Source: an optimization exercise on an open RTL-to-GDS flow (aim: small area). Production flows keep margins and buffers that such runs may drop.
Only simulation tests tie the RTL to the original design; equivalence was not proved.
Not every run is shown, and edits may drop behaviour that the tests do not exercise.

<file path="design.v">
module ram_1r1w_sync
  #(parameter [31:0] width_p = 8
  ,parameter [31:0] depth_p = 512
  /*verilator lint_off UNUSEDPARAM*/
  ,parameter filename_p = "memory_init_file.bin")
  /*verilator lint_on UNUSEDPARAM*/
  (input [0:0] clk_i
  ,input [0:0] reset_i
  ,input [0:0] wr_valid_i
  ,input [width_p-1:0] wr_data_i
  ,input [$clog2(depth_p) - 1 : 0] wr_addr_i
  ,input [0:0] rd_valid_i
  ,input [$clog2(depth_p) - 1 : 0] rd_addr_i
  ,output [width_p-1:0] rd_data_o);
  logic [width_p-1:0] ram [depth_p-1:0];
  logic [width_p-1:0] rd_data_l;
  always_ff @(posedge clk_i) begin
    if (~reset_i && rd_valid_i)
      rd_data_l <= ram[rd_addr_i];
    if (~reset_i && wr_valid_i) 
      ram[wr_addr_i] <= wr_data_i;
  end
  assign rd_data_o = rd_data_l;
endmodule
module delaybuffer
  #(parameter [31:0] width_p = 16
   ,parameter [31:0] delay_p = 64
   )
  (input [0:0] clk_i
  ,input [0:0] reset_i
  ,input [width_p-1:0] data_i
  ,input [0:0] ready_i
  ,input [0:0] valid_i
  ,output [0:0] ready_o 
  ,output [0:0] valid_o 
  ,output [width_p-1:0] data_o 
  );
  localparam depth_log2_p = $clog2(delay_p + 2);
  localparam [depth_log2_p-1:0] delay_lp = delay_p[depth_log2_p-1:0];
  logic [depth_log2_p-1:0] wr_ptr;
  logic [depth_log2_p-1:0] rd_ptr;
  logic valid_l;
  assign ready_o = ready_i | ~valid_l;
  logic wr_en;  
  assign wr_en = ready_o & valid_i;
  logic rd_en;
  assign rd_en = ready_i & valid_o;
  always_ff @(posedge clk_i) begin
  if (reset_i) begin
    wr_ptr <= delay_lp;
  end
  else if (wr_en) begin
      wr_ptr <= wr_ptr + 1;
    end
  end
  always_ff @(posedge clk_i) begin
  if (reset_i) begin
    rd_ptr <= '0;
  end
  else if (rd_en) begin
      rd_ptr <= rd_ptr + 1;
    end
  end
  always_ff @(posedge clk_i) begin
  if (reset_i) begin
    valid_l <= '0;
  end
  else if (wr_en)
    valid_l <= 1'b1;
  else if (ready_o & ~valid_i)
    valid_l <= '0;
  end
  assign valid_o = valid_l;
  logic [depth_log2_p-1:0] mux;
  assign mux = (rd_en) ? (rd_ptr + 1) : rd_ptr;
  logic [width_p-1:0] rd_addr_l;
  ram_1r1w_sync #(
    .width_p(width_p),
    .depth_p(1 << depth_log2_p),
    .filename_p("")
  ) ram_inst (
    .clk_i(clk_i),
    .reset_i(reset_i),
    .wr_valid_i(wr_en),
    .wr_data_i(data_i),
    .wr_addr_i(wr_ptr),
    .rd_valid_i(1'b1),
    .rd_addr_i(mux),
    .rd_data_o(rd_addr_l)
  );  
  assign data_o = rd_addr_l;
endmodule
</file>
<file path="constraint.sdc">
create_clock -name core_clock -period 5.0 [get_ports {clk_i}]
set_input_delay 1.0000 -clock core_clock [delete_from_list [all_inputs] [get_ports {clk_i}]]
set_output_delay 1.0000 -clock core_clock [all_outputs]
set_load 0.01 [all_outputs]
</file>
<file path="config.mk">
export PLATFORM = sky130hd
export DESIGN_NAME = delaybuffer
export DESIGN_NICKNAME = delaybuffer
export VERILOG_FILES = /design/flow/design.v
export SDC_FILE = /design/flow/constraint.sdc
export NUM_CORES = 4
export LEC_CHECK = 0
export CAP_MARGIN = 20
export CORE_MARGIN = 2
export CORE_UTILIZATION = 50
export SLEW_MARGIN = 20
</file>
<file path="run.sh">
#!/bin/bash
# synth_recipe.tcl (not shown) runs the flow's synth.tcl, then flattens the netlist and writes it again
# the make line also repeats each setting of config.mk as NAME=value (left out here)
make -C /OpenROAD-flow-scripts/flow DESIGN_CONFIG=/design/flow/config.mk WORK_HOME=/design/flow/orfs CLKGATE_MAP_FILE= SYNTH_SCRIPT=/design/flow/synth_recipe.tcl finish
</file>
==> run notes, run 1 <==
On the critical path, the stage with the largest delay is an instance of sky130_fd_sc_hd__o221ai_1. In the final layout, the multi-input gates occupy 24,200 sq um. Of the post-synthesis cell area, the dominant cell type holds 70.5%.

The tools report the worst setup slack after layout as 0.363 ns. The average wire per cell in the routed design came out at 32.3 um. The run finished with no timing, DRC or antenna violations. The worst hold path terminates at ram_inst.ram[65][8].

After synthesis, the mean cell area works out to 18.3 sq um. The layout contains a multi-input combinational cell count of 2,418. The mapped netlist covers 87,900 sq um. Between clock sinks in the finished design, the worst skew comes to 0.0412 ns. For the number of nets in the synthesized netlist, the log shows 4,838. The placed wire-length estimate is 153,000 um.

Traced cell by cell, the critical path runs through buf_12 > a21bo_1 > nand2_8 > buf_12 > buf_4 > mux4_2 > nand2_1 > a31oi_1 > o221ai_1 > buf_4 > o31ai_2. At the later pin of the worst-skew pair, clock insertion delay measures 0.86 ns. After synthesis, the share of flip-flops with an asynchronous set or reset is 0%. The layout has 13,091 filler cells. The startpoint of the worst hold path is data_i[8].

For the pin with the worst max-slew slack, the measured transition is 1.13 ns. The width of the die is 423 um. sky130_fd_sc_hd__edfxtp_1 is the most common cell in the netlist. Global routing used 43.8% of the available met2 tracks. The final clock period utilization by the worst path is 92.7%, and the non-clock buffer instance count of the final layout is 424. Cells with a size suffix above 1 make up 23.5% of the layout. The non-clock inverter instance count of the final layout was 4. Summed over all layers, the global routing overflow is 0.

In this run the worst setup path terminates at ram_inst.rd_data_l[10]. Final weighted congestion of routability-driven global placement: 0.920. After global routing, the most crowded layer is met2. The count of TritonRoute iterations in the first routing pass came out at 7.
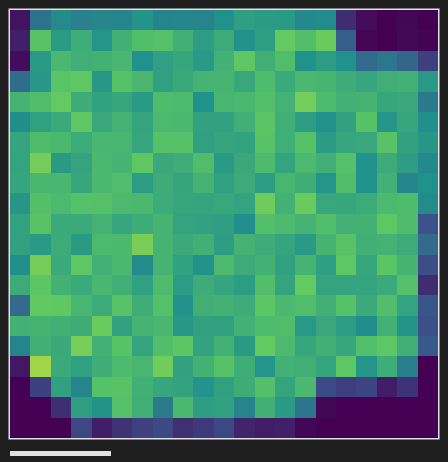
run_1/cell_density.png
Bar = 100 um. 21 x 21 tiles, from dark purple (low) to yellow (high), 0 to 100% covered.
fullest tile: 86%
emptiest ninth of the die: south-east
mean over tiles: 54%
effective utilization at floorplan: 50.4%
share of the core filled with cells in the final layout: 57.5%
core area: 174,000 sq um

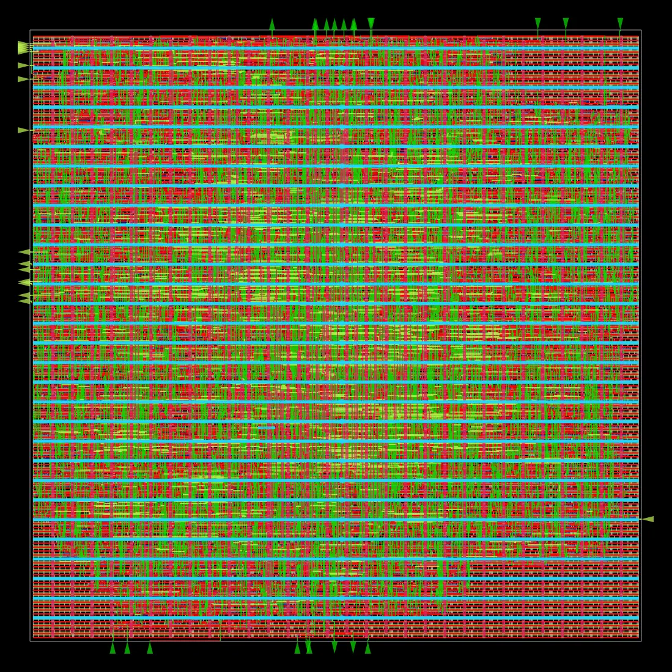
run_1/layout.png
Cell Count, Final, Fillers Out: 7,653
chip height: 423 um

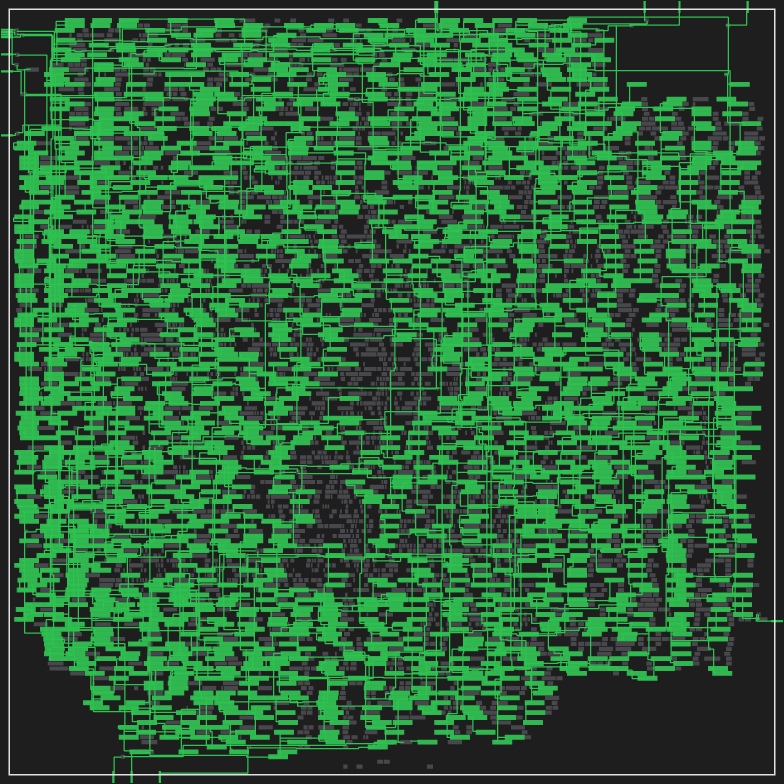
run_1/io_fan.png
[green] data_i | bits: 16 | direction: input | end cells: 2,048 | buffers: 39 | wire: 36.4 mm
# IOs: 38
number of input and output port buffers inserted: 37

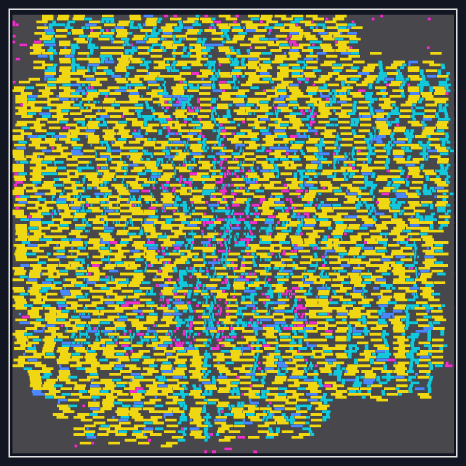
run_1/placement_by_type.png
Fill, decap, tap and diode cells in gray.
[blue] clock drivers and dummy loads | cells: 402
[cyan] combinational and other logic | cells: 2,422
[yellow] flops | cells: 2,079
[magenta] other buffers and delay cells | cells: 424
final design area excluding fillers: 100,000 sq um
fraction of area in registers: 62.2%
number of rows created at floorplan: 153

==> run 2, diff against run 1 <==
==> design.v (replaced) <==
module ram_1r1w_sync
  #(parameter [31:0] width_p = 8
  ,parameter [31:0] depth_p = 512
  /*verilator lint_off UNUSEDPARAM*/
  ,parameter filename_p = "memory_init_file.bin")
  /*verilator lint_on UNUSEDPARAM*/
  (input [0:0] clk_i
  ,input [0:0] reset_i
  ,input [0:0] wr_valid_i
  ,input [width_p-1:0] wr_data_i
  ,input [$clog2(depth_p) - 1 : 0] wr_addr_i
  ,input [0:0] rd_valid_i
  ,input [$clog2(depth_p) - 1 : 0] rd_addr_i
  ,output [width_p-1:0] rd_data_o);
  logic [width_p-1:0] ram [depth_p-1:0];
  logic [width_p-1:0] rd_data_l;
  always_ff @(posedge clk_i) begin
    if (~reset_i && rd_valid_i)
      rd_data_l <= ram[rd_addr_i];
    if (~reset_i && wr_valid_i) 
      ram[wr_addr_i] <= wr_data_i;
  end
  assign rd_data_o = rd_data_l;
endmodule
module delaybuffer
  #(parameter [31:0] width_p = 16
   ,parameter [31:0] delay_p = 64
   )
  (input [0:0] clk_i
  ,input [0:0] reset_i
  ,input [width_p-1:0] data_i
  ,input [0:0] ready_i
  ,input [0:0] valid_i
  ,output [0:0] ready_o 
  ,output [0:0] valid_o 
  ,output [width_p-1:0] data_o 
  );
  logic valid_l;
  assign ready_o = ready_i | ~valid_l;
  logic wr_en;
  assign wr_en = ready_o & valid_i;
  always_ff @(posedge clk_i) begin
    if (reset_i)
      valid_l <= 1'b0;
    else if (ready_o)
      valid_l <= valid_i;
  end
  assign valid_o = valid_l;
  logic [width_p-1:0] sr_r [0:delay_p];
  always_ff @(posedge clk_i) begin
    if (wr_en) begin
      sr_r[0] <= data_i;
      for (int i = 1; i <= delay_p; i++)
        sr_r[i] <= sr_r[i-1];
    end
  end
  assign data_o = sr_r[delay_p];
endmodule
--- a/config.mk
+++ b/config.mk
@@ -7,5 +7,8 @@
 export LEC_CHECK = 0
 export CAP_MARGIN = 20
 export CORE_MARGIN = 2
-export CORE_UTILIZATION = 50
+export CORE_UTILIZATION = 70
+export CTS_BUF_LIST = sky130_fd_sc_hd__clkbuf_16
+export CTS_CLUSTER_DIAMETER = 80
+export CTS_CLUSTER_SIZE = 40
 export SLEW_MARGIN = 20
==> run 2 against run 1 <==
Compared with the run above:
- fmax is 48% higher
- critical path type is now in -> out
==> run notes, run 2 <==
The proportion of cell area occupied by registers is 92.4% (+30 points). The tapcell count is 592. In the post-synthesis netlist, the cell with the most instances is sky130_fd_sc_hd__edfxtp_1. The run gives 0 as the number of endpoints with negative hold slack in the final report.

Count of TritonRoute iterations in the first routing pass: 4 (-3). The die outline height came out at 215 um (-49%). For this design, the slowest cell found on the critical path is sky130_fd_sc_hd__clkdlybuf4s50_1. The number of vias after detailed routing is 9,343, and the quantity of I/O buffers inserted on ports is 37 (unchanged). The total number of multi-input combinational cells came out at 3 (-99.9%).

The path with the worst hold slack has its endpoint at sr_r[17][15]. The average footprint of a synthesized cell came out at 29.9 sq um (+64%). For the final worst clock skew, the log shows 0.0150 ns (-0.0262 ns).

Entering global routing, the biggest net connects 151 pins. For the non-filler instance count after layout, the log shows 1,755 (-77%). The number of top-level pins came out at 38 (unchanged). The deepest level of the CTS H-tree was 2. The critical path is of the in -> out type. The met2 layer usage reported by global route is 16.8% (-27 points). For this run, design rule violations remaining after detail routing come to 0. The placed wire-length estimate was 12,900 um (-92%); the area of all placed cells without fillers was 33,800 sq um (-66%).

The transition at the pin with the smallest max-transition slack works out to 0.755 ns (-0.378 ns). The tools report the number of max-slew violations in the final report as 0. The fraction of post-synthesis cell area in the top cell type by area was 99.8% (+29 points). In this run the most used layer during global routing was met1. The tools report the post-synthesis instance area as 31,300 sq um (-64%).

The final clock period utilization by the worst path was 62.5% (-30 points). The run gives 0 (unchanged) as the leftover overflow at the end of global routing. The logs give 2,338 (-82%) for the number of fillers in the final layout and 320 MHz for the achievable clock frequency. The logs give 77 (-50%) for the number of cell rows and 1.88 ns (+1.51 ns) for the worst setup slack after layout.

The post-synthesis async set-or-reset flop share came out at 0% (unchanged). The run gives 0.59 ns (-0.27 ns) as the clock insertion delay at the later pin of the skew report. The die covers 46,400 sq um.

Endpoint of the most critical setup path: ready_o[0]. The clock net in this run drives a total of 1,041 sinks. The flow ran to the end and the layout has no timing, DRC or antenna violations.

The fraction of final layout cells with drive strength greater than 1 works out to 7.14% (-16 points). The dominant register cell in the synthesized netlist was sky130_fd_sc_hd__edfxtp_1. In this run, synthesis produced a sequential element count of 1,041. The number of nets in the synthesized netlist is 1,065 (-78%), and the combined area of the multi-input logic cells is 31.3 sq um (-99.9%). Walking the worst path, the cells encountered are clkdlybuf4s50_1 > nand2b_4 > clkdlybuf4s50_1. The average wire per cell in the routed design came out at 16.8 um (-48%).

Final weighted congestion of routability-driven global placement: 0.668 (-27%). The startpoint of the worst hold path was sr_r[16][15]. The area growth from synthesis to layout is 8.11%. The non-clock inverter instance count of the final layout works out to 1 (-3).

The element type at the critical path end is an output pin. The width of the die works out to 215 um (-49%). The final-stage net count came out at 1,159. The non-clock buffer instance count of the final layout was 55 (-87%); the maximum number of buffers from clock root to sink was 3.
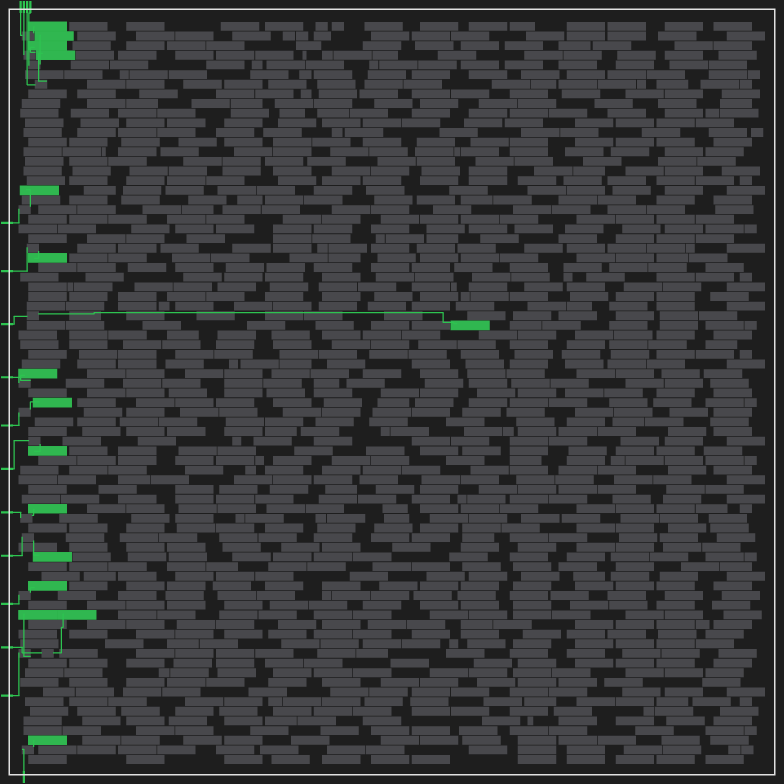
run_2/io_fan.png
[green] data_i | bits: 16 | direction: input | end cells: 16 | buffers: 16 | wire: 362 um

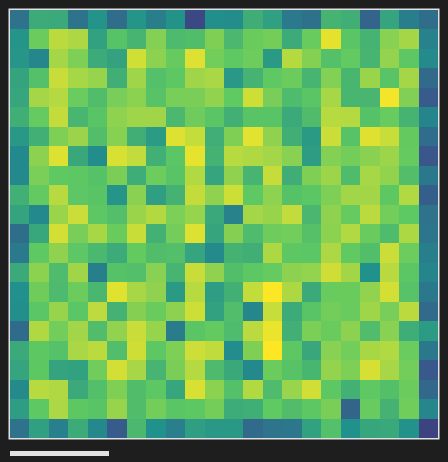
run_2/cell_density.png
Bar = 50 um. 22 x 22 tiles, from dark purple (low) to yellow (high), 0 to 100% covered.
mean over tiles: 71%
fullest tile: 100%
tiles over 75% full: 47%
share of the core filled with cells in the final layout: 76.7%
core area: 44,100 sq um
effective utilization at floorplan: 70.9%

==> run 3, diff against run 2 <==
--- a/config.mk
+++ b/config.mk
@@ -9,6 +9,6 @@
 export CORE_MARGIN = 2
 export CORE_UTILIZATION = 70
 export CTS_BUF_LIST = sky130_fd_sc_hd__clkbuf_16
-export CTS_CLUSTER_DIAMETER = 80
-export CTS_CLUSTER_SIZE = 40
+export CTS_CLUSTER_DIAMETER = 50
+export CTS_CLUSTER_SIZE = 30
 export SLEW_MARGIN = 20
==> run 3 against run 2 <==
Compared with the run above:
- still clean on timing, DRC and antenna
- core utilization up 2.0 points
- worst hold slack worse by 0.0067 ns
- cell count up 2.3%
- wire length up 5.9%
- via count up 2.5%
- die area unchanged
- largest cell class unchanged
- highest routed layer unchanged
==> run notes, run 3 <==
The flow ran to the end and the layout has no timing, DRC or antenna violations. The run gives 592 (unchanged) as the tapcell count. Deepest level of the CTS H-tree: 2 (unchanged). The number of nets in the synthesized netlist was 1,065 (unchanged); the leftover overflow at the end of global routing was 0 (unchanged). The startpoint of the worst hold path is sr_r[46][15]. For the post-synthesis instance area, the log shows 31,300 sq um (unchanged). The number of remaining DRC errors was 0 (unchanged); the synthesis-to-finish area growth was 10.9%. The run gives 0.668 (unchanged) as the final weighted congestion of routability-driven global placement. The most used flip-flop cell after synthesis is sky130_fd_sc_hd__edfxtp_1. The slack of the worst reg-to-reg path is 2.93 ns, and the initial core utilization is 70.9% (unchanged). The fraction of final layout cells with drive strength greater than 1 is 10.3% (+3.2 points). For the clock insertion delay at the later pin of the skew report, the log shows 0.63 ns (+0.04 ns). Yosys instantiated no cell more often than sky130_fd_sc_hd__edfxtp_1. The tools report the area of the placeable core as 44,100 sq um (unchanged). Clock sink total: 1,041 (unchanged). The number of fillers in the final layout is 2,204 (-5.7%). For hold timing, the worst endpoint is sr_r[47][15]. Final worst clock skew: 0.0150 ns (+0.00000960 ns).

The detail route stage leaves a number of antenna-violating nets equal to 0. The count of TritonRoute iterations in the first routing pass came out at 4 (unchanged). The number of flip-flops and latches in the synthesized netlist is 1,041 (unchanged), and the total number of multi-input combinational cells is 3 (unchanged). The number of vias after detailed routing was 9,573 (+2.5%). Quantity of I/O buffers inserted on ports: 37 (unchanged). The library cell used most frequently in the layout, excluding fill and tap cells, is sky130_fd_sc_hd__edfxtp_1. For the combined area of the multi-input logic cells, the log shows 31.3 sq um (unchanged). The most crowded layer after global routing is met1.

The maximum number of buffers from clock root to sink is 3 (unchanged). For the achievable clock frequency, the log shows 320 MHz (about the same). The non-clock buffer instance count of the final layout is 55 (unchanged).

Yosys attributes the largest share of cell area to sky130_fd_sc_hd__edfxtp_1 (100%), sky130_fd_sc_hd__dfxtp_1 (0.064%), sky130_fd_sc_hd__nand2b_4 (0.044%), sky130_fd_sc_hd__a21oi_2 (0.028%), sky130_fd_sc_hd__and2_4 (0.028%). The final clock period utilization by the worst path was 62.5% (about the same); the width of the die was 215 um (unchanged). The post-synthesis async set-or-reset flop share was 0% (unchanged). The number of top-level pins was 38 (unchanged). The dominant combinational cell family by area after synthesis was simple AND/OR/NAND/NOR gates. The transition at the pin with the smallest max-transition slack was 0.743 ns (-0.0115 ns).

For the worst setup slack after layout, the log shows 1.87 ns (-0.00164 ns). The met2 layer usage reported by global route is 18.6% (+1.8 points). Traced cell by cell, the critical path runs through clkdlybuf4s50_1 > nand2b_4 > clkdlybuf4s50_1. The number of max-slew violations in the final report came out at 0 (unchanged). The category of the most critical setup path was in -> out.

Average wire per cell in the routed design: 17.4 um (+3.5%). The placed wire-length estimate was 12,900 um (unchanged); the time the worst path needs with I/O delays and setup was 3.13 ns.

The non-clock inverter instance count of the final layout is 1 (unchanged). For this design, the slowest cell found on the critical path is sky130_fd_sc_hd__clkdlybuf4s50_1. Following the worst setup path forward leads to its endpoint at ready_o[0].

The met3 usage is 3.58%. The die outline height came out at 215 um (unchanged). The element type at the critical path end was an output pin. The pin count of the biggest net entering global routing is 151 (unchanged).
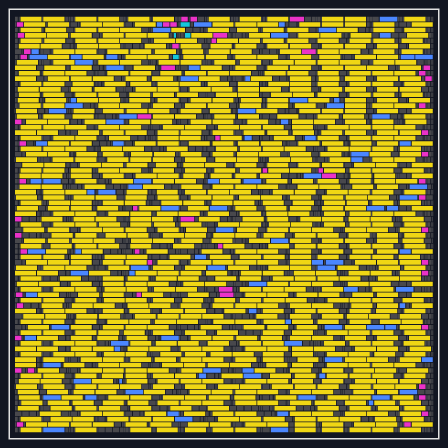
run_3/placement_by_type.png
Fill, decap, tap and diode cells in gray.
[cyan] combinational and other logic | cells: 4
[yellow] flops | cells: 1,041
[magenta] other buffers and delay cells | cells: 55
[blue] clock drivers and dummy loads | cells: 103
final design area excluding fillers: 34,700 sq um
share of the core filled with cells in the final layout: 78.7%
fraction of area in registers: 90.0%
number of rows created at floorplan: 77

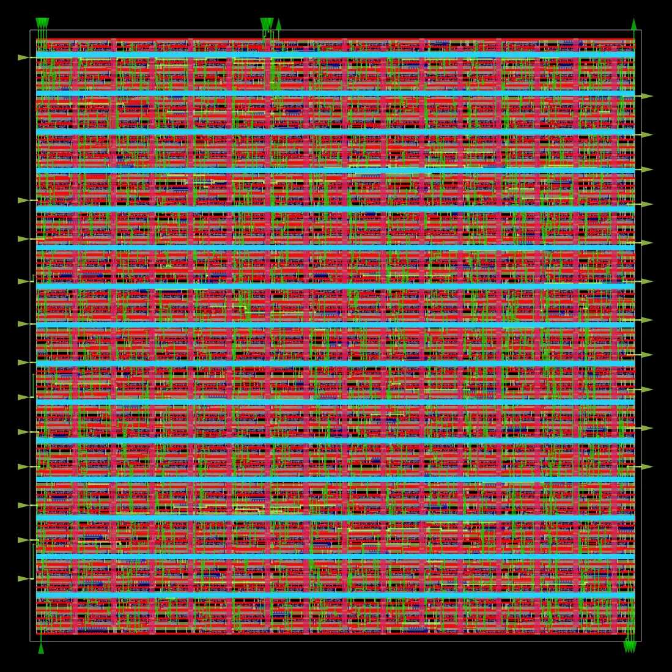
run_3/layout.png
Cell Count, Final, Fillers Out: 1,795
die area: 46,400 sq um

==> run 4, diff against run 3 <==
--- a/config.mk
+++ b/config.mk
@@ -9,6 +9,6 @@
 export CORE_MARGIN = 2
 export CORE_UTILIZATION = 70
 export CTS_BUF_LIST = sky130_fd_sc_hd__clkbuf_16
-export CTS_CLUSTER_DIAMETER = 50
-export CTS_CLUSTER_SIZE = 30
+export CTS_CLUSTER_DIAMETER = 120
+export CTS_CLUSTER_SIZE = 38
 export SLEW_MARGIN = 20
==> run 4 against run 3 <==
Compared with the run above:
- worst hold slack worse by 0.0060 ns
- critical endpoint unchanged
- design area fell by 3.5%
- count of clock-buffer cells in the layout fell by 26
- first-iteration DRC count decreased by 6.1%
- core utilization fell by 2.8 points
- clock skew up 0.0061 ns
- largest cell class unchanged
- critical path type unchanged
- fmax barely moved
- still clean
- non-clock buffer count unchanged
- setup slack improved by 0.0017 ns
- synthesized area unchanged
==> run notes, run 4 <==
The run finished with no timing, DRC or antenna violations. Synthesis-to-finish area growth: 7.06%. The combined area of the multi-input logic cells is 31.3 sq um (unchanged), and the tapcell count is 592 (unchanged). The worst setup path is captured at an output pin. The worst hold path begins at sr_r[11][6].

For the achievable clock frequency, the log shows 320 MHz (about the same). The tools report the count of TritonRoute iterations in the first routing pass as 4 (unchanged). The critical path is of the in -> out type.

The non-clock inverter instance count of the final layout is 1 (unchanged), and the time the worst path needs with I/O delays and setup is 3.12 ns (-0.00167 ns). The number of cell rows is 77 (unchanged), and the area of the placeable core is 44,100 sq um (unchanged). The deepest level of the CTS H-tree was 1 (-1).

The total number of multi-input combinational cells is 3 (unchanged). Worst min-delay path endpoint: sr_r[12][6]. The critical path ends at ready_o[0].

The dominant combinational cell family by area after synthesis is simple AND/OR/NAND/NOR gates. The non-clock buffer instance count of the final layout is 55 (unchanged). The tools report the initial core utilization as 70.9% (unchanged).

The run gives 9,284 (-3.0%) as the number of vias after detailed routing. The most common cell after layout, fill and taps aside was sky130_fd_sc_hd__edfxtp_1. Number of flip-flops and latches in the synthesized netlist: 1,041 (unchanged).

The run gives 0.62 ns (about the same) as the clock insertion delay at the later pin of the skew report. The number of remaining DRC errors is 0 (unchanged). In the post-synthesis netlist, the biggest area contributors are sky130_fd_sc_hd__edfxtp_1 (100%), sky130_fd_sc_hd__dfxtp_1 (0.064%), sky130_fd_sc_hd__nand2b_4 (0.044%), sky130_fd_sc_hd__a21oi_2 (0.028%), sky130_fd_sc_hd__and2_4 (0.028%). The number of fillers in the final layout was 2,376 (+7.8%). The signal on the critical path passes through clkdlybuf4s50_1 > nand2b_4 > clkdlybuf4s50_1. The proportion of cell area occupied by registers came out at 93.3% (+3.3 points).

The slack of the worst reg-to-reg path is 2.92 ns (about the same), and the met3 usage is 2.06% (-1.5 points). The number of top-level pins is 38 (unchanged). The average wire per cell in the routed design was 16.7 um (-4.2%); the maximum number of buffers from clock root to sink was 3 (unchanged). Among all stages on the critical path, the largest delay is contributed by sky130_fd_sc_hd__clkdlybuf4s50_1.
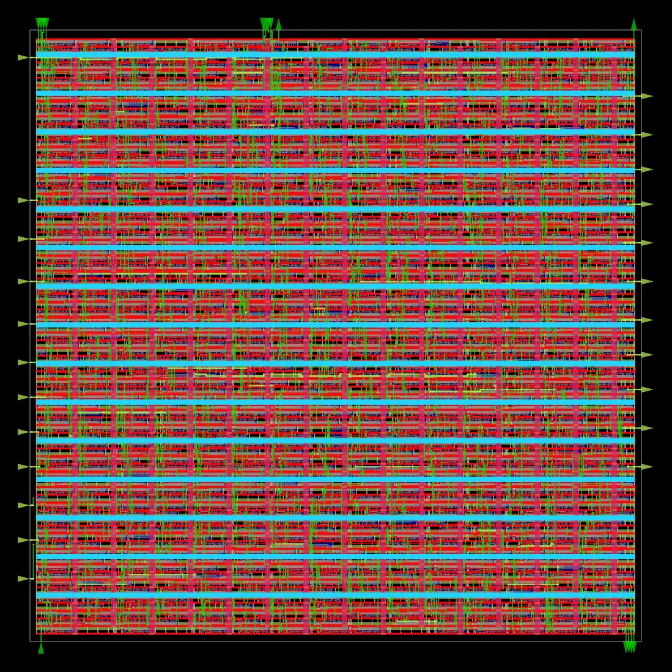
run_4/layout.png
final design area excluding fillers: 33,500 sq um
Die Span X: 215 um
share of the core filled with cells in the final layout: 75.9%
Final Routed Wirelength: 29,000 um
chip height: 215 um

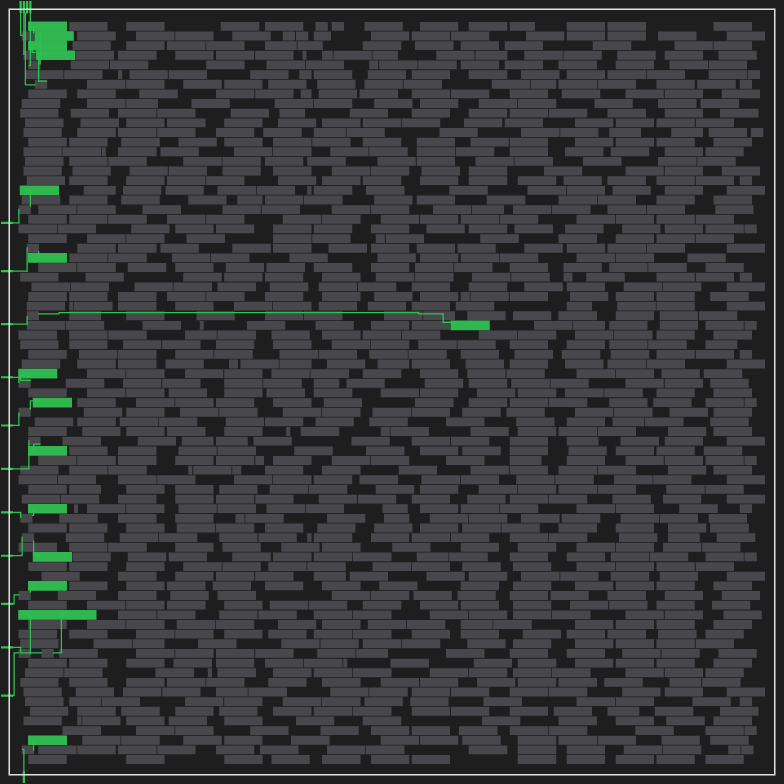
run_4/io_fan.png
[green] data_i | bits: 16 | direction: input | end cells: 16 | buffers: 16 | wire: 364 um

==> run 5, diff against run 4 <==
--- a/config.mk
+++ b/config.mk
@@ -9,6 +9,6 @@
 export CORE_MARGIN = 2
 export CORE_UTILIZATION = 70
 export CTS_BUF_LIST = sky130_fd_sc_hd__clkbuf_16
-export CTS_CLUSTER_DIAMETER = 120
-export CTS_CLUSTER_SIZE = 38
+export CTS_CLUSTER_DIAMETER = 150
+export CTS_CLUSTER_SIZE = 35
 export SLEW_MARGIN = 20
==> run 5 against run 4 <==
Compared with the run above:
- sequential cell count stayed put
- worst hold slack better by 0.0092 ns
- sequential share of layout area is 0.31 points lower
- non-clock buffer count stayed put
- synthesized area stayed put
- synthesized cell count stayed put
- critical path type unchanged
==> run notes, run 5 <==
The flow ran to the end and the layout has no timing, DRC or antenna violations. For the clock sink total, the log shows 1,041. The worst setup path is captured at an output pin. In this run the cell area of the synthesized design comes to 31,300 sq um. The initial core utilization is 70.9% (unchanged), and the non-clock inverter instance count of the final layout is 1 (unchanged). The path with the worst hold slack has its endpoint at sr_r[39][10].

The most common cell after layout, fill and taps aside was sky130_fd_sc_hd__edfxtp_1. Combined area of the multi-input logic cells: 31.3 sq um (unchanged). The slack of the worst reg-to-reg path was 2.93 ns (about the same). Walking the worst path, the cells encountered are clkdlybuf4s50_1 > nand2b_4 > clkdlybuf4s50_1. For the tapcell count, the log shows 592 (unchanged). The width of the die is 215 um (unchanged), and the number of cell rows is 77 (unchanged).

The total number of multi-input combinational cells was 3 (unchanged); the proportion of cell area occupied by registers was 93.0% (-0.31 points). The logs give 44,100 sq um (unchanged) for the area of the placeable core and 99.9% for the portion of the post-synthesis area used by sequential elements. Multi-input gates account for 0.0931% of the area. Total wirelength of the detailed-routed design: 29,600 um (+2.0%). The category of the most critical setup path is in -> out. The run gives 9,328 (+0.47%) as the number of vias after detailed routing.

After synthesis, the largest family of logic cells by area is simple AND/OR/NAND/NOR gates. The deepest level of the CTS H-tree is 2 (+1). The first global-routing pass estimated 46,500 um of wire. Setup repair after global routing left no endpoint under its margin.

The time the worst path needs with I/O delays and setup came out at 3.13 ns (+0.00147 ns). The average wire per cell in the routed design was 17.0 um (+2.0%). The number of fillers in the final layout is 2,365 (-0.46%).

The die outline height is 215 um (unchanged). For the met3 usage, the log shows 2.34% (+0.28 points). The run gives 6 as the number of distinct library cells after synthesis. The endpoint of the most critical setup path was ready_o[0].

The number of top-level pins was 38 (unchanged). The achievable clock frequency is 320 MHz (about the same), and the delay of the slowest critical-path stage is 0.53 ns. Startpoint of the worst hold path: sr_r[38][10].

The most crowded layer after global routing was met1. For the leftover overflow at the end of global routing, the log shows 0.

Ranked by total area, the top cell class in this layout is registers. The number of remaining DRC errors is 0 (unchanged), and the maximum number of buffers from clock root to sink is 3 (unchanged).
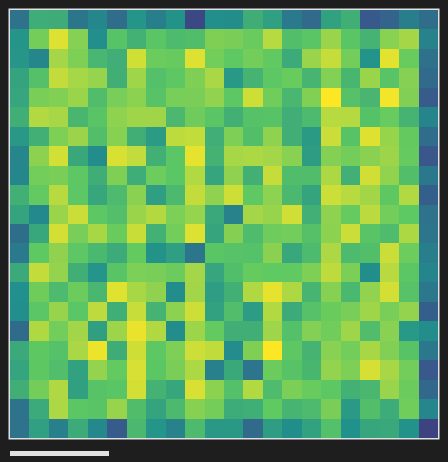
run_5/cell_density.png
Bar = 50 um. 22 x 22 tiles, from dark purple (low) to yellow (high), 0 to 100% covered.
tiles over 75% full: 47%
fullest tile: 100%
mean over tiles: 71%
share of the core filled with cells in the final layout: 76.2%

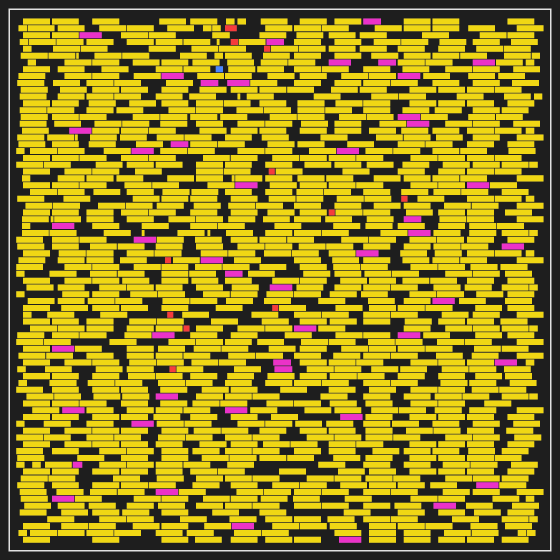
run_5/sizes.png
[red] _3 and _4 cells | cells: 11 | most used: buf_4
[blue] _2 cells | cells: 1 | most used: a21oi_2
[yellow] _0 and _1 cells | cells: 1,086 | most used: edfxtp_1
[magenta] _6 and larger | cells: 47 | most used: clkbuf_16
Non-clk bufs: 55
final design area excluding fillers: 33,600 sq um
signed area change from the synthesized netlist to the final layout: 7.42%
worst setup slack after layout: 1.87 ns

==> run 6, diff against run 5 <==
--- a/config.mk
+++ b/config.mk
@@ -7,8 +7,5 @@
 export LEC_CHECK = 0
 export CAP_MARGIN = 20
 export CORE_MARGIN = 2
-export CORE_UTILIZATION = 70
-export CTS_BUF_LIST = sky130_fd_sc_hd__clkbuf_16
-export CTS_CLUSTER_DIAMETER = 150
-export CTS_CLUSTER_SIZE = 35
+export CORE_UTILIZATION = 50
 export SLEW_MARGIN = 20
==> run 6 against run 5 <==
Compared with the run above:
- non-clock buffer count increased by 7
- wire length increased by 11%
- sequential share of layout area decreased by 6.3 points
- via count rose by 7.5%
- die area is 39% higher
- global-route usage shrank 2.5 points
- critical endpoint unchanged
- largest cell class unchanged
==> run notes, run 6 <==
The flow ran to the end and the layout has no timing, DRC or antenna violations. The critical path goes through clkdlybuf4s50_1 > nand2b_4 > clkdlybuf4s50_1. The run gives 10,025 (+7.5%) as the number of vias after detailed routing. The global-route wire length before repair came out at 52,300 um (+13%). The delay of the slowest critical-path stage is 0.53 ns (about the same), and the post-synthesis instance area is 31,300 sq um (unchanged). The slack of the worst reg-to-reg path came out at 2.86 ns (-0.07 ns).

The total wirelength of the detailed-routed design was 32,800 um (+11%); the total of clock buffers placed in the layout was 122. The worst setup path is captured at an output pin. The tools report the met3 usage as 3.24% (+0.90 points). The worst setup slack after layout was 1.88 ns (+0.00414 ns).

The tapcell count is 837 (+41%), and the portion of the post-synthesis area used by sequential elements is 99.9% (unchanged). The total number of multi-input combinational cells came out at 3 (unchanged). The non-clock inverter instance count of the final layout was 1 (unchanged).

The average wire per cell in the routed design was 15.5 um (-9.0%). The biggest slice of the area belongs to registers. Leftover overflow at the end of global routing: 0 (unchanged).

The number of fillers in the final layout came out at 4,336 (+83%). The dominant combinational cell family by area after synthesis is simple AND/OR/NAND/NOR gates. Die outline height: 254 um (+18%). The number of remaining DRC errors was 0 (unchanged).

The library cell used most frequently in the layout, excluding fill and tap cells, is sky130_fd_sc_hd__edfxtp_1. The number of top-level pins is 38 (unchanged), and the combined area of the multi-input logic cells is 31.3 sq um (unchanged). The maximum number of buffers from clock root to sink is 3 (unchanged), and the achievable clock frequency is 320 MHz (+0.13%). The tools report the number of distinct library cells after synthesis as 6 (unchanged). In this run the most used layer during global routing was met1.

The time the worst path needs with I/O delays and setup is 3.12 ns (-0.00414 ns), and the synthesis-to-finish area growth is 15.2%. Setup repair after global routing left no endpoint under its margin. The width of the die is 254 um (+18%).
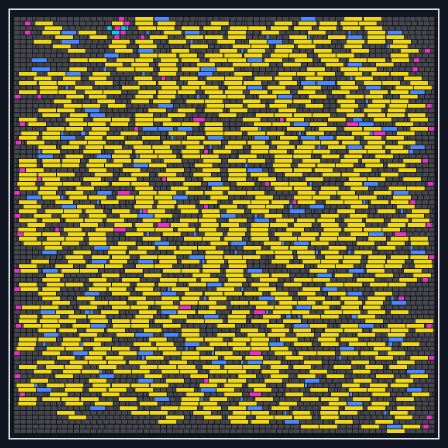
run_6/placement_by_type.png
Fill, decap, tap and diode cells in gray.
[cyan] combinational and other logic | cells: 4
[blue] clock drivers and dummy loads | cells: 175
[magenta] other buffers and delay cells | cells: 62
[yellow] flops | cells: 1,041
core area: 61,800 sq um
number of rows created at floorplan: 91
share of the core filled with cells in the final layout: 58.3%
fraction of area in registers: 86.7%

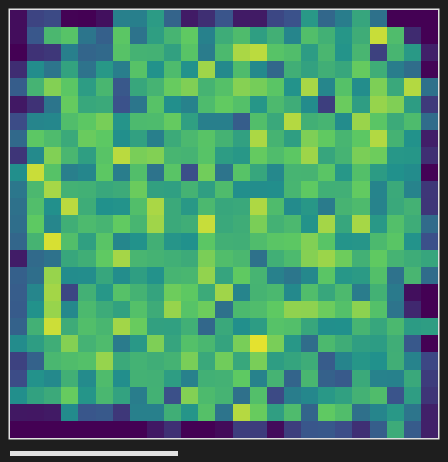
run_6/cell_density.png
Bar = 100 um. 25 x 25 tiles, from dark purple (low) to yellow (high), 0 to 100% covered.
fullest tile: 96%
tiles over 75% full: 14%
nearly empty tiles: 3.5%
mean over tiles: 54%
effective utilization at floorplan: 50.6%

==> run 7, diff against run 6 <==
--- a/config.mk
+++ b/config.mk
@@ -7,5 +7,9 @@
 export LEC_CHECK = 0
 export CAP_MARGIN = 20
 export CORE_MARGIN = 2
-export CORE_UTILIZATION = 50
+export CORE_UTILIZATION = 85
+export CTS_BUF_LIST = sky130_fd_sc_hd__clkbuf_8
+export CTS_CLUSTER_DIAMETER = 50
+export CTS_CLUSTER_SIZE = 22
+export PLACE_DENSITY = 0.9
 export SLEW_MARGIN = 20
==> run 7 against run 6 <==
Compared with the run above:
- the run now fails in detailed placement
- synthesized cell count stayed put
- synthesized area stayed put
==> run notes, run 7 <==
The flow did not finish. The stage where the flow stopped was detailed placement. The first error in the log reads "Error: detail_place.tcl, 38 bad optional access". Synthesis handed over a netlist of 1,045 instances. The die outline height is 196 um (-23%). Portion of the post-synthesis area used by sequential elements: 99.9% (unchanged). Number of nets in the synthesized netlist: 1,065. Width of the die: 196 um (-23%). Yosys printed 2 warnings.

After synthesis, the mean cell area works out to 29.9 sq um. The initial core utilization was 85.9% (+35 points). The synthesized-area fraction occupied by xor and xnor cells came out at 0%. The number of enable flip-flop cells after synthesis is 1,040, and the quantity of I/O buffers inserted on ports is 37. The final weighted congestion of routability-driven global placement was 0.685. Cell with the most instances after synthesis: sky130_fd_sc_hd__edfxtp_1.

By area, the combinational part of the netlist is dominated by simple AND/OR/NAND/NOR gates. The dominant register cell in the synthesized netlist is sky130_fd_sc_hd__edfxtp_1. For the post-synthesis instance area, the log shows 31,300 sq um (unchanged). After synthesis, the cell types taking the most area are sky130_fd_sc_hd__edfxtp_1 (100%), sky130_fd_sc_hd__dfxtp_1 (0.064%), sky130_fd_sc_hd__nand2b_4 (0.044%), sky130_fd_sc_hd__a21oi_2 (0.028%), sky130_fd_sc_hd__and2_4 (0.028%). The logs give 38 (unchanged) for the number of top-level pins and 70 (-23%) for the number of cell rows.

For the number of distinct library cells after synthesis, the log shows 6 (unchanged). Adder-cell share of the synthesized area: 0%. Counting flops and latches in the post-synthesis netlist gives 1,041. The share of synthesized area in the top cell type comes to 99.8%. Counting flops with an async set or reset pin after synthesis yields a share of 0%.
==> run 8, diff against run 7 <==
--- a/config.mk
+++ b/config.mk
@@ -7,9 +7,8 @@
 export LEC_CHECK = 0
 export CAP_MARGIN = 20
 export CORE_MARGIN = 2
-export CORE_UTILIZATION = 85
+export CORE_UTILIZATION = 78
 export CTS_BUF_LIST = sky130_fd_sc_hd__clkbuf_8
-export CTS_CLUSTER_DIAMETER = 50
-export CTS_CLUSTER_SIZE = 22
-export PLACE_DENSITY = 0.9
+export CTS_CLUSTER_DIAMETER = 60
+export CTS_CLUSTER_SIZE = 20
 export SLEW_MARGIN = 20
==> run 8 against run 7 <==
Compared with the run above:
- synthesized cell count is the same
- the flow again stops in detailed placement
- synthesized area unchanged
==> run notes, run 8 <==
Synthesized-area fraction occupied by xor and xnor cells: 0% (unchanged). For the initial core utilization, the log shows 78.9% (-6.9 points). Number of flip-flops and latches in the synthesized netlist: 1,041 (unchanged).

The adder-cell share of the synthesized area works out to 0% (unchanged). Final weighted congestion of routability-driven global placement: 0.668 (-2.5%). The run gives 1,065 (unchanged) as the number of nets in the synthesized netlist. The flow did not finish. In the synthesized netlist the dominant register cell turns out to be sky130_fd_sc_hd__edfxtp_1.

By area the synthesized netlist is led by sky130_fd_sc_hd__edfxtp_1 (100%), sky130_fd_sc_hd__dfxtp_1 (0.064%), sky130_fd_sc_hd__nand2b_4 (0.044%), sky130_fd_sc_hd__a21oi_2 (0.028%), sky130_fd_sc_hd__and2_4 (0.028%). The tools report the stage where the flow stopped as detailed placement. The tools report the number of distinct library cells after synthesis as 6 (unchanged). The number of enable flip-flop cells after synthesis came out at 1,040 (unchanged). Yosys instantiated no cell more often than sky130_fd_sc_hd__edfxtp_1. The count of synthesis-stage warnings from yosys was 2 (unchanged); the quantity of I/O buffers inserted on ports was 37 (unchanged). Post-synthesis instance area: 31,300 sq um (unchanged). The number of top-level pins was 38 (unchanged); the proportion of synthesized area in mux cells was 0%.

The post-synthesis async set-or-reset flop share is 0% (unchanged). By area, the combinational part of the netlist is dominated by simple AND/OR/NAND/NOR gates. Summing the areas of all compound-gate instances in the mapped netlist gives 0.0280% of the synthesized area.

The fraction of post-synthesis cell area in the top cell type by area is 99.8% (unchanged), and the placed wire-length estimate is 22,000 um. After Yosys synthesis, and, or, nand and nor cells account for 0.0720% of the synthesized area. The run gives 1,045 (unchanged) as the number of cells produced by synthesis. The die outline height was 204 um (+4.3%). Average footprint of a synthesized cell: 29.9 sq um (unchanged). The largest area contributor in the synthesized netlist was sky130_fd_sc_hd__edfxtp_1.

The run gives 99.9% (unchanged) as the portion of the post-synthesis area used by sequential elements. The first error in the log reads "[ERROR DPL-0033] detailed placement checks failed during check placement". The width of the die is 204 um (+4.3%), and the number of cell rows is 73 (+4.3%).
==> run 9, diff against run 8 <==
--- a/config.mk
+++ b/config.mk
@@ -7,8 +7,8 @@
 export LEC_CHECK = 0
 export CAP_MARGIN = 20
 export CORE_MARGIN = 2
-export CORE_UTILIZATION = 78
-export CTS_BUF_LIST = sky130_fd_sc_hd__clkbuf_8
+export CORE_UTILIZATION = 70
+export CTS_BUF_LIST = sky130_fd_sc_hd__clkbuf_4 sky130_fd_sc_hd__clkbuf_8
 export CTS_CLUSTER_DIAMETER = 60
 export CTS_CLUSTER_SIZE = 20
 export SLEW_MARGIN = 20
==> run 9 against run 8 <==
Compared with the run above:
- now clean on timing, DRC and antenna
- synthesized cell count unchanged
- synthesized area unchanged
==> run notes, run 9 <==
The flow ran to the end and the layout has no timing, DRC or antenna violations. The adder-cell share of the synthesized area works out to 0% (unchanged). The post-synthesis instance area is 31,300 sq um (unchanged). sky130_fd_sc_hd__edfxtp_1 takes more of the synthesized area than any other cell. Clock latency on the worst-skew pair, taken at its later pin, is 0.68 ns. The portion of the post-synthesis area used by sequential elements was 99.9% (unchanged). The tools report the post-placement cell count as 1,692. The number of flip-flops and latches in the synthesized netlist was 1,041 (unchanged). After synthesis, the largest family of logic cells by area is simple AND/OR/NAND/NOR gates.

The run gives 1,045 (unchanged) as the number of cells produced by synthesis. The complex-gate fraction of the synthesized area was 0.0280% (unchanged); the post-synthesis async set-or-reset flop share was 0% (unchanged). Yosys attributes the largest share of cell area to sky130_fd_sc_hd__edfxtp_1 (100%), sky130_fd_sc_hd__dfxtp_1 (0.064%), sky130_fd_sc_hd__nand2b_4 (0.044%), sky130_fd_sc_hd__a21oi_2 (0.028%), sky130_fd_sc_hd__and2_4 (0.028%). The final weighted congestion of routability-driven global placement was 0.668 (unchanged).

In the final layout, non-clock buffers account for 1.84% of the cell area. Cell with the most instances after synthesis: sky130_fd_sc_hd__edfxtp_1. The fraction of post-synthesis cell area in the top cell type by area was 99.8% (unchanged). The number of nets in the synthesized netlist was 1,065 (unchanged); the proportion of synthesized area in mux cells was 0% (unchanged). The run gives 5 as the count of TritonRoute iterations in the first routing pass. The fraction of the mapped netlist area in simple logic gates came out at 0.0720% (unchanged).

The quantity of I/O buffers inserted on ports was 37 (unchanged); the count of synthesis-stage warnings from yosys was 2 (unchanged). The synthesized-area fraction occupied by xor and xnor cells works out to 0% (unchanged). The number of distinct library cells after synthesis was 6 (unchanged). The average footprint of a synthesized cell is 29.9 sq um (unchanged). The dominant register cell in the synthesized netlist was sky130_fd_sc_hd__edfxtp_1. The number of enable flip-flop cells after synthesis was 1,040 (unchanged).

The first global-routing pass estimated 47,400 um of wire. The die outline height is 215 um (+5.5%).
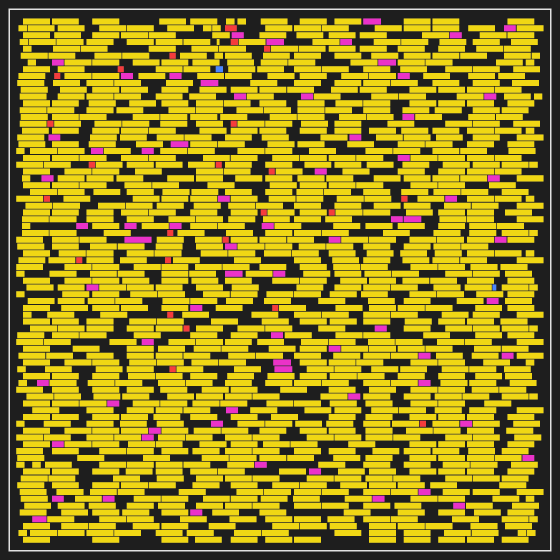
run_9/sizes.png
[red] _3 and _4 cells | cells: 24 | most used: clkbuf_4
[yellow] _0 and _1 cells | cells: 1,079 | most used: edfxtp_1
[magenta] _6 and larger | cells: 70 | most used: clkbuf_8
[blue] _2 cells | cells: 2
signed area change from the synthesized netlist to the final layout: 7.41%
worst setup slack after layout: 1.88 ns
final design area excluding fillers: 33,600 sq um

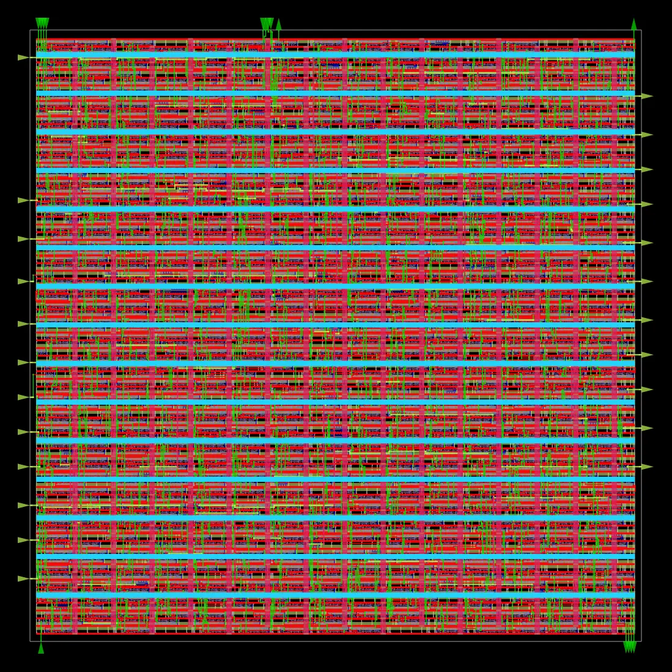
run_9/layout.png
share of the core filled with cells in the final layout: 76.2%
number of rows created at floorplan: 77

==> run 10, diff against run 9 <==
--- a/config.mk
+++ b/config.mk
@@ -8,7 +8,7 @@
 export CAP_MARGIN = 20
 export CORE_MARGIN = 2
 export CORE_UTILIZATION = 70
-export CTS_BUF_LIST = sky130_fd_sc_hd__clkbuf_4 sky130_fd_sc_hd__clkbuf_8
-export CTS_CLUSTER_DIAMETER = 60
-export CTS_CLUSTER_SIZE = 20
+export CTS_BUF_LIST = sky130_fd_sc_hd__clkbuf_8 sky130_fd_sc_hd__clkbuf_16
+export CTS_CLUSTER_DIAMETER = 100
+export CTS_CLUSTER_SIZE = 30
 export SLEW_MARGIN = 20
==> run 10 against run 9 <==
Compared with the run above:
- core utilization grew 0.24 points
- sequential share of layout area down 0.29 points
- still clean
- setup slack about the same
- highest routed layer unchanged
==> run notes, run 10 <==
The cell with the largest stage delay on the worst path was sky130_fd_sc_hd__clkdlybuf4s50_1. Fraction of the mapped netlist area in simple logic gates: 0.0720% (unchanged). By area, the combinational part of the netlist is dominated by simple AND/OR/NAND/NOR gates.

The run gives 8 (+3) as the count of TritonRoute iterations in the first routing pass. The non-clock inverter instance count of the final layout works out to 1. The number of flip-flops and latches in the synthesized netlist is 1,041 (unchanged), and the number of distinct library cells after synthesis is 6 (unchanged). In the synthesized netlist the dominant register cell turns out to be sky130_fd_sc_hd__edfxtp_1. The synthesized-area fraction occupied by xor and xnor cells works out to 0% (unchanged). Final worst clock skew: 0.0148 ns. STA puts the critical path data required time at 4.00 ns. The clock insertion delay at the later pin of the skew report is 0.58 ns (-0.10 ns). The average wire per cell in the routed design was 17.0 um; the number of cell rows was 77 (unchanged). The proportion of synthesized area in mux cells is 0% (unchanged). For the area of all placed cells without fillers, the log shows 33,700 sq um (+0.32%). At the worst endpoint, the arrival time is 2.12 ns.

For the final weighted congestion of routability-driven global placement, the log shows 0.668 (unchanged). The number of antenna diodes in the final layout is 0. In the final layout, clock buffers and inverters account for 3.17% of the cell area.

By instance count, the leading cell after synthesis is sky130_fd_sc_hd__edfxtp_1. By area the synthesized netlist is led by sky130_fd_sc_hd__edfxtp_1 (100%), sky130_fd_sc_hd__dfxtp_1 (0.064%), sky130_fd_sc_hd__nand2b_4 (0.044%), sky130_fd_sc_hd__a21oi_2 (0.028%), sky130_fd_sc_hd__and2_4 (0.028%). The logs give 32,600 sq um for the post-detailed-placement cell area and 853 for the DRC violation total after the first TritonRoute iteration. For the post-placement cell count, the log shows 1,692 (unchanged). Detailed placement ended at an HPWL of 12,900 um.

Adder-cell share of the synthesized area: 0% (unchanged). The flow ran to the end and the layout has no timing, DRC or antenna violations. The endpoint identified for the worst register-to-register timing path is sr_r[11][15].

The post-synthesis async set-or-reset flop share is 0% (unchanged), and the quantity of I/O buffers inserted on ports is 37 (unchanged). The critical path depth in cells works out to 3.

For the portion of the post-synthesis area used by sequential elements, the log shows 99.9% (unchanged). The uppermost layer routed was met4. For the post-synthesis instance area, the log shows 31,300 sq um (unchanged). The number of cells produced by synthesis was 1,045 (unchanged). Leaving out fill and tap cells, the most frequent cell in the layout is sky130_fd_sc_hd__edfxtp_1. Number of enable flip-flop cells after synthesis: 1,040 (unchanged). The die outline height works out to 215 um (unchanged). The average footprint of a synthesized cell is 29.9 sq um (unchanged). Share of final layout cell area taken by non-clock buffers: 1.83% (-0.0058 points). The tools report the number of nets in the synthesized netlist as 1,065 (unchanged).

The largest area contributor in the synthesized netlist was sky130_fd_sc_hd__edfxtp_1. The global-route wire length before repair is 46,800 um (-1.3%), and the count of synthesis-stage warnings from yosys is 2 (unchanged). The complex-gate fraction of the synthesized area was 0.0280% (unchanged).
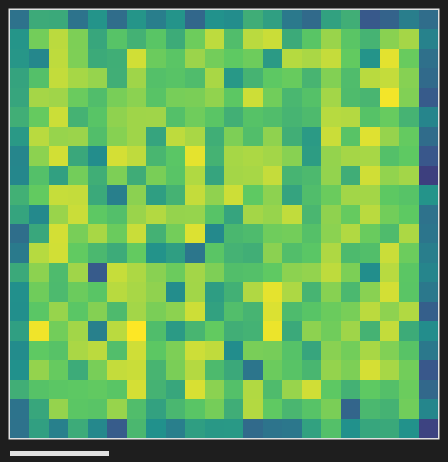
run_10/cell_density.png
Bar = 50 um. 22 x 22 tiles, from dark purple (low) to yellow (high), 0 to 100% covered.
fullest tile: 100%
tiles over 75% full: 47%
mean over tiles: 71%
core area: 44,100 sq um
share of the core filled with cells in the final layout: 76.4%
effective utilization at floorplan: 70.9%

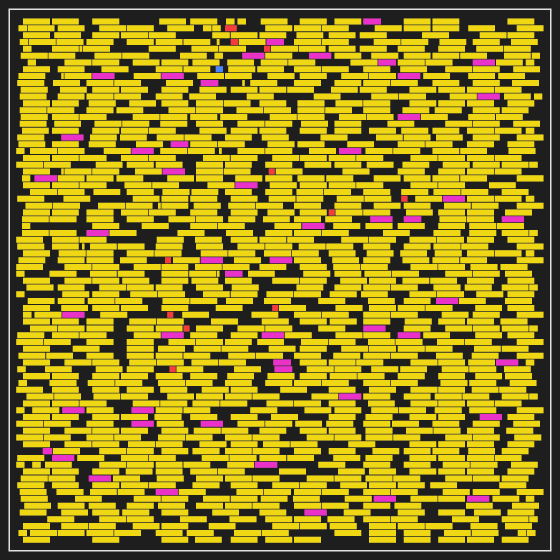
run_10/sizes.png
[yellow] _0 and _1 cells | cells: 1,087 | most used: edfxtp_1
[red] _3 and _4 cells | cells: 11 | most used: buf_4
[magenta] _6 and larger | cells: 51 | most used: clkbuf_16
[blue] _2 cells | cells: 1 | most used: a21oi_2
worst setup slack after layout: 1.88 ns
signed area change from the synthesized netlist to the final layout: 7.75%

==> run 11, diff against run 10 <==
--- a/config.mk
+++ b/config.mk
@@ -8,7 +8,7 @@
 export CAP_MARGIN = 20
 export CORE_MARGIN = 2
 export CORE_UTILIZATION = 70
-export CTS_BUF_LIST = sky130_fd_sc_hd__clkbuf_8 sky130_fd_sc_hd__clkbuf_16
-export CTS_CLUSTER_DIAMETER = 100
-export CTS_CLUSTER_SIZE = 30
+export CTS_BUF_LIST = sky130_fd_sc_hd__clkbuf_8
+export CTS_CLUSTER_DIAMETER = 45
+export CTS_CLUSTER_SIZE = 25
 export SLEW_MARGIN = 20
==> run 11 against run 10 <==
Compared with the run above:
- sequential share of layout area down 1.4 points
- via count rose by 2.8%
- count of clock-buffer cells in the layout up 32
- non-clock buffer count is the same
==> run notes, run 11 <==
Synthesized-area fraction occupied by xor and xnor cells: 0% (unchanged). The logs give 0.66 ns (+0.08 ns) for the clock insertion delay at the later pin of the skew report and 0.668 (unchanged) for the final weighted congestion of routability-driven global placement. The complex-gate fraction of the synthesized area works out to 0.0280% (unchanged).

The critical path arrival is 2.13 ns (about the same), and the portion of the post-synthesis area used by sequential elements is 99.9% (unchanged). The number of antenna diodes is 0 (unchanged). The global-route wire length before repair was 47,900 um (+2.4%).

The worst register-to-register path ends at sr_r[23][1]. The number of cell rows is 77 (unchanged). The average wire per cell in the routed design was 16.7 um (-1.6%); the proportion of synthesized area in mux cells was 0% (unchanged). The non-clock inverter instance count of the final layout is 1 (unchanged), and the critical path depth in cells is 3 (unchanged). The highest layer touched by signal routing is met4.

The post-synthesis async set-or-reset flop share was 0% (unchanged). Of all cell types, the one taking the most synthesized area is sky130_fd_sc_hd__edfxtp_1. After synthesis, the largest family of logic cells by area is simple AND/OR/NAND/NOR gates.

The fraction of the mapped netlist area in simple logic gates works out to 0.0720% (unchanged). For the post-detailed-placement cell area, the log shows 32,600 sq um (unchanged). The cell family contributing the most delay on the critical path is buffers and inverters. The post-synthesis instance area is 31,300 sq um (unchanged), and the share of final layout cell area taken by non-clock buffers is 1.81% (-0.028 points). For the met2 layer usage reported by global route, the log shows 16.9%. The most used flip-flop cell after synthesis is sky130_fd_sc_hd__edfxtp_1. The average footprint of a synthesized cell is 29.9 sq um (unchanged).

After synthesis, the cell types taking the most area are sky130_fd_sc_hd__edfxtp_1 (100%), sky130_fd_sc_hd__dfxtp_1 (0.064%), sky130_fd_sc_hd__nand2b_4 (0.044%), sky130_fd_sc_hd__a21oi_2 (0.028%), sky130_fd_sc_hd__and2_4 (0.028%). The count of TritonRoute iterations in the first routing pass came out at 4 (-4). For the initial core utilization, the log shows 70.9% (unchanged).

For the DRC violation total after the first TritonRoute iteration, the log shows 786 (-7.9%). The number of flip-flops and latches in the synthesized netlist works out to 1,041 (unchanged). The post-placement cell count is 1,692 (unchanged). Detailed routing inserted a total of 9,609 vias. The run finished with no timing, DRC or antenna violations. The count of synthesis-stage warnings from yosys is 2 (unchanged). The number of nets in the synthesized netlist is 1,065 (unchanged), and the post-route met1 wirelength is 16,100 um.

The most common cell after layout, fill and taps aside was sky130_fd_sc_hd__edfxtp_1. The number of max-slew violations in the final report came out at 0. The adder-cell share of the synthesized area is 0% (unchanged).

The share of the core filled with cells was 77.6% (+1.2 points). Area of the placeable core: 44,100 sq um (unchanged). The number of distinct library cells after synthesis is 6 (unchanged), and the area fraction of clock buffers and clock inverters is 4.65% (+1.5 points). The largest individual stage delay along the critical path comes from the cell sky130_fd_sc_hd__clkdlybuf4s50_1. Worst path required time: 4.00 ns (about the same). The die outline height works out to 215 um (unchanged). The cell with the most instances after synthesis is sky130_fd_sc_hd__edfxtp_1. The quantity of I/O buffers inserted on ports was 37 (unchanged); the logic depth of the worst register-to-register path was 3.
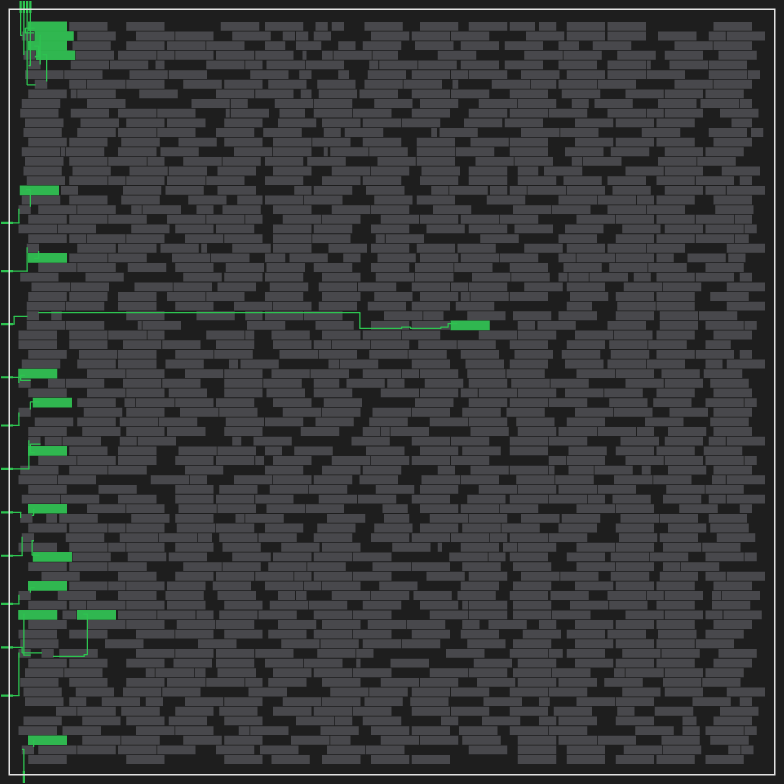
run_11/io_fan.png
[green] data_i | bits: 16 | direction: input | end cells: 16 | buffers: 16 | wire: 380 um

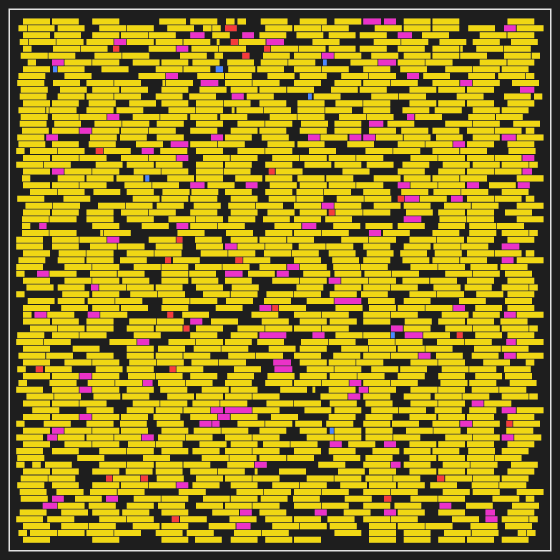
run_11/sizes.png
[red] _3 and _4 cells | cells: 24 | most used: buf_4
[yellow] _0 and _1 cells | cells: 1,086 | most used: edfxtp_1
[blue] _2 cells | cells: 7 | most used: clkinv_2
[magenta] _6 and larger | cells: 109 | most used: clkbuf_8
signed area change from the synthesized netlist to the final layout: 9.43%
final design area excluding fillers: 34,200 sq um
worst setup slack after layout: 1.87 ns

==> run 12, diff against run 11 <==
--- a/config.mk
+++ b/config.mk
@@ -9,6 +9,6 @@
 export CORE_MARGIN = 2
 export CORE_UTILIZATION = 70
 export CTS_BUF_LIST = sky130_fd_sc_hd__clkbuf_8
-export CTS_CLUSTER_DIAMETER = 45
-export CTS_CLUSTER_SIZE = 25
+export CTS_CLUSTER_DIAMETER = 40
+export CTS_CLUSTER_SIZE = 22
 export SLEW_MARGIN = 20
==> run 12 against run 11 <==
Compared with the run above:
- critical endpoint unchanged
- design area increased by 1.6%
- synthesized area unchanged
- die area unchanged
- clock skew increased by 0.0081 ns
- largest cell class unchanged
- global-route usage increased by 0.42 points
- cell count increased by 2.3%
- critical path type unchanged
==> run notes, run 12 <==
The non-clock inverter instance count of the final layout is 1 (unchanged). The met2 layer usage reported by global route is 17.1% (+0.19 points), and the critical path depth in cells is 3 (unchanged). The initial core utilization was 70.9% (unchanged); the final weighted congestion of routability-driven global placement was 0.668 (unchanged). The logic depth of the worst register-to-register path works out to 3 (unchanged). The number of vias after detailed routing is 9,747 (+1.4%). The flow ran to the end and the layout has no timing, DRC or antenna violations. The quantity of I/O buffers inserted on ports came out at 37 (unchanged). The proportion of synthesized area in mux cells came out at 0% (unchanged). Adder-cell share of the synthesized area: 0% (unchanged). The clock insertion delay at the later pin of the skew report is 0.69 ns (+0.03 ns). The library cell used most frequently in the layout, excluding fill and tap cells, is sky130_fd_sc_hd__edfxtp_1.

The number of antenna diodes is 0 (unchanged), and the complex-gate fraction of the synthesized area is 0.0280% (unchanged). For this run, the leading register cell type out of synthesis is sky130_fd_sc_hd__edfxtp_1. The DRC violation total after the first TritonRoute iteration came out at 856 (+8.9%). The portion of the post-synthesis area used by sequential elements came out at 99.9% (unchanged). Broken down by cell family, the worst path's largest delay share belongs to buffers and inverters. The number of max-slew violations in the final report was 0 (unchanged). The synthesized-area fraction occupied by xor and xnor cells is 0% (unchanged), and the count of synthesis-stage warnings from yosys is 2 (unchanged). The fraction of the mapped netlist area in simple logic gates works out to 0.0720% (unchanged). The area fraction of clock buffers and clock inverters is 6.12% (+1.5 points). The cell with the largest stage delay on the worst path was sky130_fd_sc_hd__clkdlybuf4s50_1.

The critical path arrival came out at 2.13 ns (about the same). The number of distinct library cells after synthesis was 6 (unchanged); the post-route met1 wirelength was 16,400 um (+2.3%). sky130_fd_sc_hd__edfxtp_1 is the most common cell in the netlist.

The count of TritonRoute iterations in the first routing pass came out at 4 (unchanged). The area of the placeable core is 44,100 sq um (unchanged). The number of cell rows is 77 (unchanged). The highest layer touched by signal routing is met4.

Global-route wire length before repair: 49,200 um (+2.9%). For the worst path required time, the log shows 4.00 ns (about the same). The post-synthesis async set-or-reset flop share is 0% (unchanged). Die outline height: 215 um (unchanged).
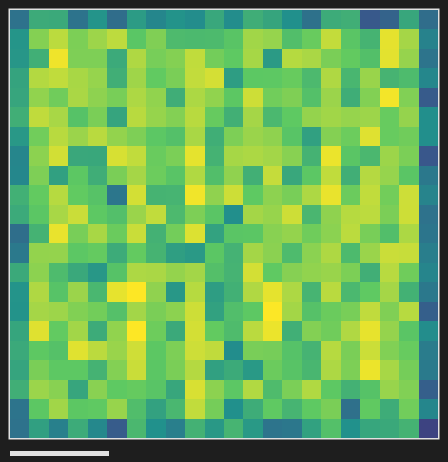
run_12/cell_density.png
Bar = 50 um. 22 x 22 tiles, from dark purple (low) to yellow (high), 0 to 100% covered.
fullest tile: 100%
mean over tiles: 73%
tiles over 75% full: 54%
share of the core filled with cells in the final layout: 78.8%

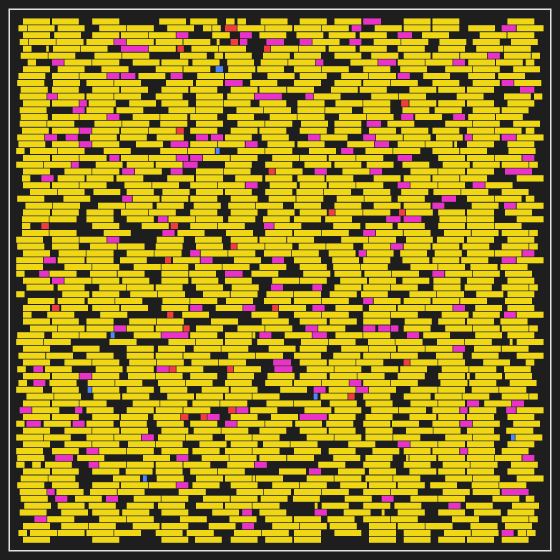
run_12/sizes.png
[magenta] _6 and larger | cells: 148 | most used: clkbuf_8
[red] _3 and _4 cells | cells: 24 | most used: buf_4
[blue] _2 cells | cells: 7 | most used: clkinv_2
[yellow] _0 and _1 cells | cells: 1,088 | most used: edfxtp_1
signed area change from the synthesized netlist to the final layout: 11.1%
worst setup slack after layout: 1.87 ns
final design area excluding fillers: 34,800 sq um

==> run 13, diff against run 12 <==
--- a/config.mk
+++ b/config.mk
@@ -9,6 +9,6 @@
 export CORE_MARGIN = 2
 export CORE_UTILIZATION = 70
 export CTS_BUF_LIST = sky130_fd_sc_hd__clkbuf_8
-export CTS_CLUSTER_DIAMETER = 40
-export CTS_CLUSTER_SIZE = 22
+export CTS_CLUSTER_DIAMETER = 60
+export CTS_CLUSTER_SIZE = 20
 export SLEW_MARGIN = 20
==> run 13 against run 12 <==
Compared with the run above:
- fmax up 0.14%
- setup slack better by 0.0043 ns
==> run notes, run 13 <==
The most common cell after layout, fill and taps aside was sky130_fd_sc_hd__edfxtp_1. Portion of the post-synthesis area used by sequential elements: 99.9% (unchanged). By instance count, the leading cell after synthesis is sky130_fd_sc_hd__edfxtp_1. The met2 layer usage reported by global route came out at 16.6% (-0.52 points). The fraction of the mapped netlist area in simple logic gates is 0.0720% (unchanged). The proportion of synthesized area in mux cells was 0% (unchanged). The run gives 5 (+1) as the count of TritonRoute iterations in the first routing pass. Clock insertion delay at the later pin of the skew report: 0.68 ns (about the same). The run finished with no timing, DRC or antenna violations. The logic depth of the worst register-to-register path is 3 (unchanged), and the number of vias after detailed routing is 9,447 (-3.1%).

The max-slew headroom at the worst pin is 46.9%. The via count of the first global-routing pass was 8,987. The die outline height is 215 um (unchanged). For this run, the leading register cell type out of synthesis is sky130_fd_sc_hd__edfxtp_1. The critical path arrival was 2.12 ns (about the same); the worst setup slack after layout was 1.88 ns (+0.00430 ns). The quantity of I/O buffers inserted on ports is 37 (unchanged), and the critical path depth in cells is 3 (unchanged).

The global-route wire length before repair was 47,400 um (-3.8%); the worst path required time was 4.00 ns (about the same). The complex-gate fraction of the synthesized area is 0.0280% (unchanged), and the number of cells produced by synthesis is 1,045. On the critical path, the stage with the largest delay is an instance of sky130_fd_sc_hd__clkdlybuf4s50_1.

For the number of max-slew violations in the final report, the log shows 0 (unchanged). The gate family responsible for the most delay along the worst path was buffers and inverters. The non-clock inverter instance count of the final layout came out at 1 (unchanged). The area fraction of clock buffers and clock inverters was 2.73% (-3.4 points). The number of antenna diodes was 0 (unchanged). Of all nets on the critical path, the largest fanout is 3. The uppermost layer routed was met4. From synthesis to final layout, the design area changed by 7.27%. The synthesized-area fraction occupied by xor and xnor cells works out to 0% (unchanged). Number of cell rows: 77 (unchanged).

After synthesis, the largest family of logic cells by area is simple AND/OR/NAND/NOR gates. The adder-cell share of the synthesized area works out to 0% (unchanged). DRC violation total after the first TritonRoute iteration: 843 (-1.5%).

Startpoint of the worst hold path: sr_r[49][13]. The post-route met1 wirelength came out at 16,100 um (-2.0%). CTS placed an instance of sky130_fd_sc_hd__clkbuf_8 at the clock tree root. The post-synthesis async set-or-reset flop share was 0% (unchanged).
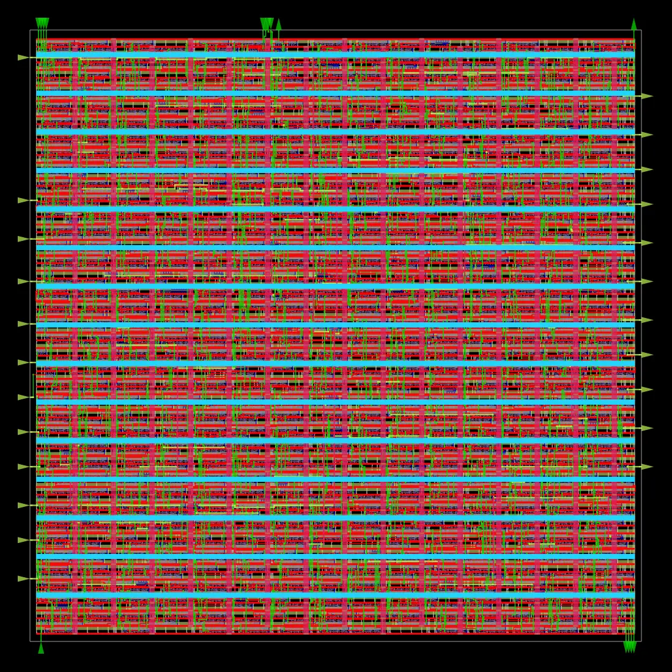
run_13/layout.png
Cell Count, Final, Fillers Out: 1,767
share of the core filled with cells in the final layout: 76.1%
Final Routed Wirelength: 30,100 um
final design area excluding fillers: 33,600 sq um

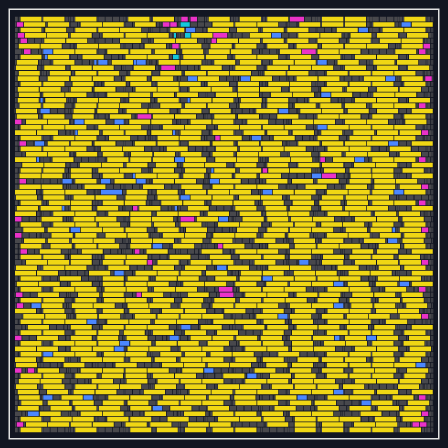
run_13/placement_by_type.png
Fill, decap, tap and diode cells in gray.
[magenta] other buffers and delay cells | cells: 55
[blue] clock drivers and dummy loads | cells: 75
[cyan] combinational and other logic | cells: 4
[yellow] flops | cells: 1,041
fraction of area in registers: 93.1%

==> run 14, diff against run 13 <==
--- a/config.mk
+++ b/config.mk
@@ -5,10 +5,10 @@
 export SDC_FILE = /design/flow/constraint.sdc
 export NUM_CORES = 4
 export LEC_CHECK = 0
-export CAP_MARGIN = 20
+export CAP_MARGIN = 0
 export CORE_MARGIN = 2
 export CORE_UTILIZATION = 70
 export CTS_BUF_LIST = sky130_fd_sc_hd__clkbuf_8
 export CTS_CLUSTER_DIAMETER = 60
 export CTS_CLUSTER_SIZE = 20
-export SLEW_MARGIN = 20
+export SLEW_MARGIN = 0
==> run 14 against run 13 <==
Compared with the run above:
- first-iteration DRC count stayed put
- still clean
- setup slack stayed put
- synthesized cell count is the same
- critical path depth is the same
- fmax stayed put
- register-to-register slack about the same
==> run notes, run 14 <==
The portion of the post-synthesis area used by sequential elements is 99.9% (unchanged). The run gives 47,400 um (unchanged) as the global-route wire length before repair. The dominant register cell in the synthesized netlist was sky130_fd_sc_hd__edfxtp_1. The number of max-slew violations in the final report was 0 (unchanged); the adder-cell share of the synthesized area was 0% (unchanged).

Via count of the first global-routing pass: 8,987 (unchanged). The proportion of cell area occupied by registers was 93.1% (unchanged); the quantity of I/O buffers inserted on ports was 37 (unchanged). Complex-gate fraction of the synthesized area: 0.0280% (unchanged). The share of the core filled with cells was 76.1% (unchanged). The die outline height is 215 um (unchanged), and the maximum fanout count along the critical path is 3 (unchanged). Area of all placed cells without fillers: 33,600 sq um (unchanged).

The run finished with no timing, DRC or antenna violations. The clock insertion delay at the later pin of the skew report was 0.68 ns (about the same); the worst path required time was 4.00 ns (about the same). The cell family contributing the most delay on the critical path is buffers and inverters.

The met2 layer usage reported by global route was 16.6% (unchanged); the fraction of the mapped netlist area in simple logic gates was 0.0720% (unchanged). After synthesis, the largest family of logic cells by area is simple AND/OR/NAND/NOR gates. Number of antenna diodes: 0 (unchanged).

The non-clock inverter instance count of the final layout is 1 (unchanged). The number of vias after detailed routing was 9,447 (unchanged); the synthesized-area fraction occupied by xor and xnor cells was 0% (unchanged). The startpoint of the worst hold path is sr_r[49][13]. The post-synthesis async set-or-reset flop share is 0% (unchanged). The highest metal layer carrying signal wires in the routed design is met4. Leaving out fill and tap cells, the most frequent cell in the layout is sky130_fd_sc_hd__edfxtp_1. The area fraction of clock buffers and clock inverters was 2.73% (unchanged). The critical path depth in cells was 3 (unchanged); the count of TritonRoute iterations in the first routing pass was 5 (unchanged).

Among all stages on the critical path, the largest delay is contributed by sky130_fd_sc_hd__clkdlybuf4s50_1. For the max-slew headroom at the worst pin, the log shows 46.9% (unchanged). Non-filler instance count after layout: 1,767 (unchanged). The post-route met1 wirelength came out at 16,100 um (unchanged).
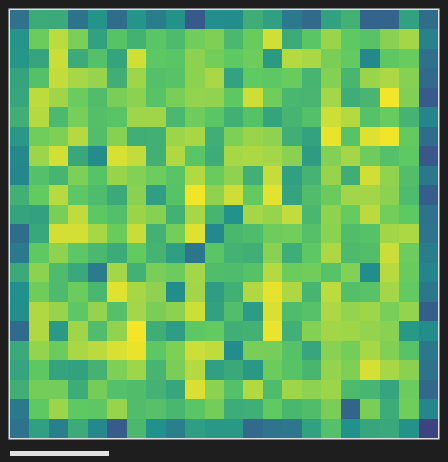
run_14/cell_density.png
Bar = 50 um. 22 x 22 tiles, from dark purple (low) to yellow (high), 0 to 100% covered.
fullest tile: 99%
tiles over 75% full: 46%
mean over tiles: 71%

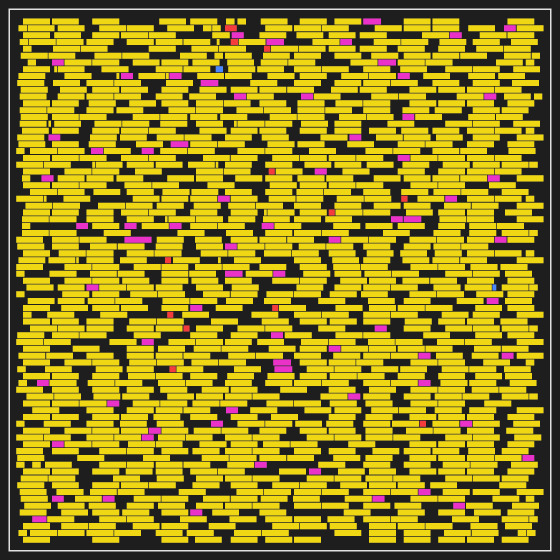
run_14/sizes.png
[blue] _2 cells | cells: 2
[yellow] _0 and _1 cells | cells: 1,091 | most used: edfxtp_1
[red] _3 and _4 cells | cells: 12 | most used: buf_4
[magenta] _6 and larger | cells: 70 | most used: clkbuf_8
signed area change from the synthesized netlist to the final layout: 7.27%
worst setup slack after layout: 1.88 ns

==> run 15, diff against run 14 <==
--- a/config.mk
+++ b/config.mk
@@ -5,10 +5,10 @@
 export SDC_FILE = /design/flow/constraint.sdc
 export NUM_CORES = 4
 export LEC_CHECK = 0
-export CAP_MARGIN = 0
+export CAP_MARGIN = 20
 export CORE_MARGIN = 2
-export CORE_UTILIZATION = 70
+export CORE_UTILIZATION = 75
 export CTS_BUF_LIST = sky130_fd_sc_hd__clkbuf_8
 export CTS_CLUSTER_DIAMETER = 60
 export CTS_CLUSTER_SIZE = 20
-export SLEW_MARGIN = 0
+export SLEW_MARGIN = 20
==> run 15 against run 14 <==
Compared with the run above:
- register-to-register slack worse by 0.03 ns
- still clean
- fmax down 0.32%
- synthesized area unchanged
- design area about the same
- via count up 1.7%
==> run notes, run 15 <==
For the max-capacitance violation count, the log shows 0. For the worst path required time, the log shows 4.00 ns (about the same). By area, the combinational part of the netlist is dominated by simple AND/OR/NAND/NOR gates. The global-route wire length before repair was 50,200 um (+6.0%); the maximum fanout count along the critical path was 3 (unchanged). The portion of the post-synthesis area used by sequential elements is 99.9% (unchanged). Non-clock buffering takes up 2.10% of total cell area after layout.

The worst flop-to-flop path endpoint was sr_r[13][6]. The fraction of the mapped netlist area in simple logic gates was 0.0720% (unchanged).

The synthesis-to-finish area growth is 7.25% (about the same). The tools report the number of cells produced by synthesis as 1,045. Setup repair after global routing left no endpoint under its margin. The dominant register cell in the synthesized netlist is sky130_fd_sc_hd__edfxtp_1. The non-filler instance count after layout was 1,716 (-2.9%).

The run finished with no timing, DRC or antenna violations. Number of vias after detailed routing: 9,606 (+1.7%).

The tools report the worst setup slack after layout as 1.87 ns (-0.00989 ns). The worst hold path begins at sr_r[32][13]. Number of antenna diodes: 0 (unchanged).

For the max-slew headroom at the worst pin, the log shows 54.1% (+7.2 points). The post-synthesis async set-or-reset flop share works out to 0% (unchanged). The area fraction of clock buffers and clock inverters is 2.67% (-0.055 points), and the die outline height is 208 um (-3.3%).

For the met2 layer usage reported by global route, the log shows 22.0% (+5.4 points). Most common cell after layout, fill and taps aside: sky130_fd_sc_hd__edfxtp_1. sr_r holds more flip-flops than any other register. The adder-cell share of the synthesized area is 0% (unchanged), and the complex-gate fraction of the synthesized area is 0.0280% (unchanged). The critical path depth in cells works out to 3 (unchanged). The proportion of cell area occupied by registers came out at 93.1% (about the same).

Routed signal wires occupy layers up through met4. The quantity of I/O buffers inserted on ports was 37 (unchanged). The tools report the combined area of the multi-input logic cells as 31.3 sq um.

Grouping stages by cell kind, the critical path spends the most delay in buffers and inverters. The tools report the via count of the first global-routing pass as 9,258 (+3.0%).
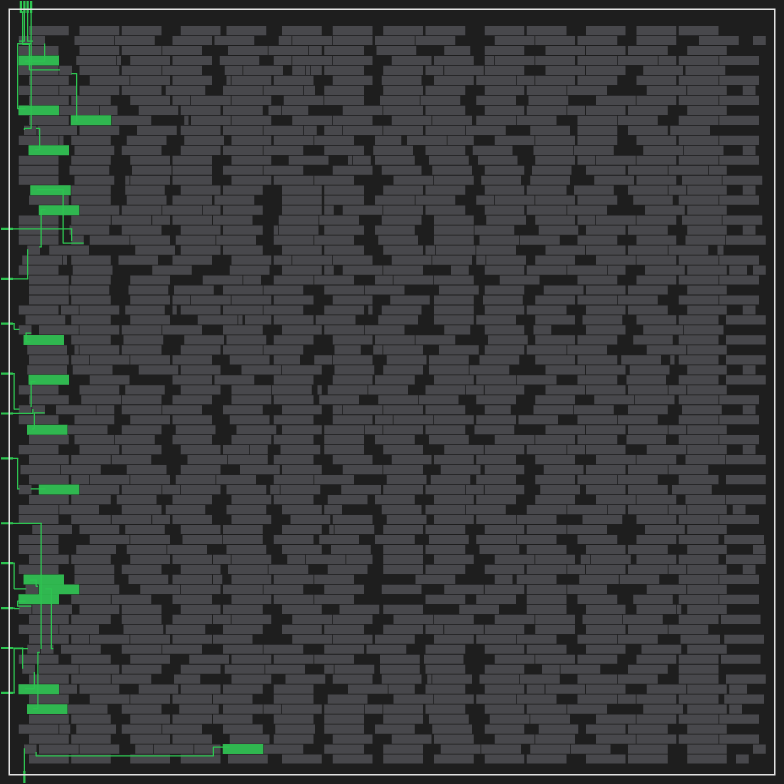
run_15/io_fan.png
[green] data_i | bits: 16 | direction: input | end cells: 16 | buffers: 16 | wire: 460 um

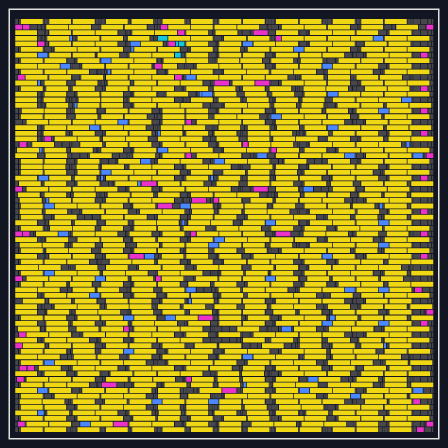
run_15/placement_by_type.png
Fill, decap, tap and diode cells in gray.
[yellow] flops | cells: 1,041
[blue] clock drivers and dummy loads | cells: 79
[magenta] other buffers and delay cells | cells: 60
[cyan] combinational and other logic | cells: 4
number of rows created at floorplan: 74
final design area excluding fillers: 33,600 sq um
share of the core filled with cells in the final layout: 81.8%
core area: 41,000 sq um

==> run 16, diff against run 15 <==
--- a/config.mk
+++ b/config.mk
@@ -7,8 +7,8 @@
 export LEC_CHECK = 0
 export CAP_MARGIN = 20
 export CORE_MARGIN = 2
-export CORE_UTILIZATION = 75
+export CORE_UTILIZATION = 70
 export CTS_BUF_LIST = sky130_fd_sc_hd__clkbuf_8
-export CTS_CLUSTER_DIAMETER = 60
+export CTS_CLUSTER_DIAMETER = 80
 export CTS_CLUSTER_SIZE = 20
 export SLEW_MARGIN = 20
==> run 16 against run 15 <==
Compared with the run above:
- still clean
- cell count up 3.0%
- synthesized cell count unchanged
- critical path depth unchanged
- global-route usage down 2.2 points
- die area up 7.0%
- first-iteration DRC count down 5.9%
- clock skew down 0.012 ns
- core utilization down 5.8 points
- fmax up 0.31%
- critical endpoint unchanged
- largest cell class unchanged
==> run notes, run 16 <==
The share of final layout cell area taken by non-clock buffers works out to 1.84% (-0.26 points). Ranked by flip-flop count, first place goes to sr_r. The run gives 4.00 ns (about the same) as the worst path required time. The maximum fanout count along the critical path was 3 (unchanged); the combined area of the multi-input logic cells was 31.3 sq um (unchanged). The complex-gate fraction of the synthesized area is 0.0280% (unchanged). Setup repair after global routing left no endpoint under its margin. The number of antenna diodes is 0 (unchanged).

The run gives 1,045 (unchanged) as the number of cells produced by synthesis. The run gives 99.9% (unchanged) as the portion of the post-synthesis area used by sequential elements. The worst setup slack after layout is 1.88 ns (+0.00976 ns), and the die outline height is 215 um (+3.4%). The global-route wire length before repair was 47,400 um (-5.6%).

The post-synthesis async set-or-reset flop share came out at 0% (unchanged). Worst flop-to-flop path endpoint: sr_r[11][15]. The cell that appears most often on the critical path is sky130_fd_sc_hd__clkdlybuf4s50_1.

The met2 layer usage reported by global route was 16.8% (-5.2 points). The gate family responsible for the most delay along the worst path is buffers and inverters. For the via count of the first global-routing pass, the log shows 9,029 (-2.5%).

The adder-cell share of the synthesized area is 0% (unchanged). The dominant combinational cell family by area after synthesis is simple AND/OR/NAND/NOR gates. The fraction of the mapped netlist area in simple logic gates was 0.0720% (unchanged); the number of vias after detailed routing was 9,414 (-2.0%).

Most common cell after layout, fill and taps aside: sky130_fd_sc_hd__edfxtp_1. The area fraction of clock buffers and clock inverters came out at 2.66% (-0.014 points). The flow ran to the end and the layout has no timing, DRC or antenna violations. The tools report the max-capacitance violation count as 0 (unchanged).
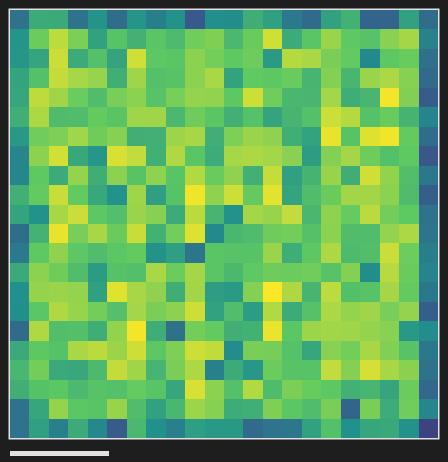
run_16/cell_density.png
Bar = 50 um. 22 x 22 tiles, from dark purple (low) to yellow (high), 0 to 100% covered.
fullest tile: 100%
mean over tiles: 71%
tiles over 75% full: 46%
share of the core filled with cells in the final layout: 76.0%
core area: 44,100 sq um

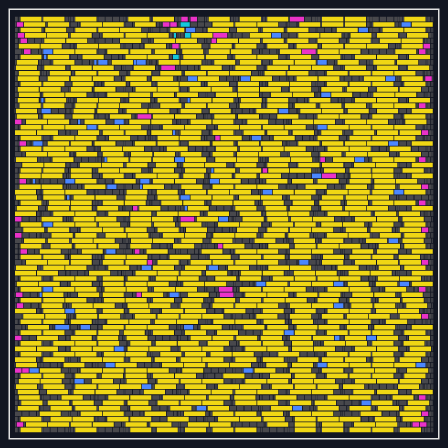
run_16/placement_by_type.png
Fill, decap, tap and diode cells in gray.
[magenta] other buffers and delay cells | cells: 55
[blue] clock drivers and dummy loads | cells: 75
[yellow] flops | cells: 1,041
[cyan] combinational and other logic | cells: 4
number of rows created at floorplan: 77
final design area excluding fillers: 33,500 sq um
fraction of area in registers: 93.2%

==> run 17, diff against run 16 <==
--- a/config.mk
+++ b/config.mk
@@ -10,5 +10,5 @@
 export CORE_UTILIZATION = 70
 export CTS_BUF_LIST = sky130_fd_sc_hd__clkbuf_8
 export CTS_CLUSTER_DIAMETER = 80
-export CTS_CLUSTER_SIZE = 20
+export CTS_CLUSTER_SIZE = 18
 export SLEW_MARGIN = 20
==> run 17 against run 16 <==
Compared with the run above:
- synthesized area stayed put
- core utilization up 0.32 points
- sequential cell count is the same
- count of clock-buffer cells in the layout is 14 higher
- still clean
- largest cell class unchanged
==> run notes, run 17 <==
Before antenna repair, the detailed router went through 4 iterations. The max-capacitance violation count is 0 (unchanged), and the worst setup timing slack at the placement stage is 1.74 ns. The endpoint identified for the worst register-to-register timing path is sr_r[11][15].

The category of the most critical setup path is in -> out. In the final layout, the registers with the most flip-flops are sr_r: 1040 flops, valid_l: 1 flops. The register with the most flip-flops in the final layout is sr_r. At the end of the flow, the number of nets in the layout was 1,189.

The critical path goes through clkdlybuf4s50_1 > nand2b_4 > clkdlybuf4s50_1. The area of the placeable core is 44,100 sq um (unchanged). The pin count of the biggest net entering global routing is 151, and the global-route met1 utilization is 22.4%. The tools report the number of cell rows as 77 (unchanged).

Counting the fill cells in the layout gives 2,346. The number of endpoints with negative hold slack in the final report was 0; the number of flip-flops and latches in the synthesized netlist was 1,041. The portion of the post-synthesis area used by sequential elements is 99.9% (unchanged). Worst setup slack after layout: 1.88 ns (+0.000730 ns).

The flow ran to the end and the layout has no timing, DRC or antenna violations. The fraction of the mapped netlist area in simple logic gates was 0.0720% (unchanged).

The most common cell after layout, fill and taps aside was sky130_fd_sc_hd__edfxtp_1. The number of antenna diodes is 0 (unchanged), and the worst path buffer plus inverter count is 2. For the combined global-route utilization of all metal layers, the log shows 13.2%.

The average wire per cell in the routed design is 17.0 um. The cell sitting at the root of the clock tree is a sky130_fd_sc_hd__clkbuf_8. The met2 layer usage reported by global route is 16.7% (-0.12 points). For the initial antenna violation count, the log shows 0.

The max-slew headroom at the worst pin was 49.8%; the adder-cell share of the synthesized area was 0% (unchanged). Startpoint of the worst hold path: sr_r[3][1]. The proportion of cell area occupied by registers was 92.8% (-0.39 points). The run gives 16,000 um as the post-route met1 wirelength. For the combined area of the multi-input logic cells, the log shows 31.3 sq um (unchanged).

Die outline height: 215 um (unchanged). Area fraction of clock buffers and clock inverters: 3.07% (+0.41 points). During tapcell insertion the tool placed 592 well taps. The clock passes through at most 3 buffers. The logs give 1,045 (unchanged) for the number of cells produced by synthesis and 9,489 (+0.80%) for the number of vias after detailed routing. Dominant combinational cell family by area after synthesis: simple AND/OR/NAND/NOR gates. The maximum fanout count along the critical path works out to 3 (unchanged).

The via count of the first global-routing pass was 9,131 (+1.1%). The share of final layout cell area taken by non-clock buffers came out at 1.84% (-0.0077 points). The most numerous cell type found on the critical path is sky130_fd_sc_hd__clkdlybuf4s50_1. The complex-gate fraction of the synthesized area works out to 0.0280% (unchanged).

On the critical path the largest part of the delay comes from buffers and inverters. The global-route wire length before repair is 47,700 um (+0.68%), and the post-synthesis async set-or-reset flop share is 0% (unchanged). Setup repair after global routing left no endpoint under its margin. The worst path required time is 4.00 ns (about the same).
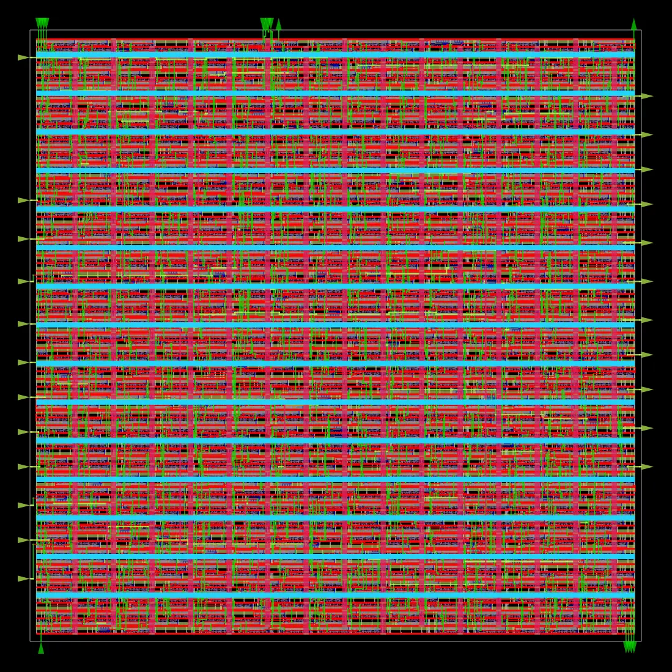
run_17/layout.png
share of the core filled with cells in the final layout: 76.3%
Cell Count, Final, Fillers Out: 1,772
final design area excluding fillers: 33,700 sq um
Final Routed Wirelength: 30,000 um

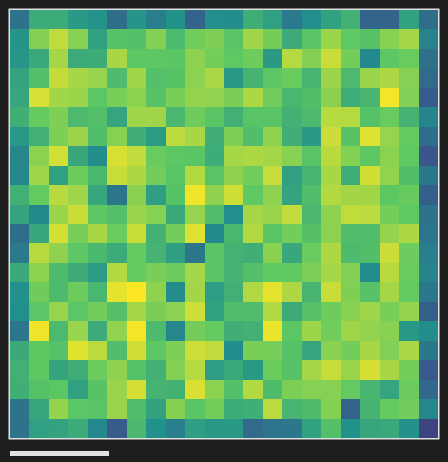
run_17/cell_density.png
Bar = 50 um. 22 x 22 tiles, from dark purple (low) to yellow (high), 0 to 100% covered.
mean over tiles: 71%
fullest tile: 100%
tiles over 75% full: 47%

==> run 18, diff against run 17 <==
--- a/config.mk
+++ b/config.mk
@@ -10,5 +10,6 @@
 export CORE_UTILIZATION = 70
 export CTS_BUF_LIST = sky130_fd_sc_hd__clkbuf_8
 export CTS_CLUSTER_DIAMETER = 80
-export CTS_CLUSTER_SIZE = 18
+export CTS_CLUSTER_SIZE = 20
+export PLACE_DENSITY = 0.8
 export SLEW_MARGIN = 20
==> run 18 against run 17 <==
Compared with the run above:
- critical endpoint unchanged
- synthesized area stayed put
- critical path depth stayed put
- design area fell by 0.55%
==> run notes, run 18 <==
The flow ran to the end and the layout has no timing, DRC or antenna violations. For the count of TritonRoute iterations in the first routing pass, the log shows 4 (unchanged). For the worst setup slack after layout, the log shows 1.89 ns (+0.0136 ns). Proportion of cell area occupied by registers: 93.3% (+0.51 points).

The worst path required time came out at 4.00 ns (about the same). Leaving out the clock tree, the finished layout contains a buffer count of 52.

The critical path goes through clkdlybuf4s50_1 > nand2b_4 > clkdlybuf4s50_1. The number of endpoints with negative hold slack in the final report was 0 (unchanged). Area of all placed cells without fillers: 33,500 sq um (-0.55%).

The pin count of the biggest net entering global routing is 149 (-1.3%). For the final-stage net count, the log shows 1,177 (-1.0%). The die outline height works out to 215 um (unchanged). The area of the placeable core came out at 44,100 sq um (unchanged).

Clock tree synthesis selected as its root buffer the cell sky130_fd_sc_hd__clkbuf_8. The total wirelength of the detailed-routed design is 29,300 um (-2.4%). STA classifies the critical path startpoint as a primary input. The max-capacitance violation count was 0 (unchanged); the tapcell count was 592 (unchanged).

The dominant combinational cell family by area after synthesis is simple AND/OR/NAND/NOR gates. Gate family responsible for the most delay along the worst path: buffers and inverters. Area fraction of clock buffers and clock inverters: 2.71% (-0.35 points). The tools report the global-route met1 utilization as 21.0% (-1.4 points). The post-synthesis async set-or-reset flop share was 0% (unchanged).

The worst hold path begins at sr_r[32][5]. The run gives 99.9% (unchanged) as the portion of the post-synthesis area used by sequential elements. In this run the worst hold path is classified as reg -> reg. In this run the critical register-to-register path is captured at sr_r[0][15]. The worst setup timing slack at the placement stage is 1.71 ns (-0.0265 ns), and the maximum number of buffers from clock root to sink is 3 (unchanged). The average wire per cell in the routed design was 16.6 um (-2.0%); the via count of the first global-routing pass was 8,963 (-1.8%). The worst path buffer plus inverter count was 2 (unchanged); the number of remaining DRC errors was 0.

Adder-cell share of the synthesized area: 0% (unchanged). Most frequent cell on the critical path: sky130_fd_sc_hd__clkdlybuf4s50_1. The combined global-route utilization of all metal layers is 12.6% (-0.59 points). The tools report the number of cell rows as 77 (unchanged). The run gives 31.3 sq um (unchanged) as the combined area of the multi-input logic cells. The global-route wire length before repair is 46,400 um (-2.7%).

The tools report the max-slew headroom at the worst pin as 50.9% (+1.1 points). The fraction of the mapped netlist area in simple logic gates works out to 0.0720% (unchanged). The maximum fanout count along the critical path was 3 (unchanged). For the number of fillers in the final layout, the log shows 2,237 (-4.6%). The number of antenna diodes came out at 0 (unchanged). In the final layout, the registers with the most flip-flops are sr_r: 1040 flops, valid_l: 1 flops. Complex-gate fraction of the synthesized area: 0.0280% (unchanged). Final hold analysis gives a worst-case slack of 0.423 ns. Post-route met1 wirelength: 15,300 um (-4.5%). For the number of cells produced by synthesis, the log shows 1,045 (unchanged).
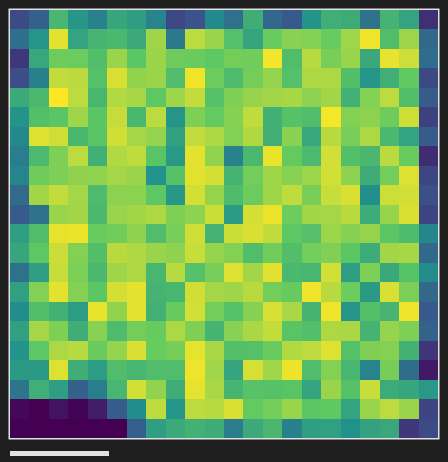
run_18/cell_density.png
Bar = 50 um. 22 x 22 tiles, from dark purple (low) to yellow (high), 0 to 100% covered.
mean over tiles: 71%
fullest tile: 100%
nearly empty tiles: 1.7%
tiles over 75% full: 52%
emptiest ninth of the die: south-west
share of the core filled with cells in the final layout: 75.9%

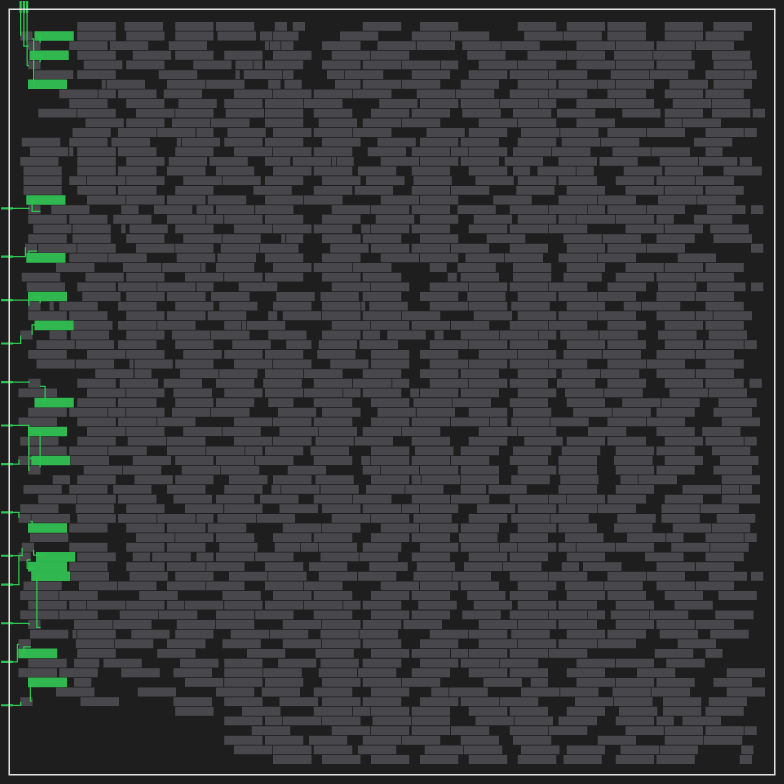
run_18/io_fan.png
[green] data_i | bits: 16 | direction: input | end cells: 16 | buffers: 16 | wire: 215 um

==> run 19, diff against run 18 <==
--- a/config.mk
+++ b/config.mk
@@ -7,9 +7,8 @@
 export LEC_CHECK = 0
 export CAP_MARGIN = 20
 export CORE_MARGIN = 2
-export CORE_UTILIZATION = 70
+export CORE_UTILIZATION = 50
 export CTS_BUF_LIST = sky130_fd_sc_hd__clkbuf_8
 export CTS_CLUSTER_DIAMETER = 80
 export CTS_CLUSTER_SIZE = 20
-export PLACE_DENSITY = 0.8
 export SLEW_MARGIN = 20
==> run 19 against run 18 <==
Compared with the run above:
- still clean on timing, DRC and antenna
- core utilization fell by 21 points
- cell count rose by 15%
- sequential share of layout area fell by 1.3 points
- fmax fell by 0.27%
- critical path type unchanged
- critical endpoint unchanged
- largest cell class unchanged
==> run notes, run 19 <==
Tapcell count: 837 (+41%). Traced cell by cell, the critical path runs through clkdlybuf4s50_1 > nand2b_4 > clkdlybuf4s50_1. The combined area of the multi-input logic cells is 31.3 sq um (unchanged), and the portion of the post-synthesis area used by sequential elements is 99.9% (unchanged). The maximum fanout count along the critical path was 3 (unchanged). The final-stage net count was 1,187 (+0.85%). The number of cells produced by synthesis is 1,045 (unchanged).

The complex-gate fraction of the synthesized area came out at 0.0280% (unchanged). The tree is rooted in a sky130_fd_sc_hd__clkbuf_8. For the count of TritonRoute iterations in the first routing pass, the log shows 7 (+3). The worst path required time came out at 4.00 ns (about the same). The share of the core filled with cells is 54.9% (-21 points).

The max-capacitance violation count came out at 0 (unchanged). The area fraction of clock buffers and clock inverters works out to 2.76% (+0.043 points). The worst hold path begins at sr_r[50][1]. The pin count of the biggest net entering global routing was 159 (+6.7%). The average wire per cell in the routed design was 15.8 um (-4.9%); the number of fillers in the final layout was 4,516 (+100%). The gate family responsible for the most delay along the worst path was buffers and inverters. The tools report the global-route met1 utilization as 15.7% (-5.3 points). The run finished with no timing, DRC or antenna violations. The post-synthesis async set-or-reset flop share came out at 0% (unchanged). The tightest min-delay check is of the reg -> reg type.

The number of endpoints with negative hold slack in the final report came out at 0 (unchanged). The run gives 31,900 um (+8.9%) as the total wirelength of the detailed-routed design. The worst setup timing slack at the placement stage came out at 1.66 ns (-0.0521 ns). The maximum number of buffers from clock root to sink is 3 (unchanged).

The worst register-to-register path ends at sr_r[8][1]. The non-clock buffer instance count of the final layout was 62 (+19%).
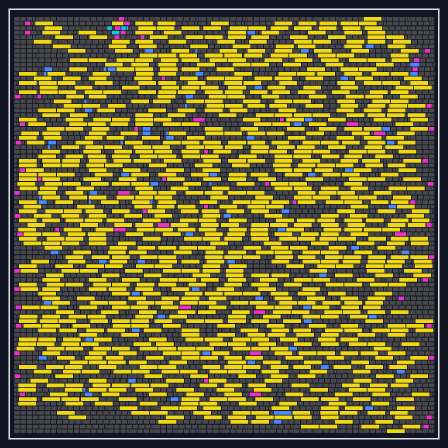
run_19/placement_by_type.png
Fill, decap, tap and diode cells in gray.
[blue] clock drivers and dummy loads | cells: 76
[cyan] combinational and other logic | cells: 4
[yellow] flops | cells: 1,041
[magenta] other buffers and delay cells | cells: 62
number of rows created at floorplan: 91
final design area excluding fillers: 34,000 sq um
core area: 61,800 sq um

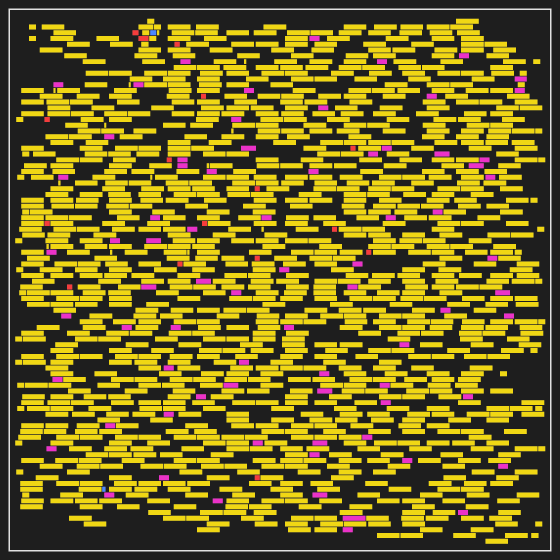
run_19/sizes.png
[blue] _2 cells | cells: 2
[red] _3 and _4 cells | cells: 16 | most used: buf_4
[magenta] _6 and larger | cells: 74 | most used: clkbuf_8
[yellow] _0 and _1 cells | cells: 1,091 | most used: edfxtp_1
worst setup slack after layout: 1.88 ns
signed area change from the synthesized netlist to the final layout: 8.56%

==> run 20, diff against run 19 <==
--- a/config.mk
+++ b/config.mk
@@ -7,8 +7,9 @@
 export LEC_CHECK = 0
 export CAP_MARGIN = 20
 export CORE_MARGIN = 2
-export CORE_UTILIZATION = 50
+export CORE_UTILIZATION = 60
 export CTS_BUF_LIST = sky130_fd_sc_hd__clkbuf_8
 export CTS_CLUSTER_DIAMETER = 80
 export CTS_CLUSTER_SIZE = 20
+export GPL_TIMING_DRIVEN = 0
 export SLEW_MARGIN = 20
==> run 20 against run 19 <==
Compared with the run above:
- still clean on timing, DRC and antenna
- die area fell by 16%
- clock skew is 0.00072 ns higher
- via count is 1.5% higher
- non-clock buffer count grew 5
- count of clock-buffer cells in the layout stayed put
- design area increased by 0.76%
- synthesized area unchanged
- largest cell class unchanged
==> run notes, run 20 <==
The run finished with no timing, DRC or antenna violations. The maximum fanout count along the critical path is 73 (+70). The number of endpoints with negative hold slack in the final report came out at 0 (unchanged). The kind of path behind the tightest hold check is reg -> reg. The highest metal layer carrying signal wires in the routed design is met4.

Library cell used as clock root buffer: sky130_fd_sc_hd__clkbuf_8. The total wirelength of the detailed-routed design was 32,700 um (+2.3%). Number of vias after detailed routing: 9,845. The largest single stage delay on the critical path is 0.45 ns. Worst path required time: 5.40 ns (+1.40 ns). The tools report the tapcell count as 680 (-19%).

The number of cells produced by synthesis is 1,045 (unchanged), and the average wire per cell in the routed design is 17.5 um (+11%). Counting buffers and inverters, the worst setup path is 15 cells deep. The number of cell rows is 83 (-8.8%). Compared with the post-synthesis result, the final layout area differs by 9.39%. The post-synthesis async set-or-reset flop share works out to 0% (unchanged). The tools report the final weighted congestion of routability-driven global placement as 0.652. The endpoint of the most critical setup path was sr_r[18][1]. Number of fillers in the final layout: 3,150 (-30%). The tools report the area of all placed cells without fillers as 34,200 sq um (+0.76%).

Non-clock buffer instance count of the final layout: 67 (+8.1%). Walking the worst path, the cells encountered are clkdlybuf4s50_1 > nand2b_4 > and2_4 > buf_16 > buf_16 > buf_16 > buf_16 > buf_16 > buf_16 > buf_16 > buf_16 > buf_16 > buf_16 > buf_16 > bufbuf_16. The clock buffer count from CTS was 58. The worst register-to-register path begins at valid_l.

The worst setup slack after layout was 0.371 ns (-1.51 ns). The worst flop-to-flop path endpoint is sr_r[18][1]. The final-stage net count came out at 1,193 (+0.51%). The run gives 4 (-3) as the count of TritonRoute iterations in the first routing pass.

For the total of hold buffers inserted after clock tree synthesis, the log shows 0. Ranked by total cell area, the synthesized netlist is headed by sky130_fd_sc_hd__edfxtp_1 (100%), sky130_fd_sc_hd__dfxtp_1 (0.064%), sky130_fd_sc_hd__nand2b_4 (0.044%), sky130_fd_sc_hd__a21oi_2 (0.028%), sky130_fd_sc_hd__and2_4 (0.028%).

The gate family responsible for the most delay along the worst path is buffers and inverters. The worst setup timing slack at the placement stage is -1.96 ns (-3.62 ns). Complex-gate fraction of the synthesized area: 0.0280% (unchanged).

The tools report the portion of the post-synthesis area used by sequential elements as 99.9% (unchanged). Excluding fillers, the count of instances in the completed layout stands at 1,868. The run gives 68 (-57%) as the pin count of the biggest net entering global routing. The max-capacitance violation count is 0 (unchanged). The tools report the startpoint of the worst hold path as sr_r[2][15]. Global-route met1 utilization: 20.8% (+5.2 points).

The smallest clock period supported by the final layout is computed as 4.63 ns. The tools report the count of synthesis-stage warnings from yosys as 2. Buffers outside the clock tree occupy 3.42% of the routed design's cell area. From left edge to right edge, the die measures 232 um. The area fraction of clock buffers and clock inverters is 2.65% (-0.10 points). For the maximum number of buffers from clock root to sink, the log shows 3 (unchanged).
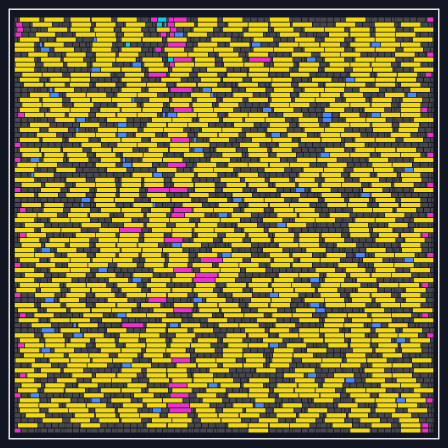
run_20/placement_by_type.png
Fill, decap, tap and diode cells in gray.
[yellow] flops | cells: 1,041
[blue] clock drivers and dummy loads | cells: 75
[cyan] combinational and other logic | cells: 5
[magenta] other buffers and delay cells | cells: 67
fraction of area in registers: 91.3%
share of the core filled with cells in the final layout: 66.6%
core area: 51,400 sq um

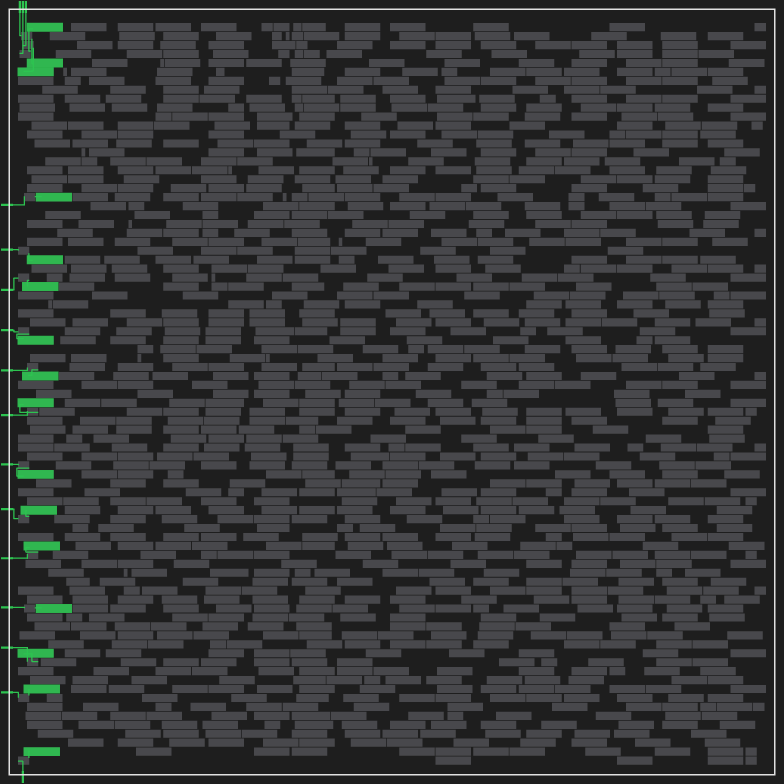
run_20/io_fan.png
[green] data_i | bits: 16 | direction: input | end cells: 16 | buffers: 16 | wire: 182 um

==> run 21, diff against run 20 <==
--- a/config.mk
+++ b/config.mk
@@ -11,5 +11,4 @@
 export CTS_BUF_LIST = sky130_fd_sc_hd__clkbuf_8
 export CTS_CLUSTER_DIAMETER = 80
 export CTS_CLUSTER_SIZE = 20
-export GPL_TIMING_DRIVEN = 0
 export SLEW_MARGIN = 20
==> run 21 against run 20 <==
Compared with the run above:
- cell count fell by 1.0%
- count of clock-buffer cells in the layout stayed put
- global-route usage down 1.1 points
- design area down 1.8%
- critical path depth decreased by 12
- worst hold slack got worse by 0.0093 ns
- sequential share of layout area up 1.7 points
- still clean
==> run notes, run 21 <==
The number of cells produced by synthesis is 1,045 (unchanged). The proportion of synthesized area in mux cells was 0%; the adder-cell share of the synthesized area was 0%. The run finished with no timing, DRC or antenna violations. Cell with the largest stage delay on the worst path: sky130_fd_sc_hd__clkdlybuf4s50_1. The endpoint identified for the worst register-to-register timing path is sr_r[7][11].

The tree is rooted in a sky130_fd_sc_hd__clkbuf_8. The delay of the slowest critical-path stage is 0.54 ns (+0.09 ns), and the tapcell count is 680 (unchanged).

In this run the cell area of the synthesized design comes to 31,300 sq um. The non-clock buffer instance count of the final layout was 49 (-27%); the transition at the pin with the smallest max-transition slack was 0.814 ns. The worst register-to-register path begins at valid_l. Area fraction of clock buffers and clock inverters: 2.70% (+0.050 points). The time the worst path needs with I/O delays and setup works out to 3.12 ns (-1.51 ns). The logs give 0 ns for the aggregate negative setup slack and 963 for the DRC violation total after the first TritonRoute iteration. For the number of fillers in the final layout, the log shows 3,267 (+3.7%). Pin count of the biggest net entering global routing: 166 (+140%).

Clock buffer count from CTS: 58 (unchanged). Uppermost layer routed: met4. The total wirelength of the detailed-routed design was 30,000 um (-8.1%); the final-stage net count was 1,174 (-1.6%).

The critical path depth in cells is 3 (-12). The width of the die was 232 um (unchanged); the number of endpoints with negative hold slack in the final report was 0 (unchanged). The run gives 4.00 ns (-1.40 ns) as the worst path required time.

The complex-gate fraction of the synthesized area came out at 0.0280% (unchanged). The synthesized-area fraction occupied by xor and xnor cells is 0%. Kind of path behind the tightest hold check: reg -> reg. The maximum fanout count along the critical path was 3 (-96%).

Average footprint of a synthesized cell: 29.9 sq um. The run gives 9,467 (-3.8%) as the number of vias after detailed routing. The logs give 5 (+1) for the count of TritonRoute iterations in the first routing pass and 18.9% (-2.0 points) for the global-route met1 utilization. The tools report the worst setup timing slack at the placement stage as 1.70 ns (+3.66 ns).

The tools report the portion of the post-synthesis area used by sequential elements as 99.9% (unchanged). The gate family responsible for the most delay along the worst path was buffers and inverters. The share of final layout cell area taken by non-clock buffers is 1.63% (-1.8 points). The area of the placeable core is 51,400 sq um (unchanged).

The maximum number of buffers from clock root to sink was 3 (unchanged). Non-filler instance count after layout: 1,849 (-1.0%). Yosys attributes the largest share of cell area to sky130_fd_sc_hd__edfxtp_1 (100%), sky130_fd_sc_hd__dfxtp_1 (0.064%), sky130_fd_sc_hd__nand2b_4 (0.044%), sky130_fd_sc_hd__a21oi_2 (0.028%), sky130_fd_sc_hd__and2_4 (0.028%).

The total of hold buffers inserted after clock tree synthesis was 0 (unchanged). In this run the tool buffered the top-level ports with 37 buffer cells. For the worst setup slack after layout, the log shows 1.88 ns (+1.51 ns). The count of nets left with antenna violations once routing finished came out at 0. The max-capacitance violation count was 0 (unchanged); the post-synthesis async set-or-reset flop share was 0% (unchanged). The average wire per cell in the routed design works out to 16.2 um (-7.2%).

The critical path goes through clkdlybuf4s50_1 > nand2b_4 > clkdlybuf4s50_1. The synthesis-to-finish area growth is 7.37%. The startpoint identified for the worst hold timing path is sr_r[7][11].

In this run the worst setup path terminates at ready_o[0]. The count of synthesis-stage warnings from yosys came out at 2 (unchanged).
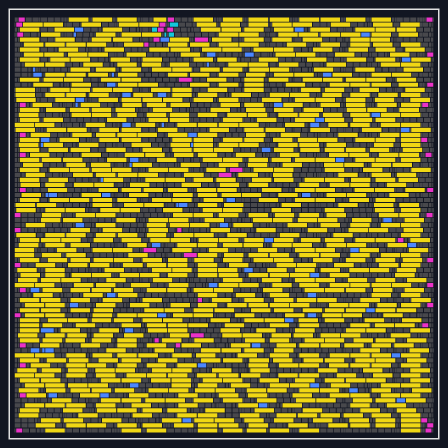
run_21/placement_by_type.png
Fill, decap, tap and diode cells in gray.
[cyan] combinational and other logic | cells: 4
[blue] clock drivers and dummy loads | cells: 75
[magenta] other buffers and delay cells | cells: 49
[yellow] flops | cells: 1,041
final design area excluding fillers: 33,600 sq um
fraction of area in registers: 93.0%
share of the core filled with cells in the final layout: 65.3%
number of rows created at floorplan: 83

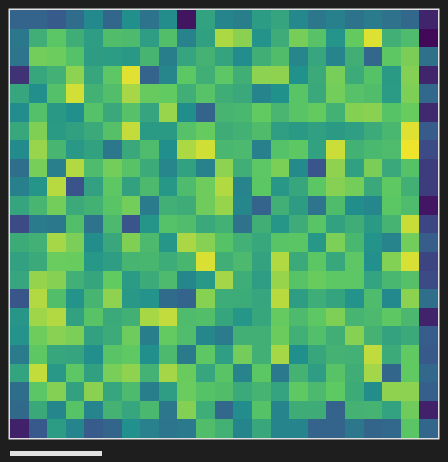
run_21/cell_density.png
Bar = 50 um. 23 x 23 tiles, from dark purple (low) to yellow (high), 0 to 100% covered.
tiles over 75% full: 20%
mean over tiles: 61%
fullest tile: 98%
effective utilization at floorplan: 60.9%

